Context: an optimization exercise on an open-source flow, tuned for small area, a short achievable clock period and few clock cycles per item. The choices shown serve that exercise and are no tape-out recipe.
In this exercise RTL edits were held to simulation tests only and were not proved equivalent to the original.
Some runs may be left out. An edit can pass the tests and still lose a function that they never use.
Power figures rest on the tool's default switching activity, not on a simulated workload.

### Routing congestion, run 1

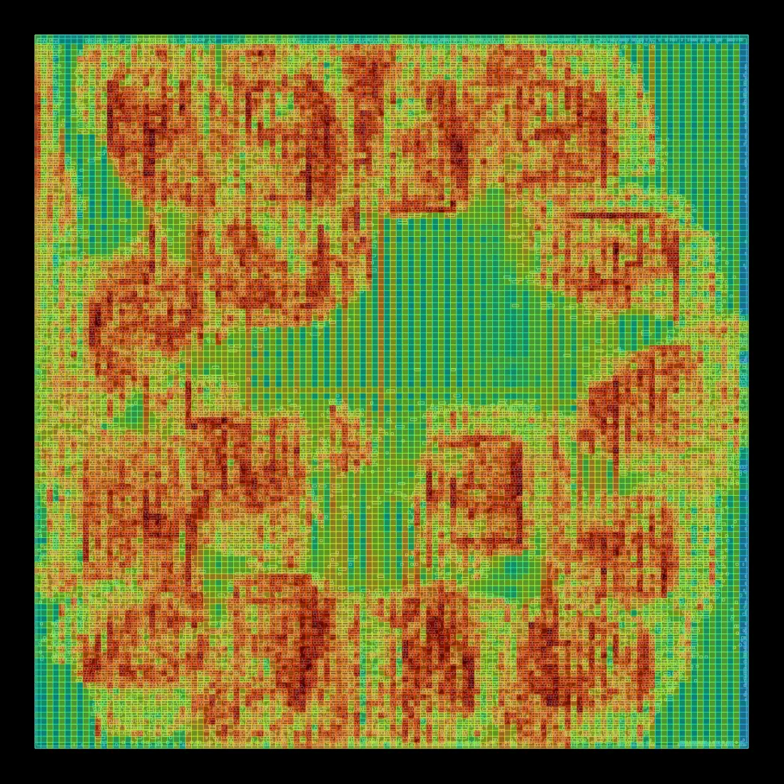
### M3 wires, run 1

The bar under the picture is 200 µm long.
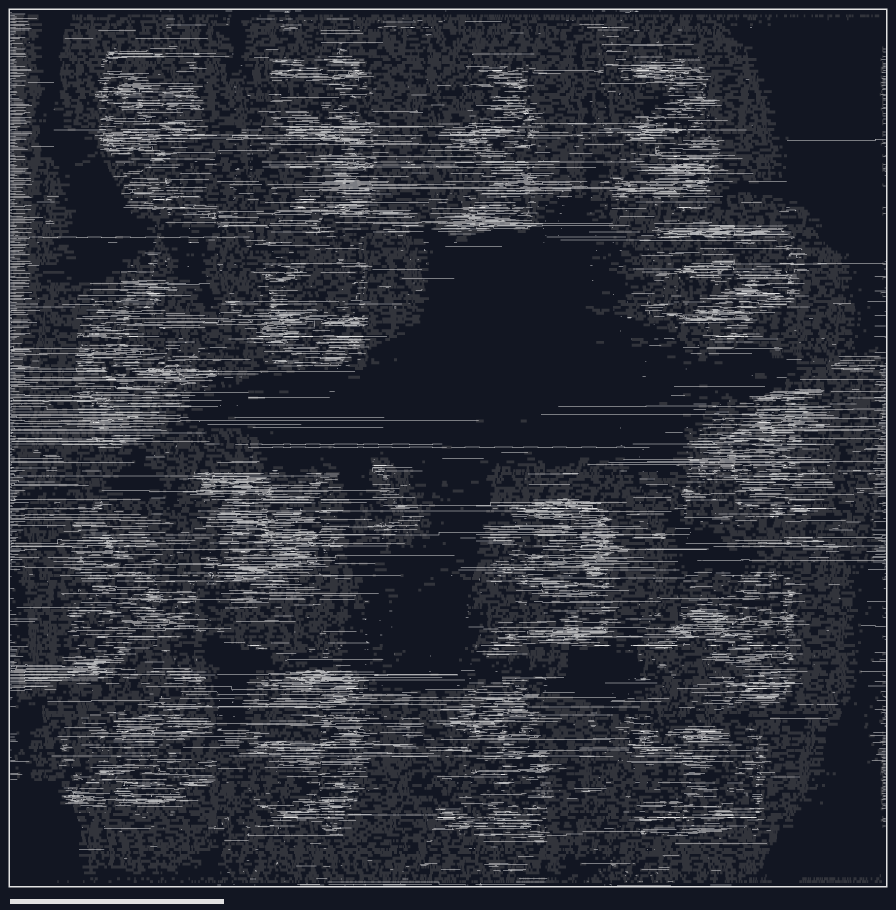
### Wiring by layer, run 1

The bar under the picture is 200 µm long. Only two layers are drawn.
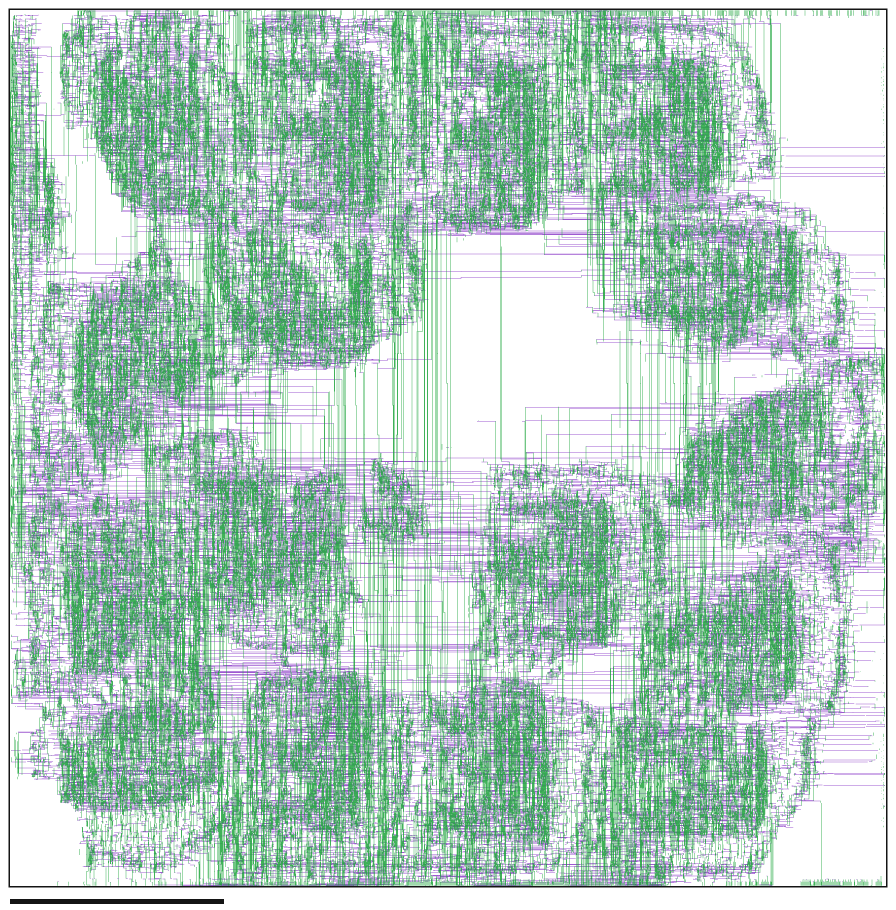
## flow/design.v in outline (module list and top-level ports)
// module fully_connected_core: 850 lines
// module fc_fa: 4 lines
// module data_mover_bram: 269 lines
module data_mover_bram
#(
	parameter CNT_BIT = 31,
	parameter DWIDTH = 32,
	parameter AWIDTH = 12,
	parameter MEM_SIZE = 3481,
	parameter IN_DATA_WITDH = 32  
)
(
    input 				clk,
    input 				reset_n,
	input 				i_run,
	input  [CNT_BIT-1:0]	i_num_cnt,
	output   			o_idle,
	output   			o_read,
	output   			o_write,
	output  			o_done,
	output[AWIDTH-1:0] 	addr_b0,
	output 				ce_b0,
	output 				we_b0,
	input [DWIDTH-1:0]  q_b0,
	output[DWIDTH-1:0] 	d_b0,
	output[AWIDTH-1:0] 	addr_b1,
	output 				ce_b1,
	output 				we_b1,
	input [DWIDTH-1:0]  q_b1,
	output[DWIDTH-1:0] 	d_b1,
	output[AWIDTH-1:0] 	addr_b2,
	output 				ce_b2,
	output 				we_b2,
	input [DWIDTH-1:0]  q_b2,
	output[DWIDTH-1:0] 	d_b2,
	output[AWIDTH-1:0] 	addr_b3,
	output 				ce_b3,
	output 				we_b3,
	input [DWIDTH-1:0]  q_b3,
	output[DWIDTH-1:0] 	d_b3,
	output[AWIDTH-1:0] 	addr_b4,
	output 				ce_b4,
	output 				we_b4,
	input [DWIDTH-1:0]  q_b4,
	output[DWIDTH-1:0] 	d_b4,
	output[AWIDTH-1:0] 	addr_b5,
	output 				ce_b5,
	output 				we_b5,
	input [DWIDTH-1:0]  q_b5,
	output[DWIDTH-1:0] 	d_b5,
	output[AWIDTH-1:0] 	addr_b6,
	output 				ce_b6,
	output 				we_b6,
	input [DWIDTH-1:0]  q_b6,
	output[DWIDTH-1:0] 	d_b6,
	output[AWIDTH-1:0] 	addr_b7,
	output 				ce_b7,
	output 				we_b7,
	input [DWIDTH-1:0]  q_b7,
	output[DWIDTH-1:0] 	d_b7,
	output[AWIDTH-1:0] 	addr_b8,
	output 				ce_b8,
	output 				we_b8,
	input [DWIDTH-1:0]  q_b8,
	output[DWIDTH-1:0] 	d_b8,
	output[AWIDTH-1:0] 	addr_b9,
	output 				ce_b9,
	output 				we_b9,
	input [DWIDTH-1:0]  q_b9,
	output[DWIDTH-1:0] 	d_b9,
	output[AWIDTH-1:0] 	addr_b10,
	output 				ce_b10,
	output 				we_b10,
	input [DWIDTH-1:0]  q_b10,
	output[DWIDTH-1:0] 	d_b10,
	output[AWIDTH-1:0] 	addr_b11,
	output 				ce_b11,
	output 				we_b11,
	input [DWIDTH-1:0]  q_b11,
	output[DWIDTH-1:0] 	d_b11,
	output[AWIDTH-1:0] 	addr_b12,
	output 				ce_b12,
	output 				we_b12,
	input [DWIDTH-1:0]  q_b12,
	output[DWIDTH-1:0] 	d_b12,
	output[AWIDTH-1:0] 	addr_b13,
	output 				ce_b13,
	output 				we_b13,
	input [DWIDTH-1:0]  q_b13,
	output[DWIDTH-1:0] 	d_b13,
	output[AWIDTH-1:0] 	addr_b14,
	output 				ce_b14,
	output 				we_b14,
	input [DWIDTH-1:0]  q_b14,
	output[DWIDTH-1:0] 	d_b14,
	output[AWIDTH-1:0] 	addr_b15,
	output 				ce_b15,
	output 				we_b15,
	input [DWIDTH-1:0]  q_b15,
	output[DWIDTH-1:0] 	d_b15,
	output[AWIDTH-1:0] 	addr_b16,
	output 				ce_b16,
	output 				we_b16,
	input [DWIDTH-1:0]  q_b16,
	output[DWIDTH-1:0] 	d_b16,
	output[DWIDTH-1:0]  result_0,
	output[DWIDTH-1:0]  result_1,
	output[DWIDTH-1:0]  result_2,
	output[DWIDTH-1:0]  result_3,
	output[DWIDTH-1:0]  result_4,
	output[DWIDTH-1:0]  result_5,
	output[DWIDTH-1:0]  result_6,
	output[DWIDTH-1:0]  result_7,
	output[DWIDTH-1:0]  result_8,
	output[DWIDTH-1:0]  result_9,
	output[DWIDTH-1:0]  result_10,
	output[DWIDTH-1:0]  result_11,
	output[DWIDTH-1:0]  result_12,
	output[DWIDTH-1:0]  result_13,
	output[DWIDTH-1:0]  result_14,
	output[DWIDTH-1:0]  result_15
    );
  // ...
==> flow/flow/run.sh <==
#!/bin/bash
set -euo pipefail
export BUFFER_PORTS_ARGS="-buffer_cell sky130_fd_sc_hd__buf_4"
export SETUP_SLACK_MARGIN=6.3
bash standard.sh finish > make.log 2>&1
==> flow/standard.sh <==
#!/bin/bash
# synth_recipe.tcl (not shown) runs the flow's synth.tcl, then flattens the netlist and writes it again
# the make line also repeats each setting of config.mk as NAME=value (left out here)
make -C /OpenROAD-flow-scripts/flow DESIGN_CONFIG=/design/flow/config.mk WORK_HOME=/design/flow/orfs CLKGATE_MAP_FILE= SYNTH_SCRIPT=/design/flow/synth_recipe.tcl "${@:-finish}"
==> flow/config.mk <==
export PLATFORM = sky130hd
export DESIGN_NAME = data_mover_bram
export DESIGN_NICKNAME = data_mover_bram
export VERILOG_FILES = /design/flow/design.v
export SDC_FILE = /design/flow/constraint.sdc
export NUM_CORES = 8
export LEC_CHECK = 0
export CAP_MARGIN = 20
export CORE_MARGIN = 2
export CORE_UTILIZATION = 40
export CTS_CLUSTER_DIAMETER = 100
export CTS_CLUSTER_SIZE = 30
export SLEW_MARGIN = 20
export SYNTH_HIERARCHICAL = 1
==> flow/constraint.sdc <==
create_clock -name core_clock -period 10.0 [get_ports {clk}]
set_input_delay 2.0000 -clock core_clock [delete_from_list [all_inputs] [get_ports {clk}]]
set_output_delay 2.0000 -clock core_clock [all_outputs]
set_load 0.01 [all_outputs]
==> impl_results.md, run 1 <==
* Status: complete, but fails checks
* Violated checks: antenna rules
* Clk_skew at between 0.1 and 0.15 ns
* GR Overflow Total at 0
* Period minus WS final at roughly 3.8 ns
* Area grow syn2layout at 9.698%
* Post-route ant nets at 3
* Layout clock buffers at approximately 210
* Final-layout non-clock buffer area share at ~5.8%
* Crit-path max FO at 5
* Max-Cap Viols at 0
* Switching portion of total power at between 40% and 50%
* Pwr Density at 399.8 mW/mm²
* PortBufs at about 1300
* Switching Power at about 54 mW
* Num sequential at approximately 3900
* Post-Layout Cell Count at ~34000
* Largest net degree at the start of global routing at about 180
* Die area at between 0.6 and 0.7 mm²
* Seq. cell area at approximately 0.08 mm²
* WHS Path Cells at 0
* Routability cong. at around 0.95
* CTS root buffer: clkbuf_16
* Register bit total from synthesis at between 3000 and 4000
* Final net count at between 20000 and 30000
* Met2 WL at approximately 450000 µm
* Starting Density at around two fifths
* Yosys Warn Count at 8
* Logic pwr share at 68.5%
* Clock share of power at slightly below 9%
* Max Clock Freq at 0.2662 GHz
* Async SR Flop Fraction at less than 1%
* Post-synth EDFFs at 0
* Worst hold path type: register to register
* Mapped Area at between 0.2 and 0.3 mm²
* Final Hold Viols at 0
* Top cell type's share of synthesized area at between 20 and 30%
* Largest family of logic cells by synthesized area: adder cells
* DIE HEIGHT at between 800 and 900 µm
* H-tree depth at 4
* Reg clk slew, reported paths at 0.11 ns
* Utilization after layout at around 44%
* CP cell instances: buf_12 > buf_6
* Nonclk inv count at between 200 and 250
* Final design area excluding fillers at slightly below 0.3 mm²
* Pint at slightly above 60 mW
* Synth Area per Inst at about 11 µm²
* I/O pin count at approximately 1900
* Cells resized by post-CTS repair at around 700
* Initial drt markers at 25260
* Comb_multi_in at roughly 18000
* Fraction of area in multi-input gates at approximately three fifths
* Non-clock buffer count at roughly 2000
* Post-CTS setup repair buffer count at between 50 and 60
* M1 WL at 397400 µm
* Final Power at 116.1 mW
* Row count at roughly 300
* CP top delay family: flip-flops
* Fin. max-slew vios at 0
* Area leader, netlist: dfxtp_1
* Clk buf depth at 4
* Largest cell class: multi-input combinational cells
* Mux cell area share after synthesis at less than 1%
* WP depth at 2
* Critical Path Source Type: register
* Fin worst setup slack at ~6.2 ns
* CTS tree: yes
* Vias in the first global route at slightly below 200k
* WP data required at approximately 8 ns
* Core Area at between 0.6 and 0.7 mm²
* Fin Hold WS at roughly 0.36 ns
* Max layer used: met5
* Tcrit/Tclk final at 37.57%
* Clock network share of area at approximately 2.3%
* Later-pin clock latency in the skew report at between 1 and 1.5 ns
* DIE WIDTH at between 800 and 900 µm
* Slowest cell on crit path: dfrtp_2
* WP data arrival at around 1.8 ns
* Complex-gate fraction of the synthesized area at 22.20%
* Sequential fraction of the synthesis area at 29.27%
* Synth Area in Adders at a little under a quarter
* # clock sinks at about 3900
* VDD IR max at roughly 0.00047 V
* Sequential power share at 22.7%
Testbench counts for the RTL of run 1, summed over its fixed seeds: cycles 51,412, items 50,068.
Back to the opening pictures, 'Routing congestion':
M2 GR Usage: 43.52%
GRT Max-Usage Layer: met2
met1 global-route usage: 36.98%
WL per Instance: 30.38 µm

Back to the opening pictures, 'M3 wires':
3748 nets have wire on it. The longest straight run is 310 µm. The wires run mostly horizontal.
Vias: 208900
final WL: 1023000 µm
grt met3 use: 8.308%

Back to the opening pictures, 'Wiring by layer':
M1: marked purple, wire length 397 mm. M2: marked green, wire length 451 mm.
overall routing resource usage: 29.10%

## run 1: synth_stat cells (164+ instances only)
master and n:
a21boi_0 164, fa_1 2369, inv_1 222, dfxtp_1 3852
clkbuf_1 2247, buf_1 208, a21oi_1 328, buf_4 594
a222oi_1 176, nand2_1 731, a22oi_1 176, ha_1 1007
buf_2 226, xnor2_1 3558, nor2b_1 579, nor2_1 589
xor2_1 560, a22o_1 2640, and2_1 353, a221oi_1 2530
and3_1 181, o21ai_0 341
## run 1: cells in the final DEF (no fill, tap or decap), types with 579 or more instances in the layout
cell type	instances
nand2_1	731
buf_4	1796
a221oi_1	2392
ha_1	1006
nor2_1	589
dfxtp_1	3300
a22o_1	2640
fa_1	2329
xnor2_1	3527
nor2b_1	579
## run 1: power by group through the flow
stage | logic (mW) | registers (mW) | clock network, mW
final | 79.5 | 26.4 | 10.2
after global routing | 88.7 | 26.7 | 10.9
after CTS | 78.5 | 26.3 | 10.5
after detailed placement | 77.5 | 26.4 | 0
after global placement | 76.3 | 26.4 | 0
after floorplan | 57.7 | 24.3 | 0
### Clock distribution, run 1

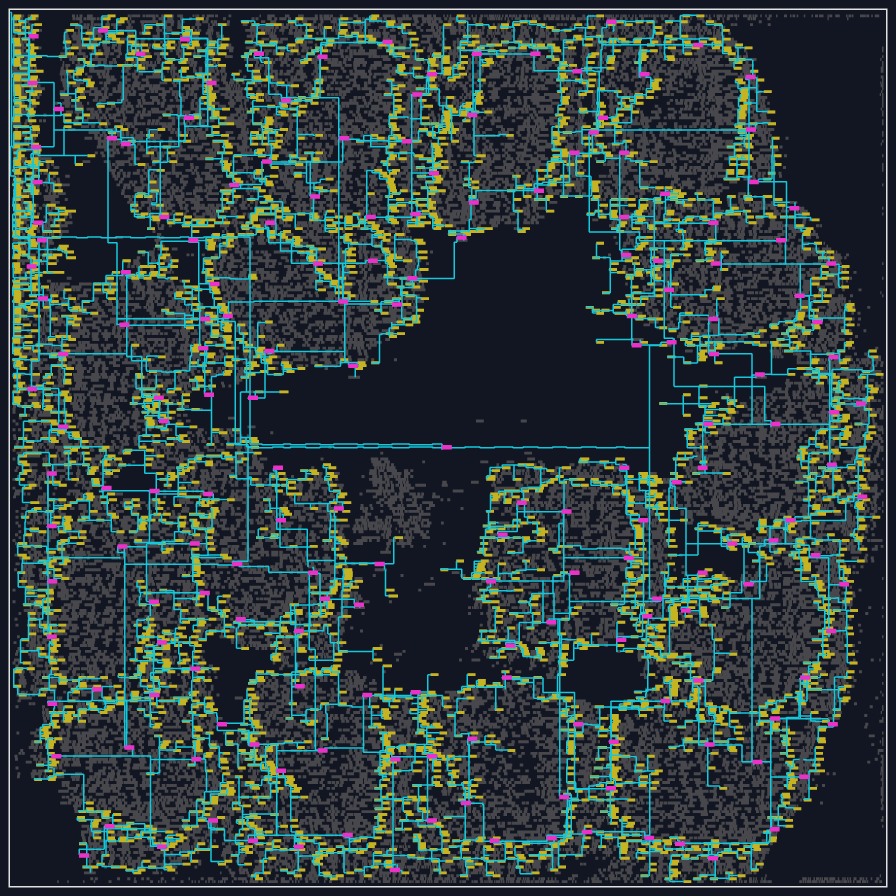

==> inputs of run 2 (changes only) <==
--- a/flow/design.v
+++ b/flow/design.v
@@ -8,4 +8,4 @@
     output reg [11:0] o_addr,      
-    input      [31:0] i_n1,        
-    input      [31:0] i_n3,        
+    input      [31:0] i_m1,        
+    input      [31:0] i_m3,        
     input             i_vld,       
@@ -14,8 +14,2 @@
 );
-reg  [31:0] i_m1;
-reg  [31:0] i_m3;
-always @(posedge clk) begin
-    i_m1 <= i_n1;
-    i_m3 <= i_n3;
-end
 reg [54:0] e_r;
@@ -855,2 +849,37 @@
 endmodule
+module fc_ctlout (
+    input             clk,
+    input             reset_n,
+    input             i_idle, i_write, i_done, i_rd,
+    input      [11:0] i_addr,
+    output reg        o_idle, o_write, o_done, o_rd,
+    output reg [11:0] o_addr
+);
+always @(posedge clk or negedge reset_n) begin
+    if (!reset_n) begin
+        o_idle  <= 1'b1;
+        o_write <= 1'b0;
+        o_done  <= 1'b0;
+        o_rd    <= 1'b0;
+    end else begin
+        o_idle  <= i_idle;
+        o_write <= i_write;
+        o_done  <= i_done;
+        o_rd    <= i_rd;
+    end
+end
+always @(posedge clk) o_addr <= i_addr;
+endmodule
+module fc_mreg (
+    input             clk,
+    input      [31:0] i_n1,
+    input      [31:0] i_n3,
+    output reg [31:0] o_m1,
+    output reg [31:0] o_m3
+);
+always @(posedge clk) begin
+    o_m1 <= i_n1;
+    o_m3 <= i_n3;
+end
+endmodule
 `timescale 1ns / 1ps
@@ -983,2 +1012,6 @@
 reg  [4:1] fst;               
+wire        idle_nx  = st_done | (st_idle & ~i_run);
+wire        write_nx = start | (st_write & ~lst[5]);
+wire        done_nx  = lst[5];
+wire        rd_nx    = start | (rd & ~last);
 always @(posedge clk or negedge reset_n) begin
@@ -992,6 +1025,6 @@
     end else begin
-        st_idle  <= st_done | (st_idle & ~i_run);
-        st_write <= start | (st_write & ~lst[5]);
-        st_done  <= lst[5];
-        rd       <= start | (rd & ~last);
+        st_idle  <= idle_nx;
+        st_write <= write_nx;
+        st_done  <= done_nx;
+        rd       <= rd_nx;
         lst      <= {lst[4:1], last};
@@ -1001,6 +1034,7 @@
 always @(posedge clk) addr <= addr_dec;
-assign o_idle  = st_idle;
-assign o_write = st_write;
-assign o_done  = st_done;
-assign o_read  = rd;
+fc_ctlout u_ctlout (
+    .clk(clk), .reset_n(reset_n),
+    .i_idle(idle_nx), .i_write(write_nx), .i_done(done_nx), .i_rd(rd_nx), .i_addr(addr_dec),
+    .o_idle(o_idle), .o_write(o_write), .o_done(o_done), .o_rd(o_read), .o_addr(addr_b0));
+assign ce_b0 = o_read;
 reg         rd_w;
@@ -1027,3 +1061,19 @@
 wire [31:0] m3 = n + {n[30:0], 1'b0};
-assign addr_b0 = addr; assign ce_b0 = rd; assign we_b0 = 1'b0; assign d_b0 = 32'd0;
+wire [31:0] m1_0, m3_0;
+fc_mreg u_mreg_0 (.clk(clk), .i_n1(m1), .i_n3(m3), .o_m1(m1_0), .o_m3(m3_0));
+wire [31:0] m1_1, m3_1;
+fc_mreg u_mreg_1 (.clk(clk), .i_n1(m1), .i_n3(m3), .o_m1(m1_1), .o_m3(m3_1));
+wire [31:0] m1_2, m3_2;
+fc_mreg u_mreg_2 (.clk(clk), .i_n1(m1), .i_n3(m3), .o_m1(m1_2), .o_m3(m3_2));
+wire [31:0] m1_3, m3_3;
+fc_mreg u_mreg_3 (.clk(clk), .i_n1(m1), .i_n3(m3), .o_m1(m1_3), .o_m3(m3_3));
+wire [31:0] m1_4, m3_4;
+fc_mreg u_mreg_4 (.clk(clk), .i_n1(m1), .i_n3(m3), .o_m1(m1_4), .o_m3(m3_4));
+wire [31:0] m1_5, m3_5;
+fc_mreg u_mreg_5 (.clk(clk), .i_n1(m1), .i_n3(m3), .o_m1(m1_5), .o_m3(m3_5));
+wire [31:0] m1_6, m3_6;
+fc_mreg u_mreg_6 (.clk(clk), .i_n1(m1), .i_n3(m3), .o_m1(m1_6), .o_m3(m3_6));
+wire [31:0] m1_7, m3_7;
+fc_mreg u_mreg_7 (.clk(clk), .i_n1(m1), .i_n3(m3), .o_m1(m1_7), .o_m3(m3_7));
+assign we_b0 = 1'b0; assign d_b0 = 32'd0;
 assign we_b1 = 1'b0; assign d_b1 = 32'd0;
@@ -1047,3 +1097,3 @@
     .i_vld(vld_w),
-    .i_n1(m1), .i_n3(m3),
+    .i_m1(m1_0), .i_m3(m3_0),
     .i_wegt(q_b1), .o_result(result_0));
@@ -1052,3 +1102,3 @@
     .i_vld(vld_w),
-    .i_n1(m1), .i_n3(m3),
+    .i_m1(m1_0), .i_m3(m3_0),
     .i_wegt(q_b2), .o_result(result_1));
@@ -1057,3 +1107,3 @@
     .i_vld(vld_w),
-    .i_n1(m1), .i_n3(m3),
+    .i_m1(m1_1), .i_m3(m3_1),
     .i_wegt(q_b3), .o_result(result_2));
@@ -1062,3 +1112,3 @@
     .i_vld(vld_w),
-    .i_n1(m1), .i_n3(m3),
+    .i_m1(m1_1), .i_m3(m3_1),
     .i_wegt(q_b4), .o_result(result_3));
@@ -1067,3 +1117,3 @@
     .i_vld(vld_w),
-    .i_n1(m1), .i_n3(m3),
+    .i_m1(m1_2), .i_m3(m3_2),
     .i_wegt(q_b5), .o_result(result_4));
@@ -1072,3 +1122,3 @@
     .i_vld(vld_w),
-    .i_n1(m1), .i_n3(m3),
+    .i_m1(m1_2), .i_m3(m3_2),
     .i_wegt(q_b6), .o_result(result_5));
@@ -1077,3 +1127,3 @@
     .i_vld(vld_w),
-    .i_n1(m1), .i_n3(m3),
+    .i_m1(m1_3), .i_m3(m3_3),
     .i_wegt(q_b7), .o_result(result_6));
@@ -1082,3 +1132,3 @@
     .i_vld(vld_w),
-    .i_n1(m1), .i_n3(m3),
+    .i_m1(m1_3), .i_m3(m3_3),
     .i_wegt(q_b8), .o_result(result_7));
@@ -1087,3 +1137,3 @@
     .i_vld(vld_w),
-    .i_n1(m1), .i_n3(m3),
+    .i_m1(m1_4), .i_m3(m3_4),
     .i_wegt(q_b9), .o_result(result_8));
@@ -1092,3 +1142,3 @@
     .i_vld(vld_w),
-    .i_n1(m1), .i_n3(m3),
+    .i_m1(m1_4), .i_m3(m3_4),
     .i_wegt(q_b10), .o_result(result_9));
@@ -1097,3 +1147,3 @@
     .i_vld(vld_w),
-    .i_n1(m1), .i_n3(m3),
+    .i_m1(m1_5), .i_m3(m3_5),
     .i_wegt(q_b11), .o_result(result_10));
@@ -1102,3 +1152,3 @@
     .i_vld(vld_w),
-    .i_n1(m1), .i_n3(m3),
+    .i_m1(m1_5), .i_m3(m3_5),
     .i_wegt(q_b12), .o_result(result_11));
@@ -1107,3 +1157,3 @@
     .i_vld(vld_w),
-    .i_n1(m1), .i_n3(m3),
+    .i_m1(m1_6), .i_m3(m3_6),
     .i_wegt(q_b13), .o_result(result_12));
@@ -1112,3 +1162,3 @@
     .i_vld(vld_w),
-    .i_n1(m1), .i_n3(m3),
+    .i_m1(m1_6), .i_m3(m3_6),
     .i_wegt(q_b14), .o_result(result_13));
@@ -1117,3 +1167,3 @@
     .i_vld(vld_w),
-    .i_n1(m1), .i_n3(m3),
+    .i_m1(m1_7), .i_m3(m3_7),
     .i_wegt(q_b15), .o_result(result_14));
@@ -1122,3 +1172,3 @@
     .i_vld(vld_w),
-    .i_n1(m1), .i_n3(m3),
+    .i_m1(m1_7), .i_m3(m3_7),
     .i_wegt(q_b16), .o_result(result_15));
==> flow/flow/run.sh (replaced) <==
#!/bin/bash
# Layout flow: the standard ORFS flow (standard.sh, with the standard synthesis), with
# these changes to how the layout is made:
#   - the port buffers that placement inserts start as buf_1 cells (the resizer sizes up
#     the ones on timing paths), not the delay cells it picks by default;
#   - antenna repair after detailed routing may take more rounds.
# ORFS writes each step's full log under orfs/logs/; make's own output goes to make.log.
set -euo pipefail
export BUFFER_PORTS_ARGS="-buffer_cell sky130_fd_sc_hd__buf_1"
export SETUP_SLACK_MARGIN=6.3
export MAX_REPAIR_ANTENNAS_ITER_DRT=15
bash standard.sh finish > make.log 2>&1
--- a/flow/config.mk
+++ b/flow/config.mk
@@ -9,3 +9,3 @@
 export CORE_MARGIN = 2
-export CORE_UTILIZATION = 40
+export CORE_UTILIZATION = 50
 export CTS_CLUSTER_DIAMETER = 100
### Clock distribution, run 2

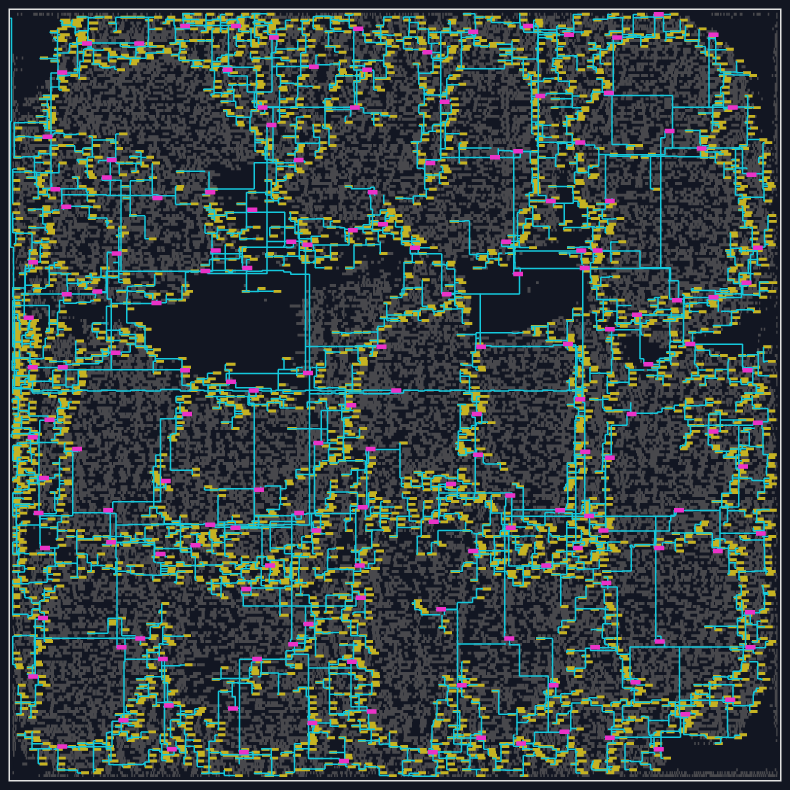
flip-flops: marked yellow, count 3370. clock-net drivers: marked magenta, count 167. clock wires: marked cyan, length 41.1 mm.
There are 168 routed clock nets. Position of the flops: all over the die.
clock share of power: 7.9%
clk_skew: 0.07870 ns

### M3 wires, run 2

The bar under the picture is 200 µm long.
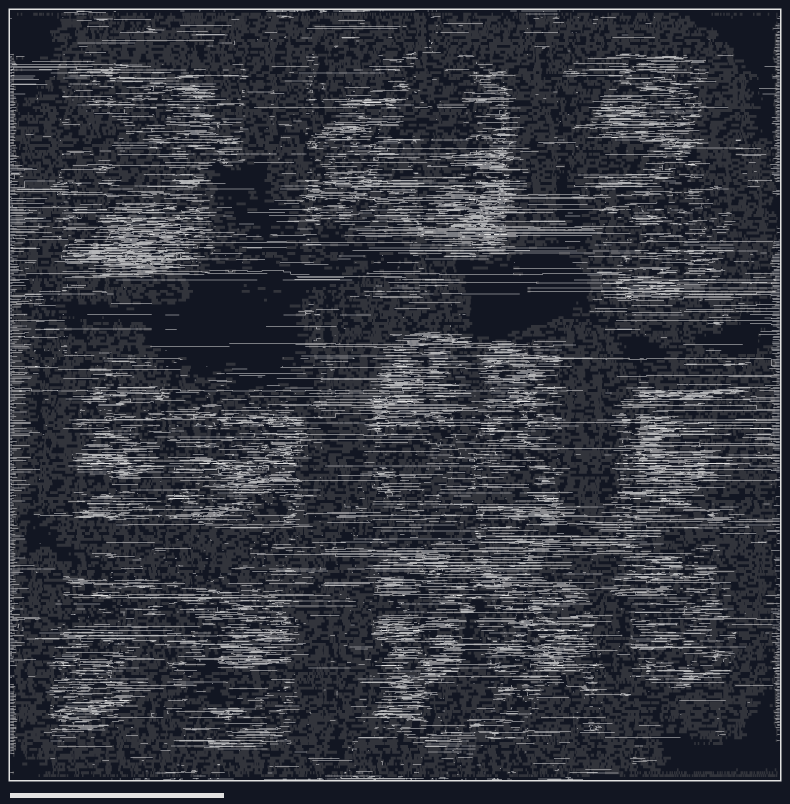
The layer holds 11% of the routed length. The wires run mostly horizontal. The layer carries 109 mm of wire. The longest straight run is 254 µm.
final WL: 1003000 µm
grt met3 use: 9.986%
Vias: 208000

### Pin map, run 2

Pins as bars across the die edge, other pins in grey.
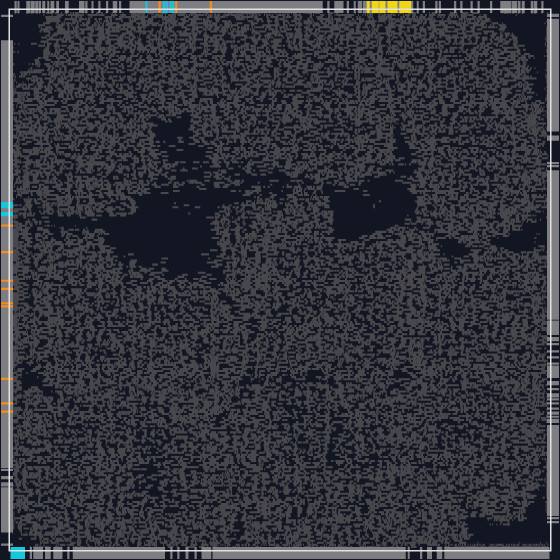
i_num_cnt: marked cyan, pins 31, direction input, edge 19 bottom, 7 left, 5 top. addr_b3: marked orange, pins 12, direction output, edge 9 left, 3 top. q_b15: marked yellow, pins 32, direction input, edge top. o_read: marked magenta, pins 1, direction output, edge top.
All pins by edge: 613 bottom, 467 left, 409 top, 387 right.
DIE WIDTH: 718.0 µm
DIE HEIGHT: 718.0 µm
PortBufs: 1295

### Cell placement, run 2

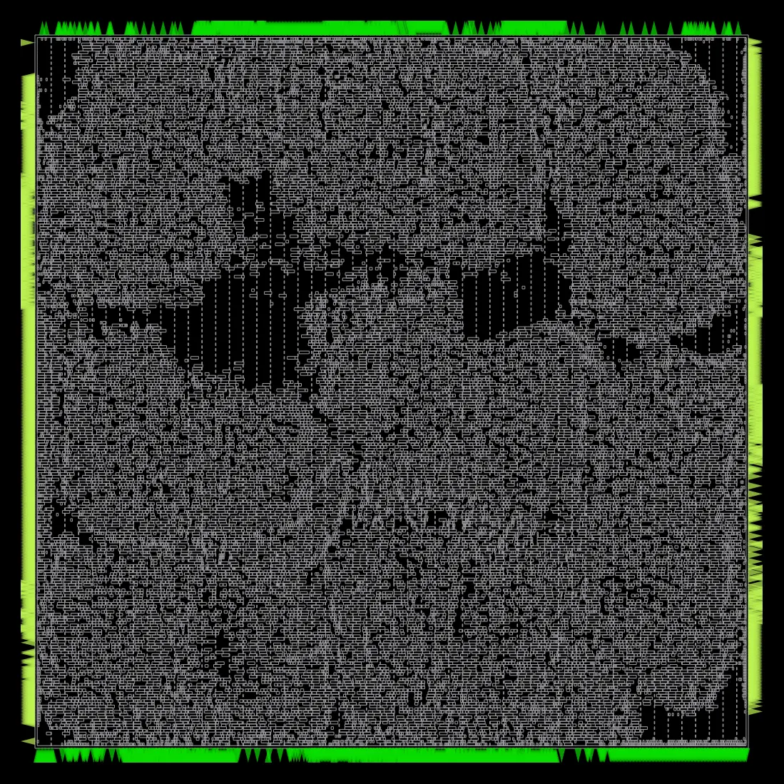
Post-Layout Cell Count: 31210
utilization after layout: 53.92%
row count: 262
fraction of area in registers: 24.94%

==> impl_results.md, run 2 <==
* Fin Hold WS at about 0.36 ns
* Met1 global-route usage at a little under half
* VDD IR max at between 0.0003 and 0.0004 V
* Logic pwr share at a little under three quarters
* Async SR Flop Fraction at 0.5341%
* CP cell instances: buf_6
* Area leader, netlist: dfxtp_1
* Top cell type's share of synthesized area at about a quarter
* CTS tree: yes
* Status: no timing/DRC/antenna violations
* M2 GR Usage at between 50% and 60%
* WHS Path Cells at 0
* Pint at 58.94 mW
* Post-synth EDFFs at 0
* Critical Path Source Type: register
* Fin. max-slew vios at 0
* CP top delay family: flip-flops
* Starting Density at between 50% and 60%
* Mapped Area at between 0.2 and 0.3 mm²
* M1 WL at 374700 µm
* Final Hold Viols at 0
* Crit path capture type: primary output
* Sequential fraction of the synthesis area at about a quarter
* Register bit total from synthesis at between 3000 and 4000
* Later-pin clock latency in the skew report at 1.02 ns
* Met2 WL at 434900 µm
* Routability cong. at 0.9688
* Slowest cell on crit path: dfrtp_4
* Yosys Warn Count at 10
* Final design area excluding fillers at 0.2741 mm²
* Max layer used: met5
* WP depth at 1
* Clk buf depth at 4
* Switching Power at 53.44 mW
* First-pass DRT Iterations at 10
* GRT Max-Usage Layer: met2
* Initial drt markers at between 20000 and 30000
* Most common cell after layout, fill and taps aside: xnor2_1
* Most frequent cell after synthesis: xnor2_1
* Max Clock Freq at ~0.27 GHz
* Commonest cells post-synth: 3542 x xnor2_1, 3352 x dfxtp_1, 2640 x a22o_1
* Worst hold path type: register to register
* Final Power at between 100 and 150 mW
* GR Overflow Total at 0
* Largest net degree at the start of global routing at 202
* WP data required at 8.00 ns
* I/O pin count at 1876
* Fin worst setup slack at 6.229 ns
* Sequential power share at about 20%
* Final net count at 28050
* Vias per cell at between 6 and 7
* Max-Cap Viols at 0
* CTS root buffer: clkbuf_16
* Sequential Power at roughly 23 mW
* Synth Area per Inst at 10.44 µm²
* Vias in the first global route at a little under 200k
* Overall routing resource usage at 37.15%
* Core Area at about 0.51 mm²
* Post-route ant nets at 0
* Most frequent cells in the layout: 3500 x xnor2_1, 2931 x dfxtp_1, 2640 x a22o_1, 2396 x a221oi_1, 2317 x fa_1
* Crit-path max FO at 2
* Layout cells sized above 1 at 9.574%
* # clock sinks at about 3400
* Period minus WS final at around 3.8 ns
* Logic power comb at 80.7 mW
* Top Consumer: combinational logic
* Switching portion of total power at 47.55%
* Die area at a little over 0.5 mm²
* H-tree depth at 4
* WP data arrival at about 1.8 ns
* Reg clk slew, reported paths at approximately 0.11 ns
* HPWL after DPL at just under 700000 µm
* Area grow syn2layout at 7.553%
* R2R setup slack at 6.27 ns
* Pwr Density at between 400 and 500 mW/mm²
* WL per Instance at between 30 and 40 µm
* Tcrit/Tclk final at 37.71%
* Clock network power at 8.90 mW
Testbench counts for the RTL of run 2, summed over its fixed seeds: cycles 51,412, items 50,068.
run 2: cell types whose count changed after synthesis, sizes merged:
cell | before | now
dfrtp | 13 | 16
dfxtp | 3852 | 3352
clkbuf | 2248 | 2088
dfstp | 1 | 2
buf | 1028 | 1188
run 2: what timing repair did:
| action | CTS | global route |
|---|---|---|
| endpoints found under the setup margin | 399 | 132 |
| cloned | 1 | 14 |
| buffers inserted | 55 | 80 |
| pin swaps | 33 | 107 |
| gates resized for setup | 653 | 587 |
run 2: final cells by class:
class                      instances  area, µm²  share of cell area, %
timing repair buffer            2230      14340                  5.231
clock buffer                     185       4478                  1.634
sequential                      3370      68380                  24.94
antenna                          281      703.2                 0.2565
tap                             6732       8423                  3.073
multi-input combinational      18110     175500                  64.02
clock inverter                    86       1485                 0.5418
inverter                         222      833.3                 0.3040
run 2: cells by family (layout without fill, tap and decap cells):
group                    Yosys count  after routing  synth area share, %
AO/OA/AOI/OAI                   6947           6947                22.97
XOR/XNOR                        4118           4118                14.20
adder cells (fa/ha/maj)         3376           3376                23.55
buffers and inverters           3498           2723                6.232
flip-flops                      3370           3370                26.51
multiplexers                      27             27               0.1065
other                             17            858              0.02504
AND/OR/NAND/NOR                 3062           3062                6.409
### Wiring by layer, run 2

The bar under the picture is 200 µm long. Only two layers are drawn.
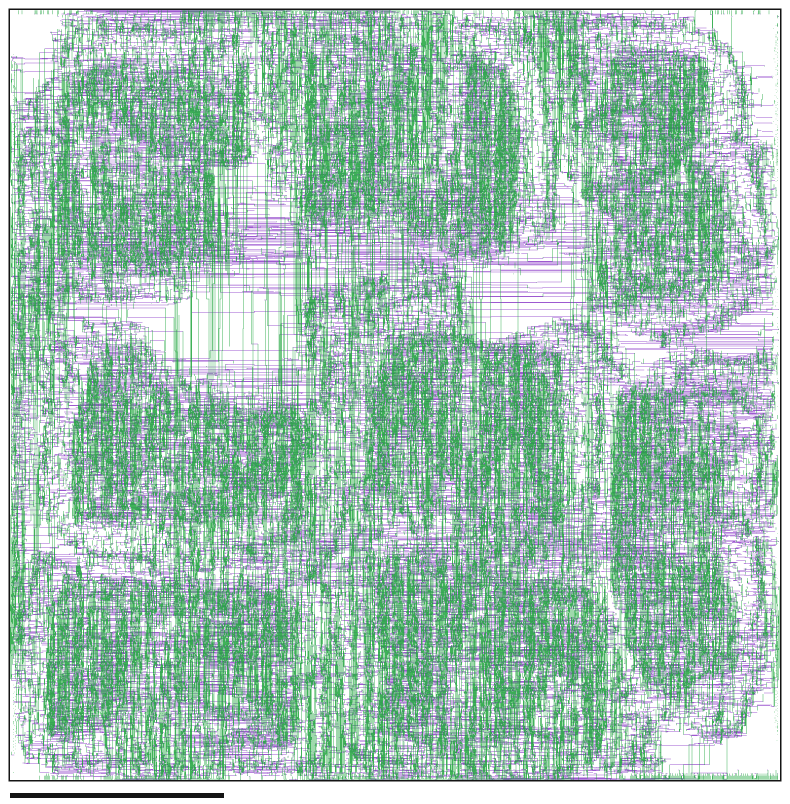

--- run 3: outline of the changes from run 2 ---
flow/design.v: 1175 -> 1173 lines; modules unchanged: 3
  fully_connected_core: edited, 844 -> 844 lines
  fc_rdreg: new, 6 lines
  data_mover_bram: edited, 290 -> 282 lines
==> module data_mover_bram as of run 3 <==
module data_mover_bram
#(
	parameter CNT_BIT = 31,
	parameter DWIDTH = 32,
	parameter AWIDTH = 12,
	parameter MEM_SIZE = 3481,
	parameter IN_DATA_WITDH = 32  
)
(
    input 				clk,
    input 				reset_n,
	input 				i_run,
	input  [CNT_BIT-1:0]	i_num_cnt,
	output   			o_idle,
	output   			o_read,
	output   			o_write,
	output  			o_done,
	output[AWIDTH-1:0] 	addr_b0,
	output 				ce_b0,
	output 				we_b0,
	input [DWIDTH-1:0]  q_b0,
	output[DWIDTH-1:0] 	d_b0,
	output[AWIDTH-1:0] 	addr_b1,
	output 				ce_b1,
	output 				we_b1,
	input [DWIDTH-1:0]  q_b1,
	output[DWIDTH-1:0] 	d_b1,
	output[AWIDTH-1:0] 	addr_b2,
	output 				ce_b2,
	output 				we_b2,
	input [DWIDTH-1:0]  q_b2,
	output[DWIDTH-1:0] 	d_b2,
	output[AWIDTH-1:0] 	addr_b3,
	output 				ce_b3,
	output 				we_b3,
	input [DWIDTH-1:0]  q_b3,
	output[DWIDTH-1:0] 	d_b3,
	output[AWIDTH-1:0] 	addr_b4,
	output 				ce_b4,
	output 				we_b4,
	input [DWIDTH-1:0]  q_b4,
	output[DWIDTH-1:0] 	d_b4,
	output[AWIDTH-1:0] 	addr_b5,
	output 				ce_b5,
	output 				we_b5,
	input [DWIDTH-1:0]  q_b5,
	output[DWIDTH-1:0] 	d_b5,
	output[AWIDTH-1:0] 	addr_b6,
	output 				ce_b6,
	output 				we_b6,
	input [DWIDTH-1:0]  q_b6,
	output[DWIDTH-1:0] 	d_b6,
	output[AWIDTH-1:0] 	addr_b7,
	output 				ce_b7,
	output 				we_b7,
	input [DWIDTH-1:0]  q_b7,
	output[DWIDTH-1:0] 	d_b7,
	output[AWIDTH-1:0] 	addr_b8,
	output 				ce_b8,
	output 				we_b8,
	input [DWIDTH-1:0]  q_b8,
	output[DWIDTH-1:0] 	d_b8,
	output[AWIDTH-1:0] 	addr_b9,
	output 				ce_b9,
	output 				we_b9,
	input [DWIDTH-1:0]  q_b9,
	output[DWIDTH-1:0] 	d_b9,
	output[AWIDTH-1:0] 	addr_b10,
	output 				ce_b10,
	output 				we_b10,
	input [DWIDTH-1:0]  q_b10,
	output[DWIDTH-1:0] 	d_b10,
	output[AWIDTH-1:0] 	addr_b11,
	output 				ce_b11,
	output 				we_b11,
	input [DWIDTH-1:0]  q_b11,
	output[DWIDTH-1:0] 	d_b11,
	output[AWIDTH-1:0] 	addr_b12,
	output 				ce_b12,
	output 				we_b12,
	input [DWIDTH-1:0]  q_b12,
	output[DWIDTH-1:0] 	d_b12,
	output[AWIDTH-1:0] 	addr_b13,
	output 				ce_b13,
	output 				we_b13,
	input [DWIDTH-1:0]  q_b13,
	output[DWIDTH-1:0] 	d_b13,
	output[AWIDTH-1:0] 	addr_b14,
	output 				ce_b14,
	output 				we_b14,
	input [DWIDTH-1:0]  q_b14,
	output[DWIDTH-1:0] 	d_b14,
	output[AWIDTH-1:0] 	addr_b15,
	output 				ce_b15,
	output 				we_b15,
	input [DWIDTH-1:0]  q_b15,
	output[DWIDTH-1:0] 	d_b15,
	output[AWIDTH-1:0] 	addr_b16,
	output 				ce_b16,
	output 				we_b16,
	input [DWIDTH-1:0]  q_b16,
	output[DWIDTH-1:0] 	d_b16,
	output[DWIDTH-1:0]  result_0,
	output[DWIDTH-1:0]  result_1,
	output[DWIDTH-1:0]  result_2,
	output[DWIDTH-1:0]  result_3,
	output[DWIDTH-1:0]  result_4,
	output[DWIDTH-1:0]  result_5,
	output[DWIDTH-1:0]  result_6,
	output[DWIDTH-1:0]  result_7,
	output[DWIDTH-1:0]  result_8,
	output[DWIDTH-1:0]  result_9,
	output[DWIDTH-1:0]  result_10,
	output[DWIDTH-1:0]  result_11,
	output[DWIDTH-1:0]  result_12,
	output[DWIDTH-1:0]  result_13,
	output[DWIDTH-1:0]  result_14,
	output[DWIDTH-1:0]  result_15
    );
reg         st_idle, st_write, st_done;
reg         rd;                  
reg  [11:0] addr;                
wire        start = st_idle & i_run;
wire        last  = rd & (addr == 12'd0);
wire [11:0] addr_dec = (start ? i_num_cnt[11:0] : addr) - 12'd1;
reg  [5:1] lst;               
reg  [4:1] fst;               
wire        idle_nx  = st_done | (st_idle & ~i_run);
wire        write_nx = start | (st_write & ~lst[5]);
wire        done_nx  = lst[5];
wire        rd_nx    = start | (rd & ~last);
always @(posedge clk or negedge reset_n) begin
    if (!reset_n) begin
        st_idle  <= 1'b1;
        st_write <= 1'b0;
        st_done  <= 1'b0;
        rd       <= 1'b0;
        lst      <= {5{1'b0}};
        fst      <= {4{1'b0}};
    end else begin
        st_idle  <= idle_nx;
        st_write <= write_nx;
        st_done  <= done_nx;
        rd       <= rd_nx;
        lst      <= {lst[4:1], last};
        fst      <= {fst[3:1], start};
    end
end
always @(posedge clk) addr <= addr_dec;
fc_ctlout u_ctlout (
    .clk(clk), .reset_n(reset_n),
    .i_idle(idle_nx), .i_write(write_nx), .i_done(done_nx), .i_rd(rd_nx), .i_addr(addr_dec),
    .o_idle(o_idle), .o_write(o_write), .o_done(o_done), .o_rd(o_read), .o_addr(addr_b0));
fc_rdreg u_ce_b0 (.clk(clk), .reset_n(reset_n), .i_d(rd_nx), .o_q(ce_b0));
reg         rd_w;
reg  [11:0] addr_w;
always @(posedge clk or negedge reset_n) begin
    if (!reset_n) rd_w <= 1'b0;
    else          rd_w <= rd;
end
always @(posedge clk) addr_w <= addr;
reg         vld;                 
always @(posedge clk or negedge reset_n) begin
    if (!reset_n) vld <= 1'b0;
    else          vld <= rd;
end
reg  [31:0] n_r;
always @(posedge clk) n_r <= q_b0;    
wire [31:0] n = n_r;
reg         vld_w;               
always @(posedge clk or negedge reset_n) begin
    if (!reset_n) vld_w <= 1'b0;
    else          vld_w <= vld;
end
wire [31:0] m1 = n;
wire [31:0] m3 = n + {n[30:0], 1'b0};
wire [31:0] m1_0, m3_0;
fc_mreg u_mreg_0 (.clk(clk), .i_n1(m1), .i_n3(m3), .o_m1(m1_0), .o_m3(m3_0));
wire [31:0] m1_1, m3_1;
fc_mreg u_mreg_1 (.clk(clk), .i_n1(m1), .i_n3(m3), .o_m1(m1_1), .o_m3(m3_1));
wire [31:0] m1_2, m3_2;
fc_mreg u_mreg_2 (.clk(clk), .i_n1(m1), .i_n3(m3), .o_m1(m1_2), .o_m3(m3_2));
wire [31:0] m1_3, m3_3;
fc_mreg u_mreg_3 (.clk(clk), .i_n1(m1), .i_n3(m3), .o_m1(m1_3), .o_m3(m3_3));
assign we_b0 = 1'b0; assign d_b0 = 32'd0;
assign we_b1 = 1'b0; assign d_b1 = 32'd0;
assign we_b2 = 1'b0; assign d_b2 = 32'd0;
assign we_b3 = 1'b0; assign d_b3 = 32'd0;
assign we_b4 = 1'b0; assign d_b4 = 32'd0;
assign we_b5 = 1'b0; assign d_b5 = 32'd0;
assign we_b6 = 1'b0; assign d_b6 = 32'd0;
assign we_b7 = 1'b0; assign d_b7 = 32'd0;
assign we_b8 = 1'b0; assign d_b8 = 32'd0;
assign we_b9 = 1'b0; assign d_b9 = 32'd0;
assign we_b10 = 1'b0; assign d_b10 = 32'd0;
assign we_b11 = 1'b0; assign d_b11 = 32'd0;
assign we_b12 = 1'b0; assign d_b12 = 32'd0;
assign we_b13 = 1'b0; assign d_b13 = 32'd0;
assign we_b14 = 1'b0; assign d_b14 = 32'd0;
assign we_b15 = 1'b0; assign d_b15 = 32'd0;
assign we_b16 = 1'b0; assign d_b16 = 32'd0;
fully_connected_core u_lane_0 (
    .clk(clk), .i_clr_pre(fst[3]), .i_rd_nxt(rd), .i_addr_nxt(addr), .o_ce(ce_b1), .o_addr(addr_b1),
    .i_vld(vld_w),
    .i_m1(m1_0), .i_m3(m3_0),
    .i_wegt(q_b1), .o_result(result_0));
fully_connected_core u_lane_1 (
    .clk(clk), .i_clr_pre(fst[3]), .i_rd_nxt(rd), .i_addr_nxt(addr), .o_ce(ce_b2), .o_addr(addr_b2),
    .i_vld(vld_w),
    .i_m1(m1_0), .i_m3(m3_0),
    .i_wegt(q_b2), .o_result(result_1));
fully_connected_core u_lane_2 (
    .clk(clk), .i_clr_pre(fst[3]), .i_rd_nxt(rd), .i_addr_nxt(addr), .o_ce(ce_b3), .o_addr(addr_b3),
    .i_vld(vld_w),
    .i_m1(m1_0), .i_m3(m3_0),
    .i_wegt(q_b3), .o_result(result_2));
fully_connected_core u_lane_3 (
    .clk(clk), .i_clr_pre(fst[3]), .i_rd_nxt(rd), .i_addr_nxt(addr), .o_ce(ce_b4), .o_addr(addr_b4),
    .i_vld(vld_w),
    .i_m1(m1_0), .i_m3(m3_0),
    .i_wegt(q_b4), .o_result(result_3));
fully_connected_core u_lane_4 (
    .clk(clk), .i_clr_pre(fst[3]), .i_rd_nxt(rd), .i_addr_nxt(addr), .o_ce(ce_b5), .o_addr(addr_b5),
    .i_vld(vld_w),
    .i_m1(m1_1), .i_m3(m3_1),
    .i_wegt(q_b5), .o_result(result_4));
fully_connected_core u_lane_5 (
    .clk(clk), .i_clr_pre(fst[3]), .i_rd_nxt(rd), .i_addr_nxt(addr), .o_ce(ce_b6), .o_addr(addr_b6),
    .i_vld(vld_w),
    .i_m1(m1_1), .i_m3(m3_1),
    .i_wegt(q_b6), .o_result(result_5));
fully_connected_core u_lane_6 (
    .clk(clk), .i_clr_pre(fst[3]), .i_rd_nxt(rd), .i_addr_nxt(addr), .o_ce(ce_b7), .o_addr(addr_b7),
    .i_vld(vld_w),
    .i_m1(m1_1), .i_m3(m3_1),
    .i_wegt(q_b7), .o_result(result_6));
fully_connected_core u_lane_7 (
    .clk(clk), .i_clr_pre(fst[3]), .i_rd_nxt(rd), .i_addr_nxt(addr), .o_ce(ce_b8), .o_addr(addr_b8),
    .i_vld(vld_w),
    .i_m1(m1_1), .i_m3(m3_1),
    .i_wegt(q_b8), .o_result(result_7));
fully_connected_core u_lane_8 (
    .clk(clk), .i_clr_pre(fst[3]), .i_rd_nxt(rd), .i_addr_nxt(addr), .o_ce(ce_b9), .o_addr(addr_b9),
    .i_vld(vld_w),
    .i_m1(m1_2), .i_m3(m3_2),
    .i_wegt(q_b9), .o_result(result_8));
fully_connected_core u_lane_9 (
    .clk(clk), .i_clr_pre(fst[3]), .i_rd_nxt(rd), .i_addr_nxt(addr), .o_ce(ce_b10), .o_addr(addr_b10),
    .i_vld(vld_w),
    .i_m1(m1_2), .i_m3(m3_2),
    .i_wegt(q_b10), .o_result(result_9));
fully_connected_core u_lane_10 (
    .clk(clk), .i_clr_pre(fst[3]), .i_rd_nxt(rd), .i_addr_nxt(addr), .o_ce(ce_b11), .o_addr(addr_b11),
    .i_vld(vld_w),
    .i_m1(m1_2), .i_m3(m3_2),
    .i_wegt(q_b11), .o_result(result_10));
fully_connected_core u_lane_11 (
    .clk(clk), .i_clr_pre(fst[3]), .i_rd_nxt(rd), .i_addr_nxt(addr), .o_ce(ce_b12), .o_addr(addr_b12),
    .i_vld(vld_w),
    .i_m1(m1_2), .i_m3(m3_2),
    .i_wegt(q_b12), .o_result(result_11));
fully_connected_core u_lane_12 (
    .clk(clk), .i_clr_pre(fst[3]), .i_rd_nxt(rd), .i_addr_nxt(addr), .o_ce(ce_b13), .o_addr(addr_b13),
    .i_vld(vld_w),
    .i_m1(m1_3), .i_m3(m3_3),
    .i_wegt(q_b13), .o_result(result_12));
fully_connected_core u_lane_13 (
    .clk(clk), .i_clr_pre(fst[3]), .i_rd_nxt(rd), .i_addr_nxt(addr), .o_ce(ce_b14), .o_addr(addr_b14),
    .i_vld(vld_w),
    .i_m1(m1_3), .i_m3(m3_3),
    .i_wegt(q_b14), .o_result(result_13));
fully_connected_core u_lane_14 (
    .clk(clk), .i_clr_pre(fst[3]), .i_rd_nxt(rd), .i_addr_nxt(addr), .o_ce(ce_b15), .o_addr(addr_b15),
    .i_vld(vld_w),
    .i_m1(m1_3), .i_m3(m3_3),
    .i_wegt(q_b15), .o_result(result_14));
fully_connected_core u_lane_15 (
    .clk(clk), .i_clr_pre(fst[3]), .i_rd_nxt(rd), .i_addr_nxt(addr), .o_ce(ce_b16), .o_addr(addr_b16),
    .i_vld(vld_w),
    .i_m1(m1_3), .i_m3(m3_3),
    .i_wegt(q_b16), .o_result(result_15));
endmodule
==> module fc_rdreg as of run 3 <==
module fc_rdreg (input clk, input reset_n, input i_d, output reg o_q);
always @(posedge clk or negedge reset_n) begin
    if (!reset_n) o_q <= 1'b0;
    else          o_q <= i_d;
end
endmodule
--- a/flow/config.mk
+++ b/flow/config.mk
@@ -9,6 +9,6 @@
 export CORE_MARGIN = 2
 export CORE_UTILIZATION = 50
-export CTS_CLUSTER_DIAMETER = 100
-export CTS_CLUSTER_SIZE = 30
+export CTS_CLUSTER_DIAMETER = 80
+export CTS_CLUSTER_SIZE = 24
 export SLEW_MARGIN = 20
 export SYNTH_HIERARCHICAL = 1
### Wiring by layer, run 3

The bar under the picture is 200 µm long. Only two layers are drawn.
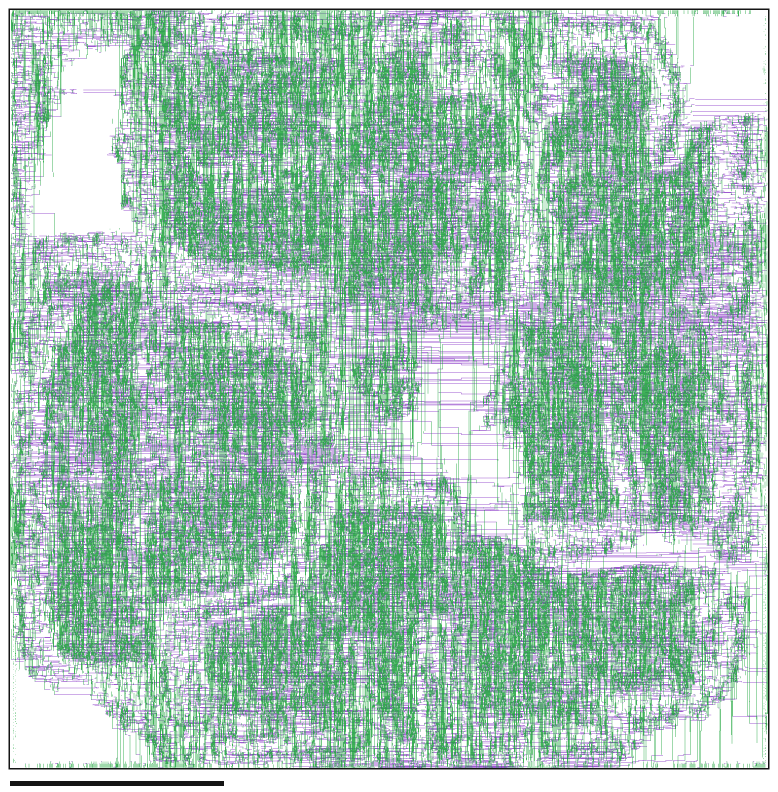
M2: marked green, wire length 417 mm. M1: marked purple, wire length 365 mm.
Vias: 208600
WL per Instance: 32.79 µm
final WL: 996300 µm

### Cell placement, run 3

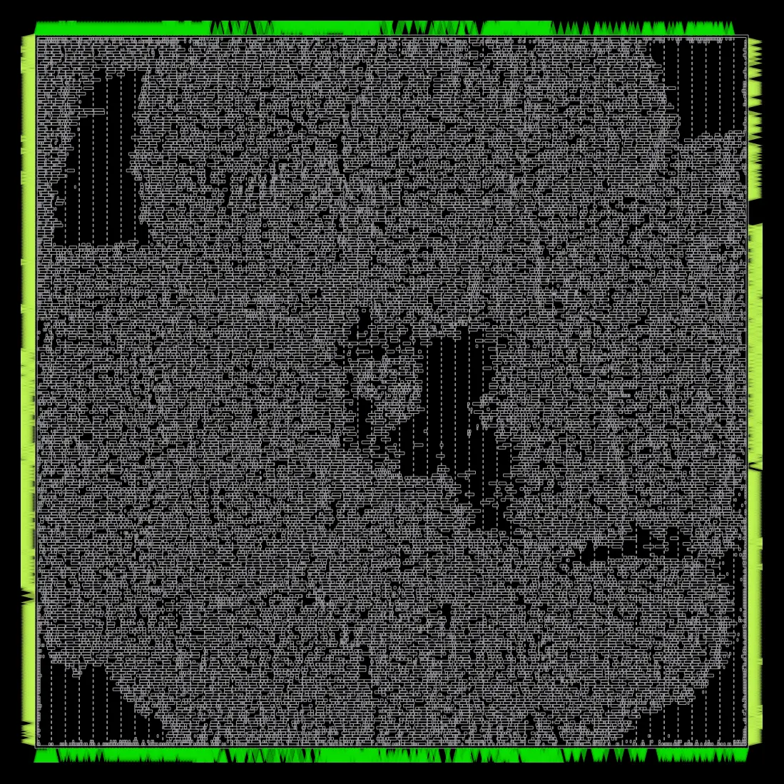
Post-Layout Cell Count: 30380
Core Area: 0.4929 mm²

==> impl_results.md, run 3 <==
* Overall routing resource usage at 37.66%
* Logic pwr share at 72.2%
* Wire length of the first global-routing pass at around 1400000 µm
* Reg clk slew, reported paths at around 0.090 ns
* Fin Hold WS at roughly 0.35 ns
* Max Clock Freq at about 0.26 GHz
* Most frequent cells in the layout: 3492 x xnor2_1, 2539 x dfxtp_1, 2496 x a22o_1, 2352 x a221oi_1, 2299 x fa_1
* Initial antenna violation count at 231
* Layout cells sized above 1 at between 10% and 20%
* RSZ-0062 raised after global routing: yes
* Post-synth EDFFs at 0
* Switching portion of total power at 47.61%
* Tcrit/Tclk final at around two fifths
* Slowest cell on crit path: buf_4
* Area contributors post-synth: dfxtp_1 24%, fa_1 19%, xnor2_1 13%
* Drt drc at 0
* Mapped Area at roughly 0.25 mm²
* Cells resized by post-CTS repair at a little under 900
* # setup viols final at 0
* Yosys Warn Count at 11
* Vias in the first global route at between 150k and 200k
* Final Hold Viols at 0
* Routability cong. at about 0.96
* Max-Cap Viols at 0
* WP depth at 11
* R2R setup slack at 6.17 ns
* Clock network power at ~9.4 mW
* Post-route ant nets at 0
* Final net count at between 20000 and 30000
* Register bit total from synthesis at between 2000 and 3000
* Pint at between 50 and 60 mW
* Worst-Margin Slew at 1.082 ns
* Area grow syn2layout at 8.330%
* CTS Hold Buffers Added at 0
* H-tree depth at 4
* Fin. max-slew vios at 0
* Sequential fraction of the synthesis area at roughly a quarter
* Final Power at roughly 110 mW
* Post-CTS setup repair buffer count at ~110
* Clk buf depth at 4
* WP data required at around 11 ns
* Max-slew headroom at approximately 28%
* Commonest cells post-synth: 3542 x xnor2_1, 2936 x dfxtp_1, 2498 x a221oi_1
* WHS Path Cells at 0
* CTS tree: yes
* PortBufs at around 1300
* Post-synth top flop: dfxtp_1
* HPWL after DPL at approximately 650000 µm
* Worst r2r path cells at 11
* Switching Power at 51.68 mW
* Starting Density at approximately half
* CP top delay family: XOR/XNOR gates
* Sequential Power at about 21 mW
* Later-pin clock latency in the skew report at 1.00 ns
* Max stage delay on crit path at 0.61 ns
* Logic power comb at about 80 mW
* Initial drt markers at between 20000 and 30000
* Status: no timing/DRC/antenna violations
* Period minus WS final at ~3.8 ns
* Area leader, netlist: dfxtp_1
* I/O pin count at about 1900
* CTS buffer count at around 200
* Setup_tns at 0 ns
* Crit-path max FO at 29
* # clock sinks at between 2000 and 3000
* Clock share of power at under 10%
* Number of fill cells at around 44000
* Vias per cell at 6.867
* Final design area excluding fillers at around 0.27 mm²
* Most frequent cell after synthesis: xnor2_1
* Clk_skew at around 0.088 ns
* GR Overflow Total at 0
* Worst hold path type: register to register
* Most common cell after layout, fill and taps aside: xnor2_1
* Synth Area per Inst at a little over 10 µm²
* Top cell type's share of synthesized area at approximately a quarter
* Setup WS pre-CTS at roughly 5.3 ns
* CP bufs+invs at 1
* Largest net degree at the start of global routing at between 150 and 200
* CP cell instances: buf_4 > a22oi_1 > xnor2_1 > fa_1 > fa_1 > xor2_1 > xnor2_1 > xnor2_1 > xnor2_1 > xnor2_1 > xnor2_1
* VDD IR max at just over 0.0005 V
* Async SR Flop Fraction at less than 1%
* First-pass DRT Iterations at 10
* Sequential power share at between 10% and 20%
* WP data arrival at about 4.7 ns
* Fin worst setup slack at 6.170 ns
* Die area at 0.4997 mm²
* Top Consumer: combinational logic
* Placed instance area at approximately 0.25 mm²
* Critical Path Source Type: register
* Crit path capture type: register
* Pwr Density at about 400 mW/mm²
* Row count at 258
* CTS root buffer: clkbuf_16
* Utilization after layout at around 54%
Testbench counts for the RTL of run 3, summed over its fixed seeds: cycles 51,412, items 50,068.
### Pin map, run 3

Pins as bars across the die edge, other pins in grey.
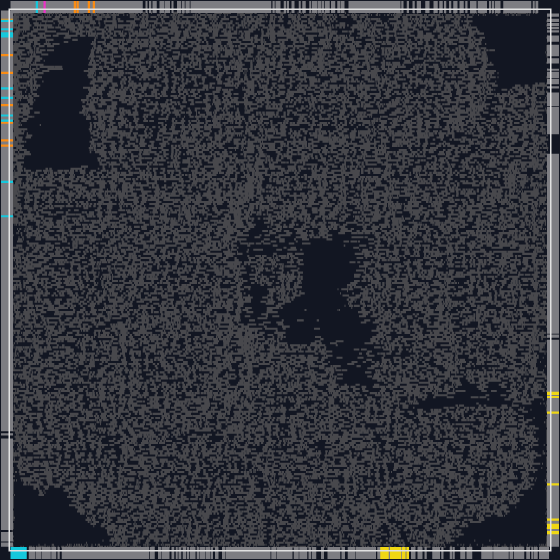
addr_b3: marked orange, pins 12, direction output, edge 8 left, 4 top. o_read: marked magenta, pins 1, direction output, edge top. q_b15: marked yellow, pins 32, direction input, edge 21 bottom, 11 right. i_num_cnt: marked cyan, pins 31, direction input, edge 19 bottom, 11 left, 1 top.
All pins by edge: 500 left, 491 top, 448 bottom, 437 right.
DIE HEIGHT: 706.9 µm
DIE WIDTH: 706.9 µm

### M3 wires, run 3

The bar under the picture is 200 µm long.
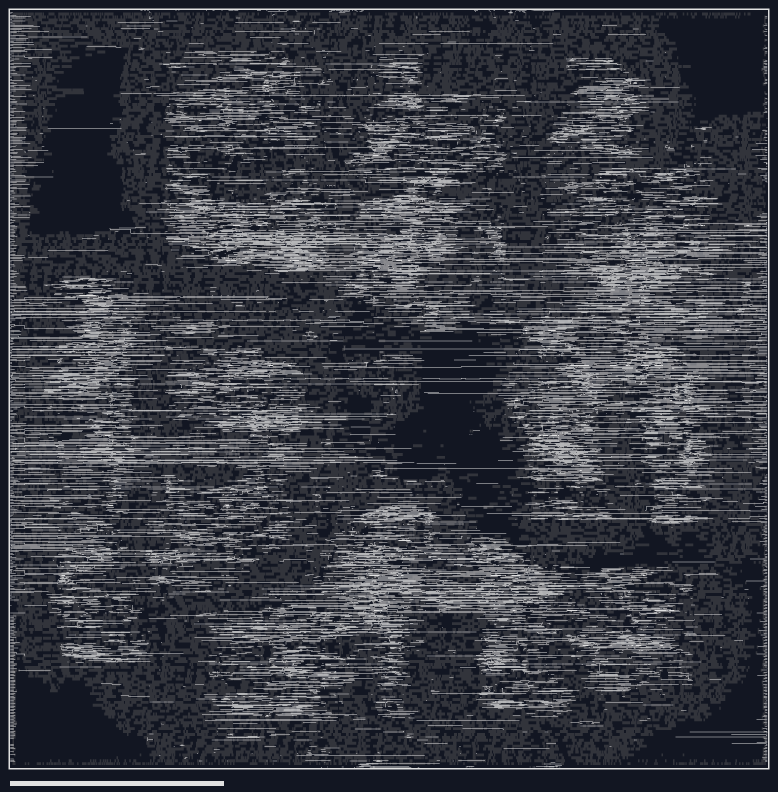
The layer holds 14% of the routed length. The layer carries 135 mm of wire. The longest straight run is 343 µm.
grt met3 use: 14.42%

==> run 3: final cells by class <==
class	count	area, µm²	share of cell area (%)
Clock buffer	227	5280	1.973
Sequential cell	2955	60050	22.44
Timing Repair Buffer	2221	15860	5.927
Tap cell	6500	8133	3.039
Inverter	190	713.2	0.2665
Multi-Input combinational cell	17960	175200	65.46
Antenna cell	199	498.0	0.1861
Clock inverter	128	1889	0.7060
==> run 3: routing by layer <==
| metal | wire (µm) | global-route usage (%) | vias up |
|---|---|---|---|
| met5 | 880 | 0.2499 | - |
| met4 | 77960 | 24.61 | 94 |
| met3 | 135400 | 14.42 | 4080 |
| met2 | 417200 | 54.81 | 15700 |
| met1 | 364900 | 46.40 | 103200 |
| li1 | - | - | 85580 |
==> run 3: cells by family (layout without fill, tap and decap cells) <==
kind of cell	count (synthesis)	in the layout	synth area share, %
fa+ha+maj	3376	3376	24.30
compound gates	7043	7043	23.95
mux	11	11	0.04508
simple gates	2822	2822	6.256
xor+xnor	4134	4134	14.75
buf+inv	3465	2766	6.678
other cells	17	776	0.02583
flops	2955	2955	23.99
### Routing congestion, run 3

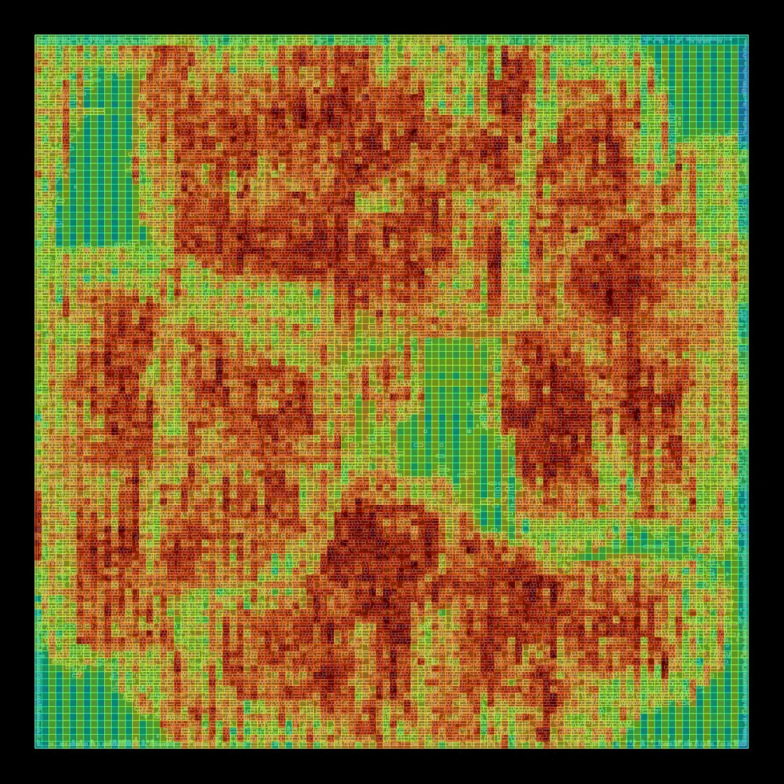

## Run 4: large edit since run 3, in outline
flow/design.v: 1173 -> 1227 lines; modules unchanged: 4
  fully_connected_core: edited, 844 -> 838 lines
  fc_areg: new, 12 lines
  data_mover_bram: edited, 282 -> 330 lines
==> module fc_areg as of run 4 <==
module fc_areg (
    input             clk,
    input             i_rd,
    input      [11:0] i_addr,
    output reg        o_ce,
    output reg [11:0] o_addr
);
always @(posedge clk) begin
    o_ce   <= i_rd;
    o_addr <= i_addr;
end
endmodule
==> module data_mover_bram as of run 4 <==
module data_mover_bram
#(
	parameter CNT_BIT = 31,
	parameter DWIDTH = 32,
	parameter AWIDTH = 12,
	parameter MEM_SIZE = 3481,
	parameter IN_DATA_WITDH = 32  
)
(
    input 				clk,
    input 				reset_n,
	input 				i_run,
	input  [CNT_BIT-1:0]	i_num_cnt,
	output   			o_idle,
	output   			o_read,
	output   			o_write,
	output  			o_done,
	output[AWIDTH-1:0] 	addr_b0,
	output 				ce_b0,
	output 				we_b0,
	input [DWIDTH-1:0]  q_b0,
	output[DWIDTH-1:0] 	d_b0,
	output[AWIDTH-1:0] 	addr_b1,
	output 				ce_b1,
	output 				we_b1,
	input [DWIDTH-1:0]  q_b1,
	output[DWIDTH-1:0] 	d_b1,
	output[AWIDTH-1:0] 	addr_b2,
	output 				ce_b2,
	output 				we_b2,
	input [DWIDTH-1:0]  q_b2,
	output[DWIDTH-1:0] 	d_b2,
	output[AWIDTH-1:0] 	addr_b3,
	output 				ce_b3,
	output 				we_b3,
	input [DWIDTH-1:0]  q_b3,
	output[DWIDTH-1:0] 	d_b3,
	output[AWIDTH-1:0] 	addr_b4,
	output 				ce_b4,
	output 				we_b4,
	input [DWIDTH-1:0]  q_b4,
	output[DWIDTH-1:0] 	d_b4,
	output[AWIDTH-1:0] 	addr_b5,
	output 				ce_b5,
	output 				we_b5,
	input [DWIDTH-1:0]  q_b5,
	output[DWIDTH-1:0] 	d_b5,
	output[AWIDTH-1:0] 	addr_b6,
	output 				ce_b6,
	output 				we_b6,
	input [DWIDTH-1:0]  q_b6,
	output[DWIDTH-1:0] 	d_b6,
	output[AWIDTH-1:0] 	addr_b7,
	output 				ce_b7,
	output 				we_b7,
	input [DWIDTH-1:0]  q_b7,
	output[DWIDTH-1:0] 	d_b7,
	output[AWIDTH-1:0] 	addr_b8,
	output 				ce_b8,
	output 				we_b8,
	input [DWIDTH-1:0]  q_b8,
	output[DWIDTH-1:0] 	d_b8,
	output[AWIDTH-1:0] 	addr_b9,
	output 				ce_b9,
	output 				we_b9,
	input [DWIDTH-1:0]  q_b9,
	output[DWIDTH-1:0] 	d_b9,
	output[AWIDTH-1:0] 	addr_b10,
	output 				ce_b10,
	output 				we_b10,
	input [DWIDTH-1:0]  q_b10,
	output[DWIDTH-1:0] 	d_b10,
	output[AWIDTH-1:0] 	addr_b11,
	output 				ce_b11,
	output 				we_b11,
	input [DWIDTH-1:0]  q_b11,
	output[DWIDTH-1:0] 	d_b11,
	output[AWIDTH-1:0] 	addr_b12,
	output 				ce_b12,
	output 				we_b12,
	input [DWIDTH-1:0]  q_b12,
	output[DWIDTH-1:0] 	d_b12,
	output[AWIDTH-1:0] 	addr_b13,
	output 				ce_b13,
	output 				we_b13,
	input [DWIDTH-1:0]  q_b13,
	output[DWIDTH-1:0] 	d_b13,
	output[AWIDTH-1:0] 	addr_b14,
	output 				ce_b14,
	output 				we_b14,
	input [DWIDTH-1:0]  q_b14,
	output[DWIDTH-1:0] 	d_b14,
	output[AWIDTH-1:0] 	addr_b15,
	output 				ce_b15,
	output 				we_b15,
	input [DWIDTH-1:0]  q_b15,
	output[DWIDTH-1:0] 	d_b15,
	output[AWIDTH-1:0] 	addr_b16,
	output 				ce_b16,
	output 				we_b16,
	input [DWIDTH-1:0]  q_b16,
	output[DWIDTH-1:0] 	d_b16,
	output[DWIDTH-1:0]  result_0,
	output[DWIDTH-1:0]  result_1,
	output[DWIDTH-1:0]  result_2,
	output[DWIDTH-1:0]  result_3,
	output[DWIDTH-1:0]  result_4,
	output[DWIDTH-1:0]  result_5,
	output[DWIDTH-1:0]  result_6,
	output[DWIDTH-1:0]  result_7,
	output[DWIDTH-1:0]  result_8,
	output[DWIDTH-1:0]  result_9,
	output[DWIDTH-1:0]  result_10,
	output[DWIDTH-1:0]  result_11,
	output[DWIDTH-1:0]  result_12,
	output[DWIDTH-1:0]  result_13,
	output[DWIDTH-1:0]  result_14,
	output[DWIDTH-1:0]  result_15
    );
reg         st_idle, st_write, st_done;
reg         rd;                  
reg  [11:0] addr;                
wire        start = st_idle & i_run;
wire        last  = rd & (addr == 12'd0);
wire [11:0] addr_dec = (start ? i_num_cnt[11:0] : addr) - 12'd1;
reg  [5:1] lst;               
reg  [4:1] fst;               
wire        idle_nx  = st_done | (st_idle & ~i_run);
wire        write_nx = start | (st_write & ~lst[5]);
wire        done_nx  = lst[5];
wire        rd_nx    = start | (rd & ~last);
always @(posedge clk or negedge reset_n) begin
    if (!reset_n) begin
        st_idle  <= 1'b1;
        st_write <= 1'b0;
        st_done  <= 1'b0;
        rd       <= 1'b0;
        lst      <= {5{1'b0}};
        fst      <= {4{1'b0}};
    end else begin
        st_idle  <= idle_nx;
        st_write <= write_nx;
        st_done  <= done_nx;
        rd       <= rd_nx;
        lst      <= {lst[4:1], last};
        fst      <= {fst[3:1], start};
    end
end
always @(posedge clk) addr <= addr_dec;
fc_ctlout u_ctlout (
    .clk(clk), .reset_n(reset_n),
    .i_idle(idle_nx), .i_write(write_nx), .i_done(done_nx), .i_rd(rd_nx), .i_addr(addr_dec),
    .o_idle(o_idle), .o_write(o_write), .o_done(o_done), .o_rd(o_read), .o_addr(addr_b0));
fc_rdreg u_ce_b0 (.clk(clk), .reset_n(reset_n), .i_d(rd_nx), .o_q(ce_b0));
reg         rd_w;
reg  [11:0] addr_w;
always @(posedge clk or negedge reset_n) begin
    if (!reset_n) rd_w <= 1'b0;
    else          rd_w <= rd;
end
always @(posedge clk) addr_w <= addr;
reg         vld;                 
always @(posedge clk or negedge reset_n) begin
    if (!reset_n) vld <= 1'b0;
    else          vld <= rd;
end
reg  [31:0] n_r;
always @(posedge clk) n_r <= q_b0;    
wire [31:0] n = n_r;
reg         vld_w;               
always @(posedge clk or negedge reset_n) begin
    if (!reset_n) vld_w <= 1'b0;
    else          vld_w <= vld;
end
wire [31:0] m1 = n;
wire [31:0] m3 = n + {n[30:0], 1'b0};
wire [31:0] m1_0, m3_0;
fc_mreg u_mreg_0 (.clk(clk), .i_n1(m1), .i_n3(m3), .o_m1(m1_0), .o_m3(m3_0));
wire [31:0] m1_1, m3_1;
fc_mreg u_mreg_1 (.clk(clk), .i_n1(m1), .i_n3(m3), .o_m1(m1_1), .o_m3(m3_1));
wire [31:0] m1_2, m3_2;
fc_mreg u_mreg_2 (.clk(clk), .i_n1(m1), .i_n3(m3), .o_m1(m1_2), .o_m3(m3_2));
wire [31:0] m1_3, m3_3;
fc_mreg u_mreg_3 (.clk(clk), .i_n1(m1), .i_n3(m3), .o_m1(m1_3), .o_m3(m3_3));
wire [31:0] m1_4, m3_4;
fc_mreg u_mreg_4 (.clk(clk), .i_n1(m1), .i_n3(m3), .o_m1(m1_4), .o_m3(m3_4));
wire [31:0] m1_5, m3_5;
fc_mreg u_mreg_5 (.clk(clk), .i_n1(m1), .i_n3(m3), .o_m1(m1_5), .o_m3(m3_5));
wire [31:0] m1_6, m3_6;
fc_mreg u_mreg_6 (.clk(clk), .i_n1(m1), .i_n3(m3), .o_m1(m1_6), .o_m3(m3_6));
wire [31:0] m1_7, m3_7;
fc_mreg u_mreg_7 (.clk(clk), .i_n1(m1), .i_n3(m3), .o_m1(m1_7), .o_m3(m3_7));
assign we_b0 = 1'b0; assign d_b0 = 32'd0;
assign we_b1 = 1'b0; assign d_b1 = 32'd0;
assign we_b2 = 1'b0; assign d_b2 = 32'd0;
assign we_b3 = 1'b0; assign d_b3 = 32'd0;
assign we_b4 = 1'b0; assign d_b4 = 32'd0;
assign we_b5 = 1'b0; assign d_b5 = 32'd0;
assign we_b6 = 1'b0; assign d_b6 = 32'd0;
assign we_b7 = 1'b0; assign d_b7 = 32'd0;
assign we_b8 = 1'b0; assign d_b8 = 32'd0;
assign we_b9 = 1'b0; assign d_b9 = 32'd0;
assign we_b10 = 1'b0; assign d_b10 = 32'd0;
assign we_b11 = 1'b0; assign d_b11 = 32'd0;
assign we_b12 = 1'b0; assign d_b12 = 32'd0;
assign we_b13 = 1'b0; assign d_b13 = 32'd0;
assign we_b14 = 1'b0; assign d_b14 = 32'd0;
assign we_b15 = 1'b0; assign d_b15 = 32'd0;
assign we_b16 = 1'b0; assign d_b16 = 32'd0;
wire        ce_g0;
wire [11:0] addr_g0;
fc_areg u_areg_0 (.clk(clk), .i_rd(rd), .i_addr(addr), .o_ce(ce_g0), .o_addr(addr_g0));
assign ce_b1 = ce_g0; assign addr_b1 = addr_g0;
assign ce_b2 = ce_g0; assign addr_b2 = addr_g0;
wire        ce_g1;
wire [11:0] addr_g1;
fc_areg u_areg_1 (.clk(clk), .i_rd(rd), .i_addr(addr), .o_ce(ce_g1), .o_addr(addr_g1));
assign ce_b3 = ce_g1; assign addr_b3 = addr_g1;
assign ce_b4 = ce_g1; assign addr_b4 = addr_g1;
wire        ce_g2;
wire [11:0] addr_g2;
fc_areg u_areg_2 (.clk(clk), .i_rd(rd), .i_addr(addr), .o_ce(ce_g2), .o_addr(addr_g2));
assign ce_b5 = ce_g2; assign addr_b5 = addr_g2;
assign ce_b6 = ce_g2; assign addr_b6 = addr_g2;
wire        ce_g3;
wire [11:0] addr_g3;
fc_areg u_areg_3 (.clk(clk), .i_rd(rd), .i_addr(addr), .o_ce(ce_g3), .o_addr(addr_g3));
assign ce_b7 = ce_g3; assign addr_b7 = addr_g3;
assign ce_b8 = ce_g3; assign addr_b8 = addr_g3;
wire        ce_g4;
wire [11:0] addr_g4;
fc_areg u_areg_4 (.clk(clk), .i_rd(rd), .i_addr(addr), .o_ce(ce_g4), .o_addr(addr_g4));
assign ce_b9 = ce_g4; assign addr_b9 = addr_g4;
assign ce_b10 = ce_g4; assign addr_b10 = addr_g4;
wire        ce_g5;
wire [11:0] addr_g5;
fc_areg u_areg_5 (.clk(clk), .i_rd(rd), .i_addr(addr), .o_ce(ce_g5), .o_addr(addr_g5));
assign ce_b11 = ce_g5; assign addr_b11 = addr_g5;
assign ce_b12 = ce_g5; assign addr_b12 = addr_g5;
wire        ce_g6;
wire [11:0] addr_g6;
fc_areg u_areg_6 (.clk(clk), .i_rd(rd), .i_addr(addr), .o_ce(ce_g6), .o_addr(addr_g6));
assign ce_b13 = ce_g6; assign addr_b13 = addr_g6;
assign ce_b14 = ce_g6; assign addr_b14 = addr_g6;
wire        ce_g7;
wire [11:0] addr_g7;
fc_areg u_areg_7 (.clk(clk), .i_rd(rd), .i_addr(addr), .o_ce(ce_g7), .o_addr(addr_g7));
assign ce_b15 = ce_g7; assign addr_b15 = addr_g7;
assign ce_b16 = ce_g7; assign addr_b16 = addr_g7;
fully_connected_core u_lane_0 (
    .clk(clk), .i_clr_pre(fst[3]),
    .i_vld(vld_w),
    .i_m1(m1_0), .i_m3(m3_0),
    .i_wegt(q_b1), .o_result(result_0));
fully_connected_core u_lane_1 (
    .clk(clk), .i_clr_pre(fst[3]),
    .i_vld(vld_w),
    .i_m1(m1_0), .i_m3(m3_0),
    .i_wegt(q_b2), .o_result(result_1));
fully_connected_core u_lane_2 (
    .clk(clk), .i_clr_pre(fst[3]),
    .i_vld(vld_w),
    .i_m1(m1_1), .i_m3(m3_1),
    .i_wegt(q_b3), .o_result(result_2));
fully_connected_core u_lane_3 (
    .clk(clk), .i_clr_pre(fst[3]),
    .i_vld(vld_w),
    .i_m1(m1_1), .i_m3(m3_1),
    .i_wegt(q_b4), .o_result(result_3));
fully_connected_core u_lane_4 (
    .clk(clk), .i_clr_pre(fst[3]),
    .i_vld(vld_w),
    .i_m1(m1_2), .i_m3(m3_2),
    .i_wegt(q_b5), .o_result(result_4));
fully_connected_core u_lane_5 (
    .clk(clk), .i_clr_pre(fst[3]),
    .i_vld(vld_w),
    .i_m1(m1_2), .i_m3(m3_2),
    .i_wegt(q_b6), .o_result(result_5));
fully_connected_core u_lane_6 (
    .clk(clk), .i_clr_pre(fst[3]),
    .i_vld(vld_w),
    .i_m1(m1_3), .i_m3(m3_3),
    .i_wegt(q_b7), .o_result(result_6));
fully_connected_core u_lane_7 (
    .clk(clk), .i_clr_pre(fst[3]),
    .i_vld(vld_w),
    .i_m1(m1_3), .i_m3(m3_3),
    .i_wegt(q_b8), .o_result(result_7));
fully_connected_core u_lane_8 (
    .clk(clk), .i_clr_pre(fst[3]),
    .i_vld(vld_w),
    .i_m1(m1_4), .i_m3(m3_4),
    .i_wegt(q_b9), .o_result(result_8));
fully_connected_core u_lane_9 (
    .clk(clk), .i_clr_pre(fst[3]),
    .i_vld(vld_w),
    .i_m1(m1_4), .i_m3(m3_4),
    .i_wegt(q_b10), .o_result(result_9));
fully_connected_core u_lane_10 (
    .clk(clk), .i_clr_pre(fst[3]),
    .i_vld(vld_w),
    .i_m1(m1_5), .i_m3(m3_5),
    .i_wegt(q_b11), .o_result(result_10));
fully_connected_core u_lane_11 (
    .clk(clk), .i_clr_pre(fst[3]),
    .i_vld(vld_w),
    .i_m1(m1_5), .i_m3(m3_5),
    .i_wegt(q_b12), .o_result(result_11));
fully_connected_core u_lane_12 (
    .clk(clk), .i_clr_pre(fst[3]),
    .i_vld(vld_w),
    .i_m1(m1_6), .i_m3(m3_6),
    .i_wegt(q_b13), .o_result(result_12));
fully_connected_core u_lane_13 (
    .clk(clk), .i_clr_pre(fst[3]),
    .i_vld(vld_w),
    .i_m1(m1_6), .i_m3(m3_6),
    .i_wegt(q_b14), .o_result(result_13));
fully_connected_core u_lane_14 (
    .clk(clk), .i_clr_pre(fst[3]),
    .i_vld(vld_w),
    .i_m1(m1_7), .i_m3(m3_7),
    .i_wegt(q_b15), .o_result(result_14));
fully_connected_core u_lane_15 (
    .clk(clk), .i_clr_pre(fst[3]),
    .i_vld(vld_w),
    .i_m1(m1_7), .i_m3(m3_7),
    .i_wegt(q_b16), .o_result(result_15));
endmodule
### Routing congestion, run 4

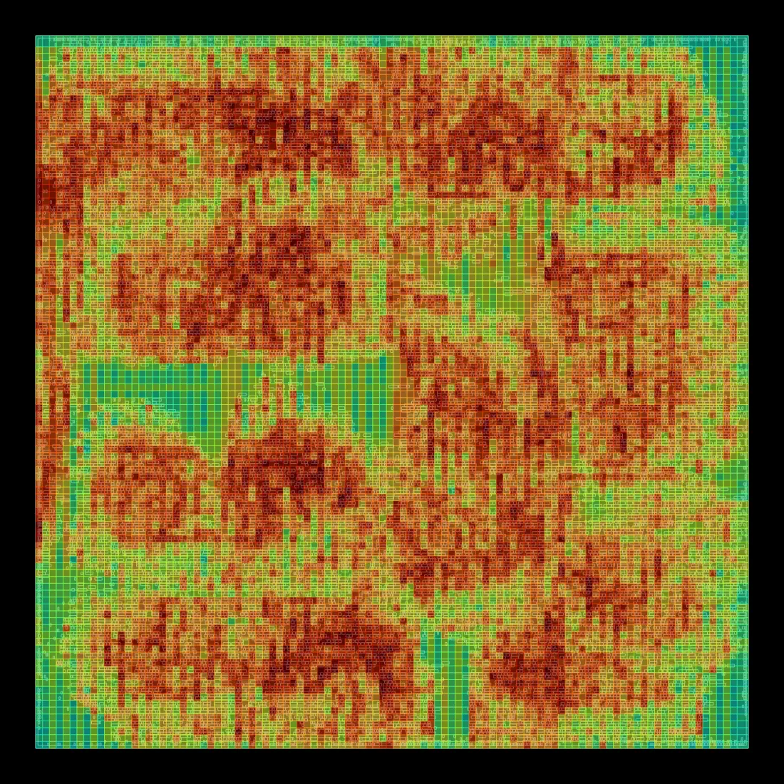
utilization after layout: 53.77%
WL per Instance: 32.09 µm

### Wiring by layer, run 4

The bar under the picture is 200 µm long. Only two layers are drawn.
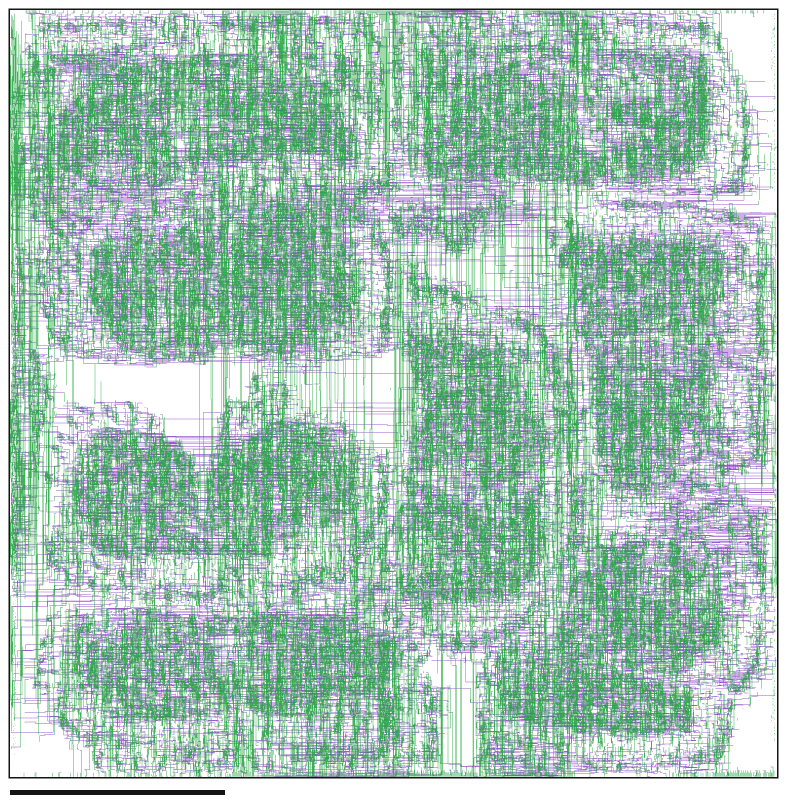
M1: marked purple, wire length 363 mm. M2: marked green, wire length 428 mm.
final WL: 995200 µm
Vias: 206600
overall routing resource usage: 37.20%

### Cell placement, run 4

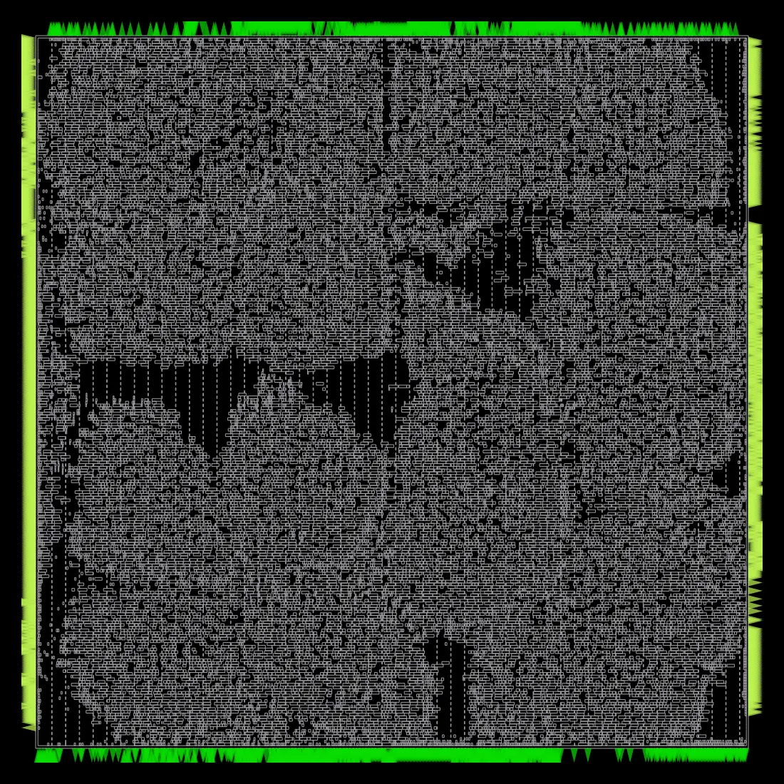
# Taps: 6706
num sequential: 3203
Post-Layout Cell Count: 31010
number of fill cells: 45170

### M3 wires, run 4

The bar under the picture is 200 µm long.
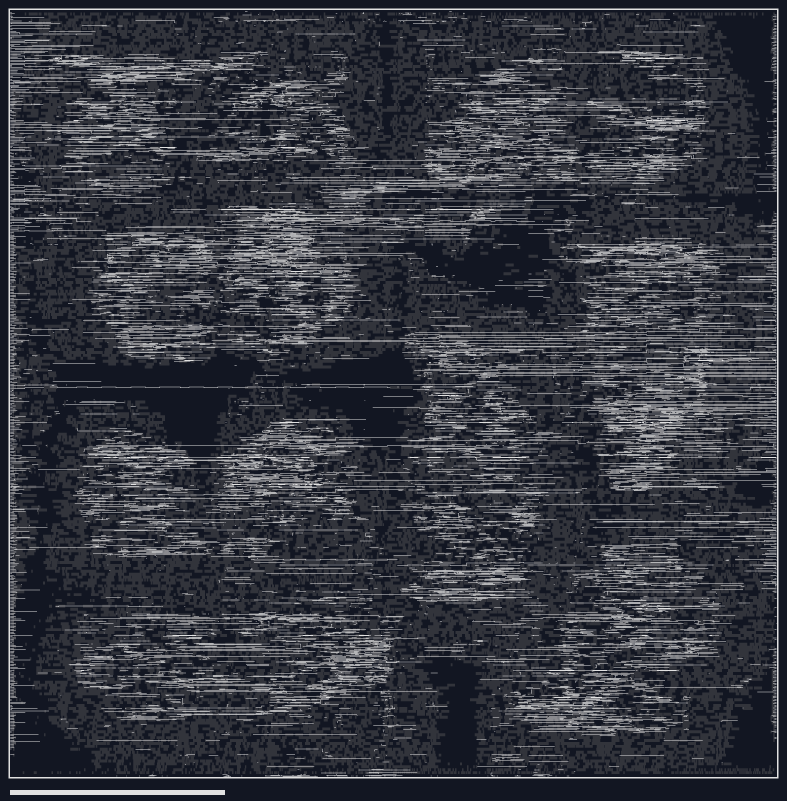
The longest straight run is 229 µm. 3893 nets have wire on it. The layer holds 11% of the routed length. The wires run mostly horizontal.
grt met3 use: 10.13%

==> impl_results.md, run 4 <==
* Tcrit/Tclk final at about 38%
* Initial drt markers at between 20000 and 30000
* Routability cong. at a little under 1
* Switching Power at about 56 mW
* DIE HEIGHT at between 700 and 800 µm
* Post-synth EDFFs at 0
* Most common cell after layout, fill and taps aside: xnor2_1
* HPWL after DPL at approximately 690000 µm
* Vias per cell at 6.661
* WP data arrival at roughly 4.6 ns
* Crit path capture type: register
* Max layer used: met5
* Final net count at 27720
* Initial antenna violation count at ~300
* CTS tree: yes
* R2R setup slack at between 6 and 7 ns
* Fin worst setup slack at ~6.2 ns
* Sequential fraction of the synthesis area at 25.41%
* Area grow syn2layout at 7.327%
* Area leader, netlist: dfxtp_1
* Worst hold path type: register to register
* Setup_tns at 0 ns
* GRT Max-Usage Layer: met2
* Crit-path max FO at 17
* Max Clock Freq at 0.2661 GHz
* WHS Path Cells at 0
* Logic pwr share at about 73%
* Worst r2r path cells at 11
* Period minus WS final at between 3 and 4 ns
* CTS buffer count at 210
* Row count at about 260
* Drt drc at 0
* M1 WL at roughly 360000 µm
* Top cell type's share of synthesized area at 25.22%
* Largest family of logic cells by synthesized area: adder cells
* Distinct cell type count after synthesis at 73
* Starting Density at about half
* Sequential power share at about a fifth
* Final design area excluding fillers at 0.2713 mm²
* Worst-Margin Slew at approximately 1.2 ns
* DIE WIDTH at approximately 700 µm
* Placed instance area at 0.2584 mm²
* Synth Area in Adders at a little under a quarter
* Clock share of power at 8.4%
* Synth Area per Inst at 10.46 µm²
* Met1 global-route usage at between 40% and 50%
* Placed cell count at 30190
* RSZ-0062 raised after global routing: yes
* CP top delay family: compound AO/OA/AOI/OAI gates
* CTS root buffer: clkbuf_16
* I/O pin count at about 1900
* Setup WS pre-CTS at 5.355 ns
* Status: no timing/DRC/antenna violations
* Clk_skew at approximately 0.049 ns
* CP bufs+invs at 2
* Pwr Density at approximately 430 mW/mm²
* M2 GR Usage at around 54%
* CTS Hold Buffers Added at 0
* Post-route ant nets at 0
* Most frequent cells in the layout: 3502 x xnor2_1, 2838 x dfxtp_1, 2496 x a22o_1, 2339 x a221oi_1, 2294 x fa_1
* Simple-gate area share of the yosys netlist at around 6.1%
* Largest net degree at the start of global routing at roughly 190
* # setup viols final at 0
* Fin. max-slew vios at 0
* Final Power at between 100 and 150 mW
* Wire length of the first global-routing pass at 1412000 µm
* CP cell instances: buf_6 > ha_2 > fa_2 > a21o_1 > a221o_2 > o21ai_4 > o41ai_4 > o31ai_4 > o31a_1 > and3_2 > buf_6
* Reg clk slew, reported paths at 0.09 ns
* Slowest cell on crit path: a221o_2
* XOR/XNOR Fraction of Synth Area at between 10% and 20%
* Met3 WL post-DR at approximately 110000 µm
* First-pass DRT Iterations at 10
* Max-Cap Viols at 0
* CP Class: register to register
* Met2 WL at 428300 µm
* Post-synth top flop: dfxtp_1
* GR Overflow Total at 0
* Core Area at approximately 0.50 mm²
* Yosys Warn Count at 12
* Critical Path Source Type: register
* Commonest cells post-synth: 3542 x xnor2_1, 3184 x dfxtp_1, 2498 x a221oi_1
* Vias in the first global route at roughly 200k
* Max stage delay on crit path at approximately 0.43 ns
* Clk buf depth at 4
* PortBufs at ~1300
* Mux cell area share after synthesis at less than 1%
* Layout cells sized above 1 at around a tenth
* Die area at ~0.51 mm²
* Most frequent cell after synthesis: xnor2_1
* Fin Hold WS at approximately 0.36 ns
* Final Hold Viols at 0
* Async SR Flop Fraction at less than 1%
* Mapped Area at about 0.25 mm²
* WP data required at 10.85 ns
* Area contributors post-synth: dfxtp_1 25%, fa_1 19%, xnor2_1 12%
* # clock sinks at between 3000 and 4000
* Switching portion of total power at between 40 and 50%
* Complex-gate fraction of the synthesized area at a little under a quarter
* VDD IR max at around 0.00066 V
* Cells after Synth at 24180
* H-tree depth at 4
* Worst path most repeated cell: buf_6
* Max-slew headroom at a little under a quarter
* Pint at roughly 62 mW
* WP depth at 11
* Register bit total from synthesis at 3203
* Later-pin clock latency in the skew report at around 1.0 ns
Testbench counts for the RTL of run 4, summed over its fixed seeds: cycles 51,412, items 50,068.
-- run 4: cell type report --
cell class | instances | area (µm²)
Clock buffer | 230 | 5495
Tap cell | 6706 | 8391
Clock inverter | 134 | 1897
Antenna cell | 390 | 975.9
Timing Repair Buffer | 2193 | 13690
Sequential cell | 3203 | 64840
Fill cell | 45170 | 233200
Inverter | 190 | 713.2
Multi-Input combinational cell | 17960 | 175300
-- run 4: power groups by stage --
| stage | Clock (mW) | Combinational [mW] | Sequential, mW |
|---|---|---|---|
| 6_report | 9.93 | 85.7 | 22.0 |
| 5_1_grt | 10.6 | 95.0 | 22.4 |
| 4_1_cts | 10.1 | 84.3 | 22.0 |
| 3_5_place_dp | 0 | 83.1 | 22.2 |
| 3_3_place_gp | 0 | 82.4 | 22.1 |
| 2_1_floorplan | 0 | 61.6 | 21.4 |
-- run 4: repair_timing --
| action | 4_1_cts | 5_1_grt |
|---|---|---|
| buffers inserted | 18 | 33 |
| cloned | 0 | 14 |
| setup endpoints to repair | 376 | 128 |
| resized for setup | 665 | 523 |
| pin swaps | 38 | 129 |
### Pin map, run 4

Pins as bars across the die edge, other pins in grey.
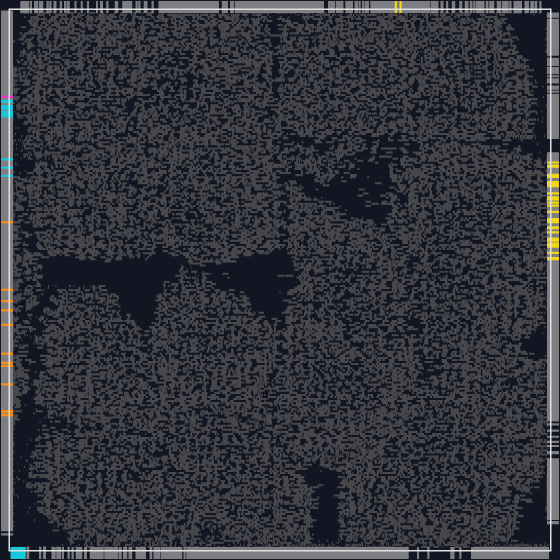

--- run 5: outline of the changes from run 4 ---
flow/design.v: 1227 -> 1227 lines; modules unchanged: 5
  fully_connected_core: edited, 838 -> 838 lines
  data_mover_bram: edited, 330 -> 330 lines
### Pin map, run 5

Pins as bars across the die edge, other pins in grey.
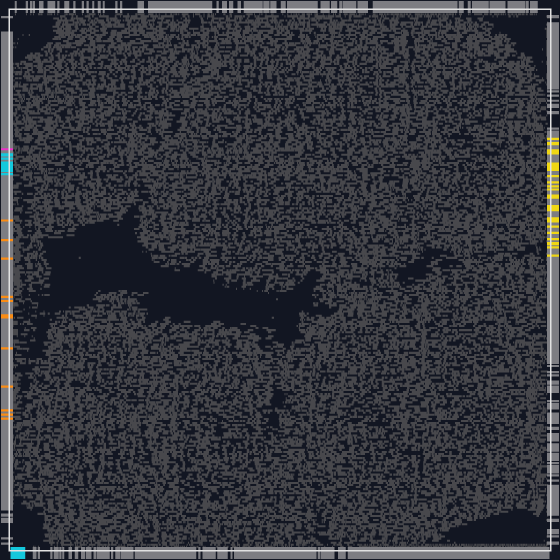
o_read: marked magenta, pins 1, direction output, edge left. q_b15: marked yellow, pins 32, direction input, edge right. i_num_cnt: marked cyan, pins 31, direction input, edge 19 bottom, 12 left. addr_b3: marked orange, pins 12, direction output, edge left.
DIE WIDTH: 711.5 µm
DIE HEIGHT: 711.5 µm

### Clock distribution, run 5

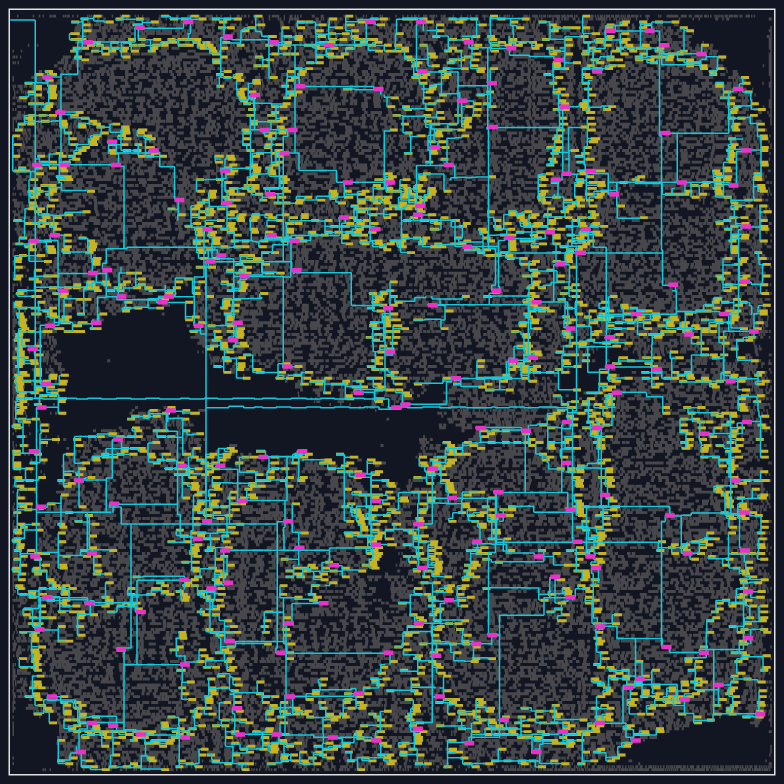
clock-net drivers: marked magenta, count 208. clock wires: marked cyan, length 40.7 mm. flip-flops: marked yellow, count 3203.
There are 209 routed clock nets.
later-pin clock latency in the skew report: 1.01 ns
clock network power: 9.98 mW
clk_skew: 0.06140 ns
clock share of power: 8.5%

### Cell placement, run 5

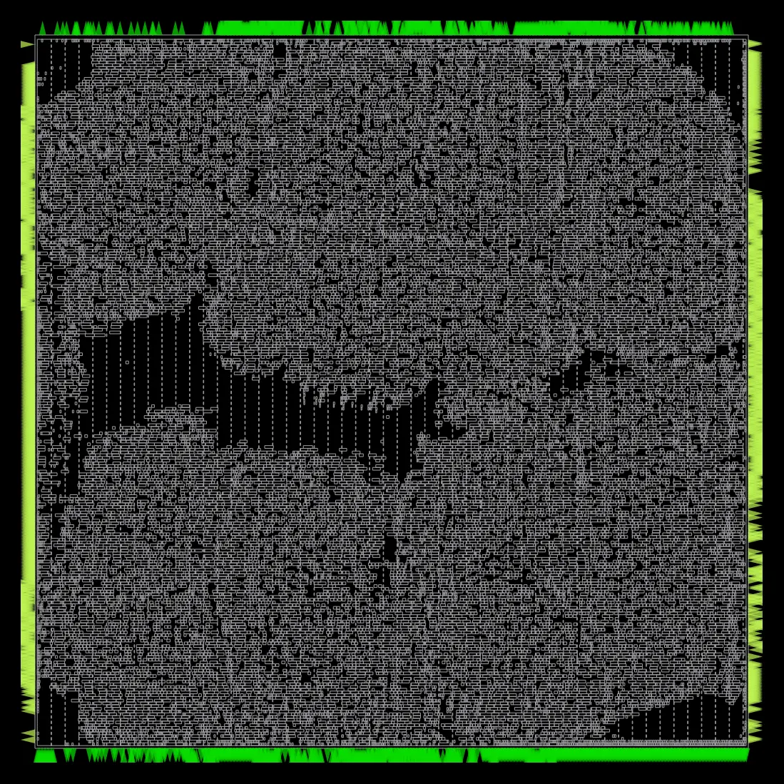
fraction of area in registers: 24.16%
utilization after layout: 53.97%

### M3 wires, run 5

The bar under the picture is 200 µm long.
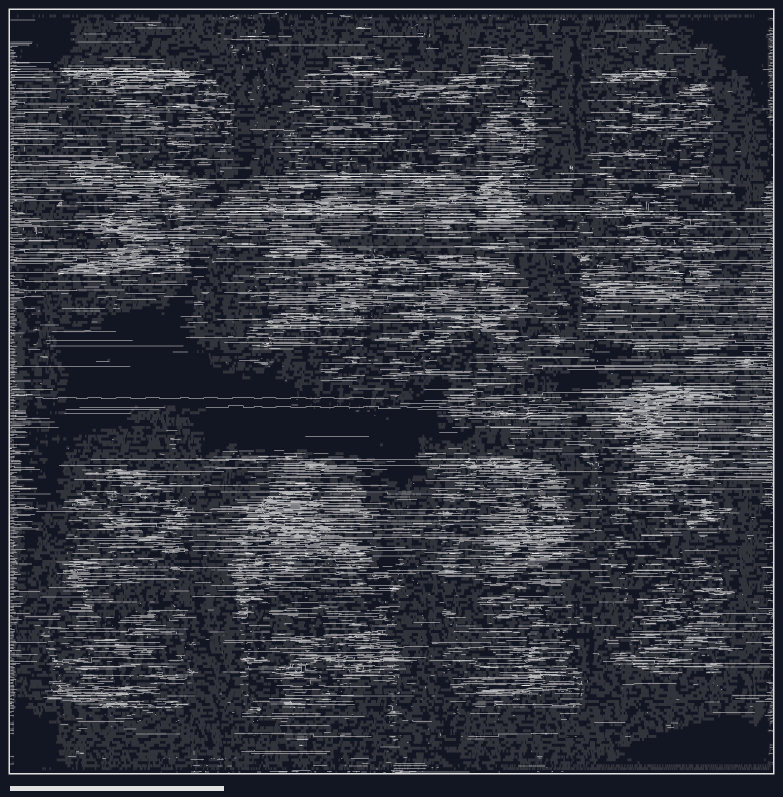
The layer carries 114 mm of wire. The longest straight run is 415 µm.
Vias: 203900
grt met3 use: 11.69%

==> impl_results.md, run 5 <==
* Met2 WL at around 420000 µm
* Cells after Synth at about 24000
* Status: no timing/DRC/antenna violations
* Final Hold Viols at 0
* Final WL at between 900000 and 1000000 µm
* Slowest cell on crit path: dfstp_2
* Setup WS pre-CTS at roughly 5.5 ns
* Final net count at ~27000
* Vias per cell at ~6.7
* I/O pin count at ~1900
* Pint at between 60 and 70 mW
* Max layer used: met5
* Ant. Diodes at approximately 340
* Fin worst setup slack at roughly 6.3 ns
* Setup_tns at 0 ns
* Largest net degree at the start of global routing at 63
* Most frequent cells in the layout: 3805 x xnor2_1, 2769 x dfxtp_1, 2640 x a22o_1, 2346 x a221oi_1, 2298 x fa_1
* HPWL after DPL at 678600 µm
* CP bufs+invs at 1
* Mapped Area at 0.2503 mm²
* Post-synth top flop: dfxtp_1
* Die area at approximately 0.5 mm²
* # setup viols final at 0
* Worst-Margin Slew at 1.259 ns
* H-tree depth at 4
* Non-clock buffer count at about 2100
* Most frequent cell after synthesis: xnor2_1
* Wire length of the first global-routing pass at 1385000 µm
* Number of fill cells at 44380
* Crit-path max FO at 1
* Core Area at between 0.4 and 0.5 mm²
* Area grow syn2layout at 7.412%
* Tcrit/Tclk final at roughly 37%
* Top Consumer: combinational logic
* Overall routing resource usage at a little over a third
* CTS buffer count at 208
* Async SR Flop Fraction at 0.5932%
* Post-synth EDFFs at 0
* Drt drc at 0
* Row count at around 260
* Max-slew headroom at about 16%
* Period minus WS final at 3.683 ns
* Crit path capture type: primary output
* Initial antenna violation count at between 200 and 300
* Layout clock buffers at around 230
* CP Class: register to primary output
* Switching Power at 56.27 mW
* CTS tree: yes
* Distinct cell type count after synthesis at 74
* RSZ-0062 raised after global routing: yes
* WP data required at roughly 8 ns
* Fin. max-slew vios at 0
* Initial drt markers at approximately 26000
* WP data arrival at approximately 1.7 ns
* R2R setup slack at between 6 and 7 ns
* CP cell instances: buf_6
* # clock sinks at ~3200
* Fraction of area in multi-input gates at 64.54%
* Max stage delay on crit path at 0.59 ns
* Vias in the first global route at 193000
* Met3 WL post-DR at between 100000 and 150000 µm
* CTS root buffer: clkbuf_16
* Pwr Density at ~440 mW/mm²
* Routability cong. at approximately 0.96
* Register bit total from synthesis at between 3000 and 4000
* WL per Instance at 31.84 µm
* Commonest cells post-synth: 3850 x xnor2_1, 3184 x dfxtp_1, 2640 x a22o_1
* Sequential Power at 22.3 mW
* Sequential power share at 18.9%
* Switching portion of total power at 47.72%
* Starting Density at roughly 50%
* Max-Cap Viols at 0
* Comb_multi_in at 17640
* Area taken by multi-input logic gates at between 0.15 and 0.2 mm²
* Yosys Warn Count at 12
* Logic pwr share at between 70% and 80%
* Max Clock Freq at between 0.2 and 0.3 GHz
* Layout cells sized above 1 at between 10% and 20%
* CP top delay family: flip-flops
* CTS Hold Buffers Added at 0
* WP depth at 1
* # Taps at approximately 6700
* Largest cell class: multi-input combinational cells
* Area contributors post-synth: dfxtp_1 25%, fa_1 19%, xnor2_1 13%
* Area leader, netlist: dfxtp_1
* Nonclk inv count at roughly 190
* Sequential fraction of the synthesis area at 25.66%
* Critical Path Source Type: register
* Clk buf depth at 4
* Logic power comb at 85.6 mW
Testbench counts for the RTL of run 5, summed over its fixed seeds: cycles 51,412, items 50,068.
## run 5: layer usage
layer	up-vias	GRT usage, %
li1	85230	-
met1	102000	46.34
met2	13760	53.75
met3	2845	11.69
met4	72	23.89
met5	-	0.03771
## run 5: per-stage QoR
stage                     instances  cell area [µm²]  util [%]  hold slack (ns)  total power [mW]
after floorplan               24330           252400         -           0.3258             83.23
final                         30530           268800     53.97           0.3553             117.9
after global routing          30350           268400     53.89           0.3634             128.6
after global placement        29780           256300     51.45           0.3316             104.6
after CTS                     30160           265600     53.32           0.3568             116.7
after detailed placement      29790           256400     51.48           0.3347             105.5
## run 5: logic make-up after synthesis
kind of cell | after synthesis | share of synthesized area (%)
AND/OR/NAND/NOR | 2643 | 5.935
flip-flops | 3203 | 25.66
multiplexers | 11 | 0.04449
other | 17 | 0.02549
XOR/XNOR | 4135 | 14.57
adder cells (fa/ha/maj) | 3376 | 23.98
AO/OA/AOI/OAI | 6899 | 23.17
buffers and inverters | 3490 | 6.615
## run 5: repair_timing
item,4_1_cts,5_1_grt
pin swaps,41,108
resized for setup,726,512
cloned,0,10
setup endpoints to repair,388,106
setup buffers,16,20
### Wiring by layer, run 5

The bar under the picture is 200 µm long. Only two layers are drawn.
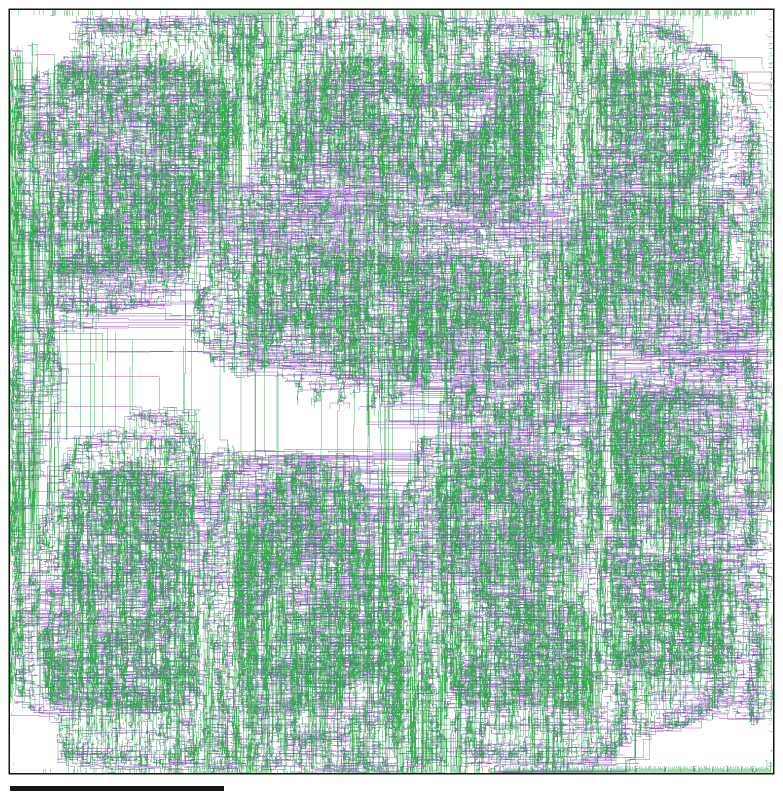

==> inputs of run 6 (changes only) <==
--- a/flow/config.mk
+++ b/flow/config.mk
@@ -7,8 +7,8 @@
 export LEC_CHECK = 0
-export CAP_MARGIN = 20
+export CAP_MARGIN = 40
 export CORE_MARGIN = 2
-export CORE_UTILIZATION = 50
+export CORE_UTILIZATION = 60
 export CTS_CLUSTER_DIAMETER = 80
 export CTS_CLUSTER_SIZE = 24
-export SLEW_MARGIN = 20
+export SLEW_MARGIN = 40
 export SYNTH_HIERARCHICAL = 1
### Wiring by layer, run 6

The bar under the picture is 200 µm long. Only two layers are drawn.
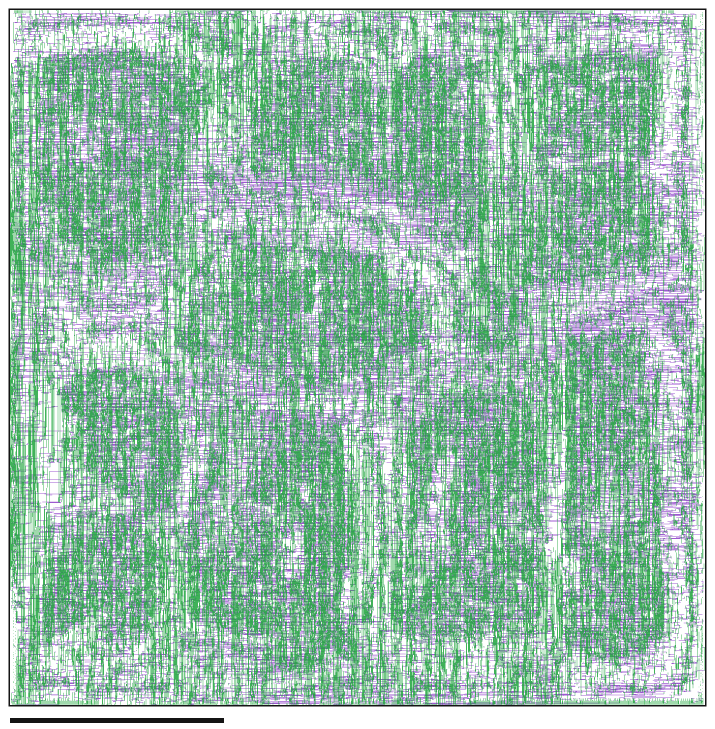
M2: marked green, wire length 407 mm. M1: marked purple, wire length 329 mm.
overall routing resource usage: 42.27%
WL per Instance: 31.82 µm

### M3 wires, run 6

The bar under the picture is 200 µm long.
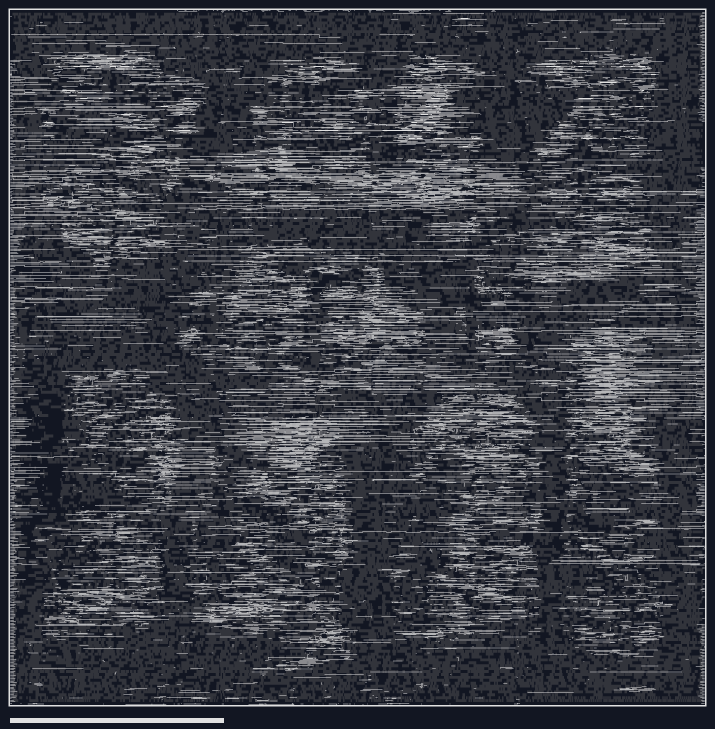
The longest straight run is 318 µm. 3947 nets have wire on it.
final WL: 932700 µm
grt met3 use: 12.77%
Vias: 204700

### Pin map, run 6

Pins as bars across the die edge, other pins in grey.
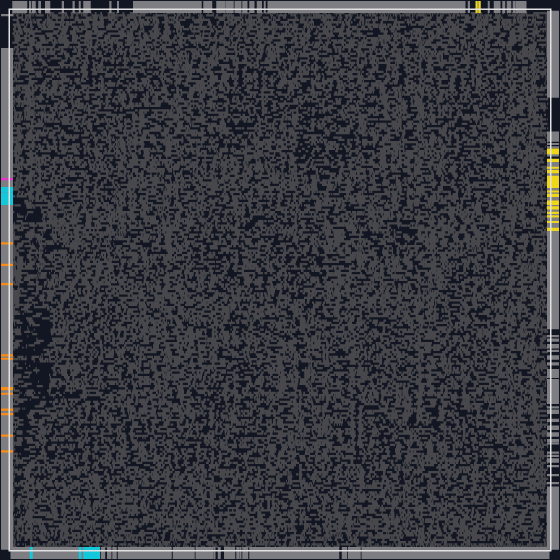
i_num_cnt: marked cyan, pins 31, direction input, edge 19 bottom, 12 left. o_read: marked magenta, pins 1, direction output, edge left. q_b15: marked yellow, pins 32, direction input, edge 30 right, 2 top. addr_b3: marked orange, pins 12, direction output, edge left.
DIE WIDTH: 649.9 µm
DIE HEIGHT: 649.9 µm

### Cell placement, run 6

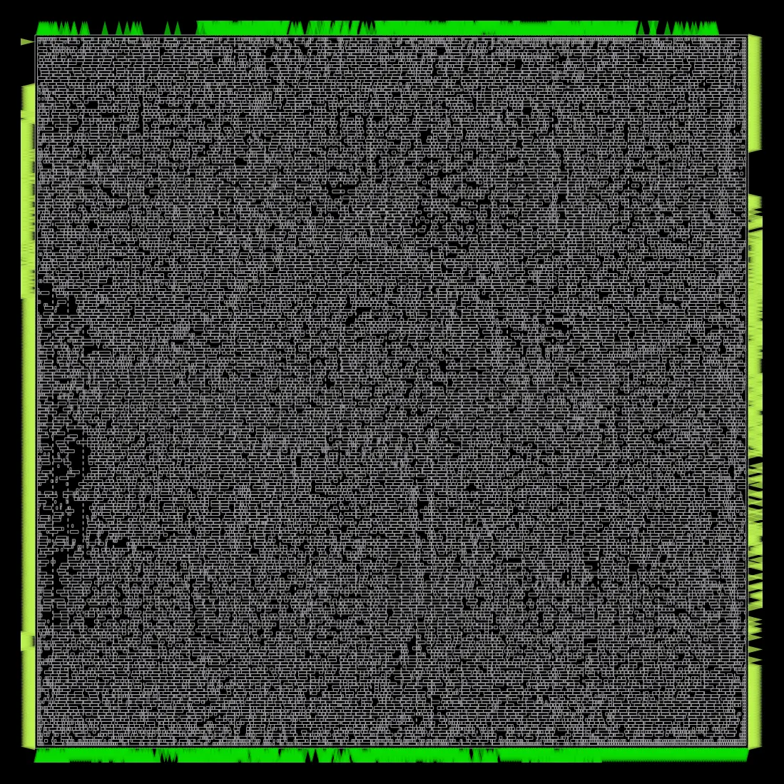
# Taps: 5497
Core Area: 0.4160 mm²

==> impl_results.md, run 6 <==
* Complex-gate fraction of the synthesized area at 23.17%
* Drt drc at 0
* Async SR Flop Fraction at less than 1%
* Final Power at 116.6 mW
* CTS root buffer: clkbuf_16
* Pint at between 60 and 70 mW
* Sequential power share at 19.1%
* Wire length of the first global-routing pass at 1339000 µm
* Switching portion of total power at between 40 and 50%
* Post-route ant nets at 0
* WHS Path Cells at 0
* Worst path most repeated cell: a21oi_1
* Most frequent cells in the layout: 3810 x xnor2_1, 2784 x dfxtp_1, 2640 x a22o_1, 2354 x a221oi_1, 2308 x fa_1
* Worst hold path type: register to register
* Vias per cell at roughly 7.0
* Distinct cell type count after synthesis at between 70 and 80
* Die area at about 0.42 mm²
* First-pass DRT Iterations at 12
* Commonest cells post-synth: 3850 x xnor2_1, 3184 x dfxtp_1, 2640 x a22o_1
* CP cell instances: buf_6 > ha_1 > a21oi_1 > o21bai_1 > a221oi_1 > o21ai_0 > a21oi_1 > o41ai_2 > xor2_4 > buf_4
* Cells resized by post-CTS repair at ~460
* M2 GR Usage at 63.27%
* Routability cong. at between 0.9 and 1
* Layout cells sized above 1 at 9.925%
* Switching Power at 55.52 mW
* CTS Hold Buffers Added at 0
* Simple-gate area share of the yosys netlist at between 5 and 6%
* VDD IR max at 0.0008232 V
* CTS tree: yes
* XOR/XNOR Fraction of Synth Area at 14.57%
* # clock sinks at around 3200
* Leak at about 99 nW
* M1 WL at roughly 330000 µm
* Yosys Warn Count at 12
* Post-synth EDFFs at 0
* I/O pin count at around 1900
* PortBufs at around 1300
* Initial antenna violation count at 260
* Reg clk slew, reported paths at around 0.090 ns
* Initial drt markers at roughly 27000
* Max stage delay on crit path at ~0.57 ns
* Later-pin clock latency in the skew report at 1.04 ns
* H-tree depth at 4
* CP bufs+invs at 2
* Cells after Synth at 23770
* Max-slew headroom at between 40% and 50%
* Setup_tns at 0 ns
* Met2 WL at slightly above 400000 µm
* Period minus WS final at about 3.8 ns
* CTS buffer count at between 150 and 200
* Clock share of power at approximately 8%
* CP Class: register to register
* Largest family of logic cells by synthesized area: adder cells
* Max layer used: met5
* Synth Area per Inst at around 11 µm²
* Critical Path Source Type: register
* # setup viols final at 0
* R2R setup slack at roughly 6.2 ns
* Fin. max-slew vios at 0
* Area contributors post-synth: dfxtp_1 25%, fa_1 19%, xnor2_1 13%
* Pwr Density at about 440 mW/mm²
* Clk_skew at around 0.072 ns
* Logic pwr share at 73.0%
* Most common cell after layout, fill and taps aside: xnor2_1
* Slowest cell on crit path: buf_4
* Most frequent cell after synthesis: xnor2_1
* Clk buf depth at 4
* Status: no timing/DRC/antenna violations
* Crit-path max FO at 15
* RSZ-0062 raised after global routing: yes
* Row count at about 240
* GRT Max-Usage Layer: met2
* GR Overflow Total at 0
* Crit path capture type: register
* Final Hold Viols at 0
* Post-CTS setup repair buffer count at 6
* Synth Area in Adders at a little under a quarter
* Mux cell area share after synthesis at 0.04449%
* Vias in the first global route at a little under 200k
* Largest net degree at the start of global routing at between 90 and 100
* WP depth at 10
* Starting Density at between 60 and 70%
* CP top delay family: compound AO/OA/AOI/OAI gates
* Fin Hold WS at between 0.3 and 0.4 ns
* Max Clock Freq at between 0.2 and 0.3 GHz
* Top cell type's share of synthesized area at 25.47%
* WP data required at approximately 11 ns
* Met3 WL post-DR at ~110000 µm
* Sequential fraction of the synthesis area at ~26%
* Worst r2r path cells at 10
* Area leader, netlist: dfxtp_1
* Met1 global-route usage at about half
* Worst-Margin Slew at slightly below 0.9 ns
* Utilization after layout at 63.91%
* Register bit total from synthesis at between 3000 and 4000
* Area grow syn2layout at 6.230%
* Max-Cap Viols at 0
* Placed instance area at 0.2550 mm²
* HPWL after DPL at roughly 650000 µm
* Post-synth top flop: dfxtp_1
* Tcrit/Tclk final at about 38%
* Final design area excluding fillers at 0.2659 mm²
* WP data arrival at 4.62 ns
* Mapped Area at around 0.25 mm²
* Final net count at roughly 27000
==> run 6: cell types whose count changed in the layout (fill, tap and decap cells not counted), sizes merged <==
| cell | delta |
|---|---|
| buf | -20 |
| clkinv | +5 |
| clkbuf | -9 |
| diode | +2 |
| clkinvlp | -3 |
| bufinv | -6 |
| inv | -31 |
==> run 6: power by group through the flow <==
| stage | logic, mW | registers (mW) | clock network (mW) |
|---|---|---|---|
| finish | 85.1 | 22.2 | 9.23 |
| CTS | 83.5 | 22.2 | 9.34 |
| global route | 94.3 | 22.6 | 9.77 |
| global placement | 81.3 | 22.3 | 0 |
| floorplan | 61.8 | 21.4 | 0 |
| detailed placement | 82.5 | 22.4 | 0 |
==> run 6: stage by stage <==
step                      std cells  setup slack (ns)
final                         29310             6.223
after global routing          29140             6.202
after CTS                     28950             6.286
after detailed placement      28620             5.594
after global placement        28620             5.436
after floorplan               24330             6.315
==> run 6: layout make-up <==
type	instances	area (µm²)
Multi-Input combinational cell	17640	173400
Fill cell	34290	150200
Sequential cell	3203	64930
Timing Repair Buffer	2125	12620
Tap cell	5497	6878
Clock buffer	225	5147
Clock inverter	94	1396
Antenna cell	337	843.3
Inverter	188	705.7
### Routing congestion, run 6

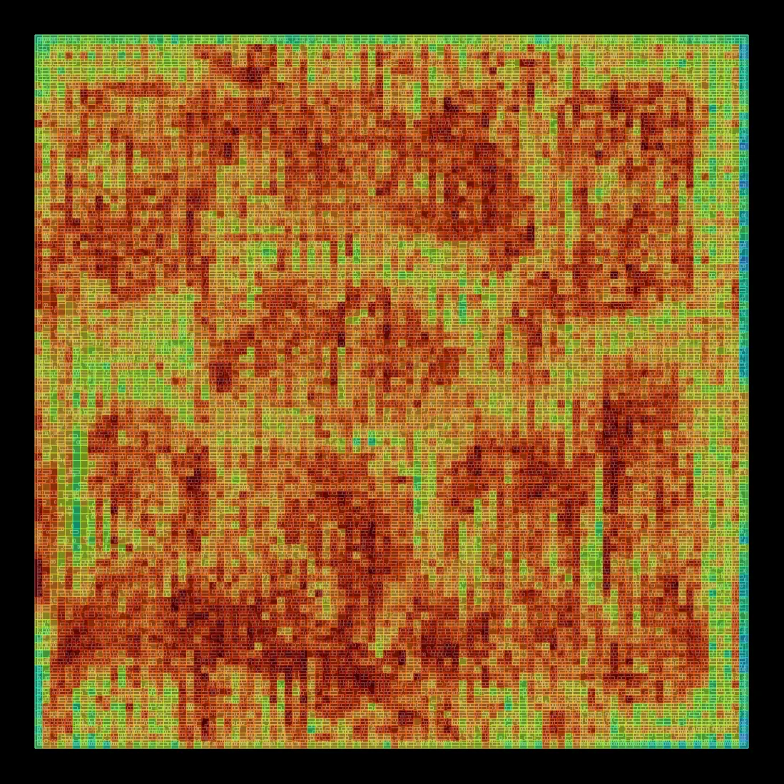

==> inputs of run 7 (changes only) <==
==> flow/flow/run.sh (replaced) <==
#!/bin/bash
set -euo pipefail
export BUFFER_PORTS_ARGS="-buffer_cell sky130_fd_sc_hd__buf_1"
export MAX_REPAIR_ANTENNAS_ITER_DRT=15
bash standard.sh finish > make.log 2>&1
--- a/flow/config.mk
+++ b/flow/config.mk
@@ -7,8 +7,9 @@
 export LEC_CHECK = 0
-export CAP_MARGIN = 40
+export CAP_MARGIN = 20
 export CORE_MARGIN = 2
-export CORE_UTILIZATION = 60
+export CORE_UTILIZATION = 50
 export CTS_CLUSTER_DIAMETER = 80
 export CTS_CLUSTER_SIZE = 24
-export SLEW_MARGIN = 40
+export SETUP_SLACK_MARGIN = 5
+export SLEW_MARGIN = 20
 export SYNTH_HIERARCHICAL = 1
### Routing congestion, run 7

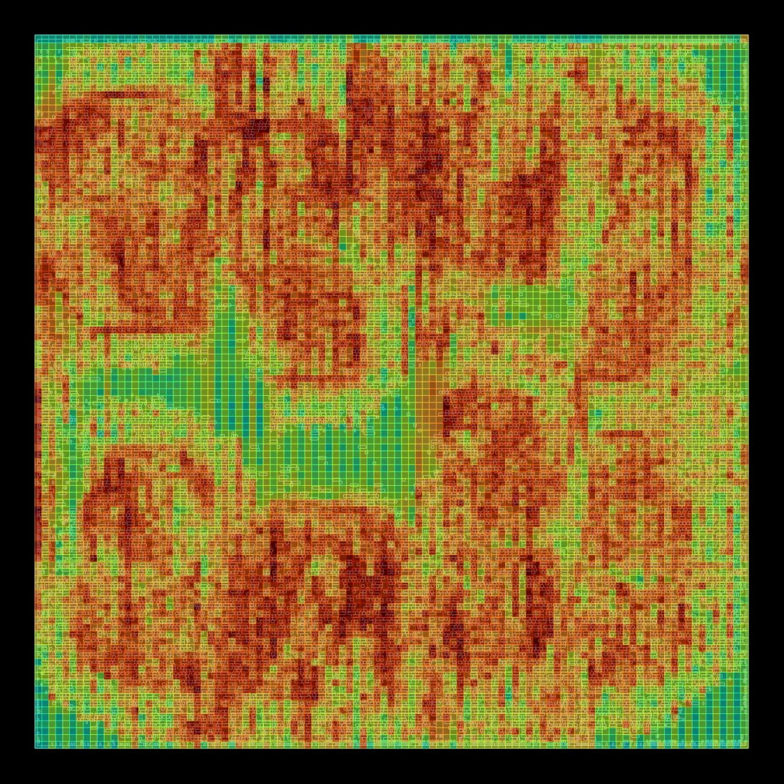
utilization after layout: 53.09%
grt met3 use: 10.38%

### Cell placement, run 7

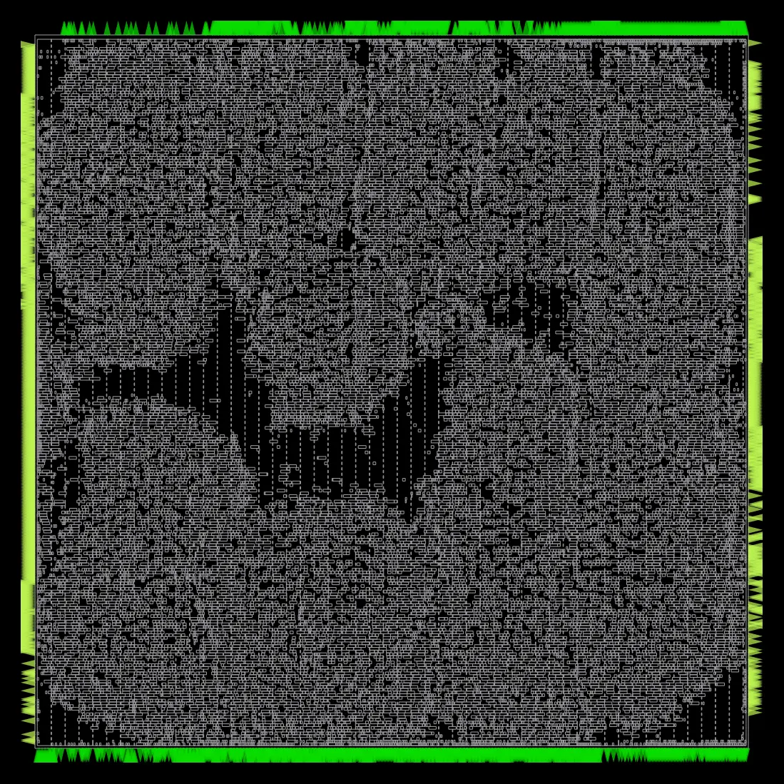
fraction of area in registers: 24.37%
# Taps: 6655

### Pin map, run 7

Pins as bars across the die edge, other pins in grey.
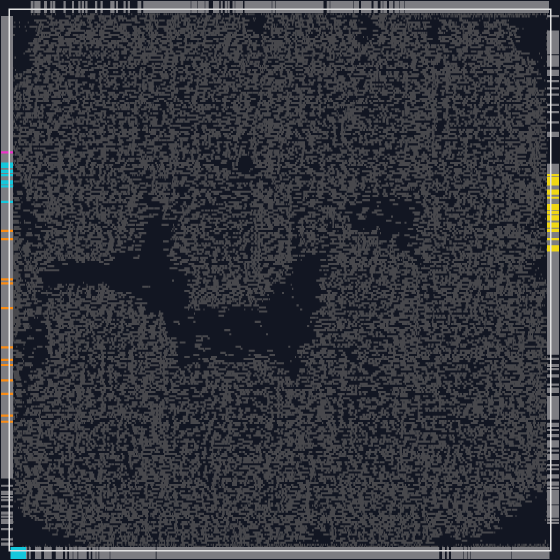
o_read: marked magenta, pins 1, direction output, edge left. i_num_cnt: marked cyan, pins 31, direction input, edge 19 bottom, 12 left. addr_b3: marked orange, pins 12, direction output, edge left. q_b15: marked yellow, pins 32, direction input, edge right.
DIE WIDTH: 711.5 µm
DIE HEIGHT: 711.5 µm

### Wiring by layer, run 7

The bar under the picture is 200 µm long. Only two layers are drawn.
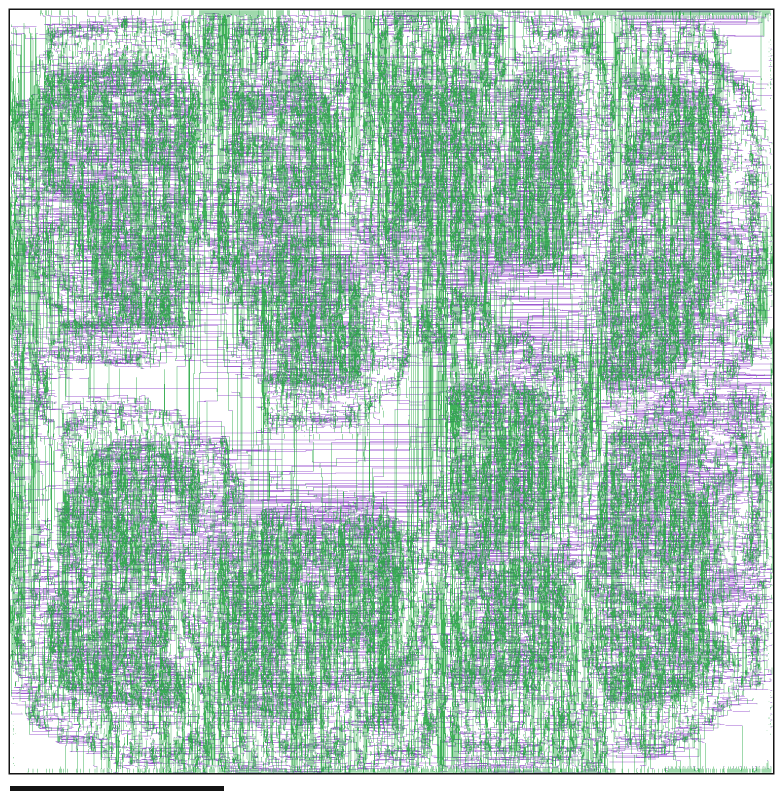
M2: marked green, wire length 428 mm. M1: marked purple, wire length 352 mm.
final WL: 954000 µm
WL per Instance: 31.33 µm
overall routing resource usage: 36.18%

==> impl_results.md, run 7 <==
* Later-pin clock latency in the skew report at roughly 1.0 ns
* Comb_multi_in at about 18000
* Clock share of power at roughly 8.4%
* Max stage delay on crit path at 1.03 ns
* Routability cong. at ~0.96
* Wire length of the first global-routing pass at roughly 1400000 µm
* Vias per cell at ~6.6
* First-pass DRT Iterations at 13
* Layout cells sized above 1 at between 7 and 8%
* Post-Layout Cell Count at roughly 30000
* Clk buf depth at 4
* Non-clock buffer count at around 2100
* CTS buffer count at ~210
* Vias at slightly above 200k
* # clock sinks at around 3200
* Post-synth top flop: dfxtp_1
* Worst-Margin Slew at about 1.2 ns
* Area taken by multi-input logic gates at around 0.17 mm²
* Most frequent cells in the layout: 3832 x xnor2_1, 3021 x dfxtp_1, 2640 x a22o_1, 2498 x a221oi_1, 2368 x fa_1
* Crit path capture type: register
* CTS root buffer: clkbuf_16
* Starting Density at ~50%
* Period minus WS final at roughly 4.6 ns
* WP data required at around 11 ns
* Area contributors post-synth: dfxtp_1 25%, fa_1 19%, xnor2_1 13%
* Status: no timing/DRC/antenna violations
* Placed cell count at approximately 30000
* RSZ-0062 raised after global routing: no
* Tcrit/Tclk final at between 40 and 50%
* Initial drt markers at between 20000 and 30000
* Commonest cells post-synth: 3850 x xnor2_1, 3184 x dfxtp_1, 2640 x a22o_1
* Num sequential at roughly 3200
* Logic pwr share at around 73%
* VDD IR max at around 0.00058 V
* Fin. max-slew vios at 0
* Final Hold Viols at 0
* Final design area excluding fillers at 0.2644 mm²
* Cells resized by post-CTS repair at 0
* Core Area at between 0.4 and 0.5 mm²
* Vias in the first global route at approximately 190k
* WP depth at 8
* Reg clk slew, reported paths at 0.10 ns
* Placed instance area at ~0.26 mm²
* Post-CTS setup repair buffer count at 0
* Fin Hold WS at 0.3564 ns
* Die area at slightly above 0.5 mm²
* Pint at 60.66 mW
* Sequential power share at between 10% and 20%
* Switching Power at around 55 mW
* CTS tree: yes
* Final net count at around 27000
* Post-route ant nets at 0
* Crit-path max FO at 10
* Async SR Flop Fraction at less than 1%
* Row count at 259
* Pwr Density at ~440 mW/mm²
* Fraction of area in multi-input gates at about 65%
* Most common cell after layout, fill and taps aside: xnor2_1
* Layout clock buffers at around 230
* CP bufs+invs at 1
* WP data arrival at 5.52 ns
==> run 7: cell families (layout without fill, tap and decap cells) <==
logic type	Yosys count	count (layout)	synth area share, %
AO/OA/AOI/OAI	6899	6899	23.17
other	17	885	0.02549
flip-flops	3203	3203	25.66
multiplexers	11	11	0.04449
buffers and inverters	3490	2645	6.615
adder cells (fa/ha/maj)	3376	3376	23.98
AND/OR/NAND/NOR	2643	2643	5.935
XOR/XNOR	4135	4135	14.57
==> run 7: power groups by stage <==
stage / Clock, mW / Combinational, mW / Sequential, mW
after detailed placement: 0 / 82.8 / 22.5
after global placement: 0 / 82.0 / 22.4
after CTS: 9.89 / 83.6 / 22.2
final: 9.68 / 84.0 / 22.2
after floorplan: 0 / 61.8 / 21.4
after global routing: 10.3 / 93.7 / 22.6
==> run 7: worst register-to-register path: stages (launching register included) <==
cell	delay, ns
dfxtp_2	1.03
ha_1	0.48
a21o_1	0.23
a221oi_2	0.44
o21bai_1	0.26
a221oi_1	0.77
o21ai_0	0.36
xor2_4	0.68
buf_16	0.25

==> port drivers added, routing unchanged <==
In the flow no input, the clock included, has a driving cell. The finished layouts below were timed again as built, in two steps. Step 1: set_driving_cell puts a clkbuf_16 on clk and a buf_2 on each other input, an assumption about the parent block. Step 2 moves the port delays by t, midway between the first and last clock arrival at a register: inputs arrive t later, outputs are due t later. That takes back most of the time a late clock gives input paths. Slacks: ideal ports / drivers / drivers and shift; pairs: ideal ports / drivers.
run	t (ns)	setup slack, ns	hold slack, ns	latest minus earliest clock arrival (ns)	cell pins on the clock port's net
run 1	1.151	6.243 / 6.093 / 5.612	0.359 / 0.359 / 0.359	0.142 / 0.141	1
run 2	1.118	6.229 / 6.091 / 5.320	0.358 / 0.358 / 0.358	0.085 / 0.084	1
run 3	1.056	6.170 / 6.170 / 5.735	0.349 / 0.349 / 0.349	0.099 / 0.099	1
run 4	1.127	6.242 / 6.180 / 5.667	0.361 / 0.361 / 0.361	0.058 / 0.058	1
run 5	1.119	6.317 / 6.182 / 5.492	0.355 / 0.355 / 0.355	0.066 / 0.067	1
run 6	1.135	6.223 / 6.179 / 5.558	0.355 / 0.355 / 0.355	0.075 / 0.075	1
run 7	1.130	5.382 / 5.382 / 5.382	0.356 / 0.356 / 0.356	0.099 / 0.100	1
For run 2, which loses most, drivers alone change the setup slack by -0.138 ns; drivers and shift together by -0.909 ns.
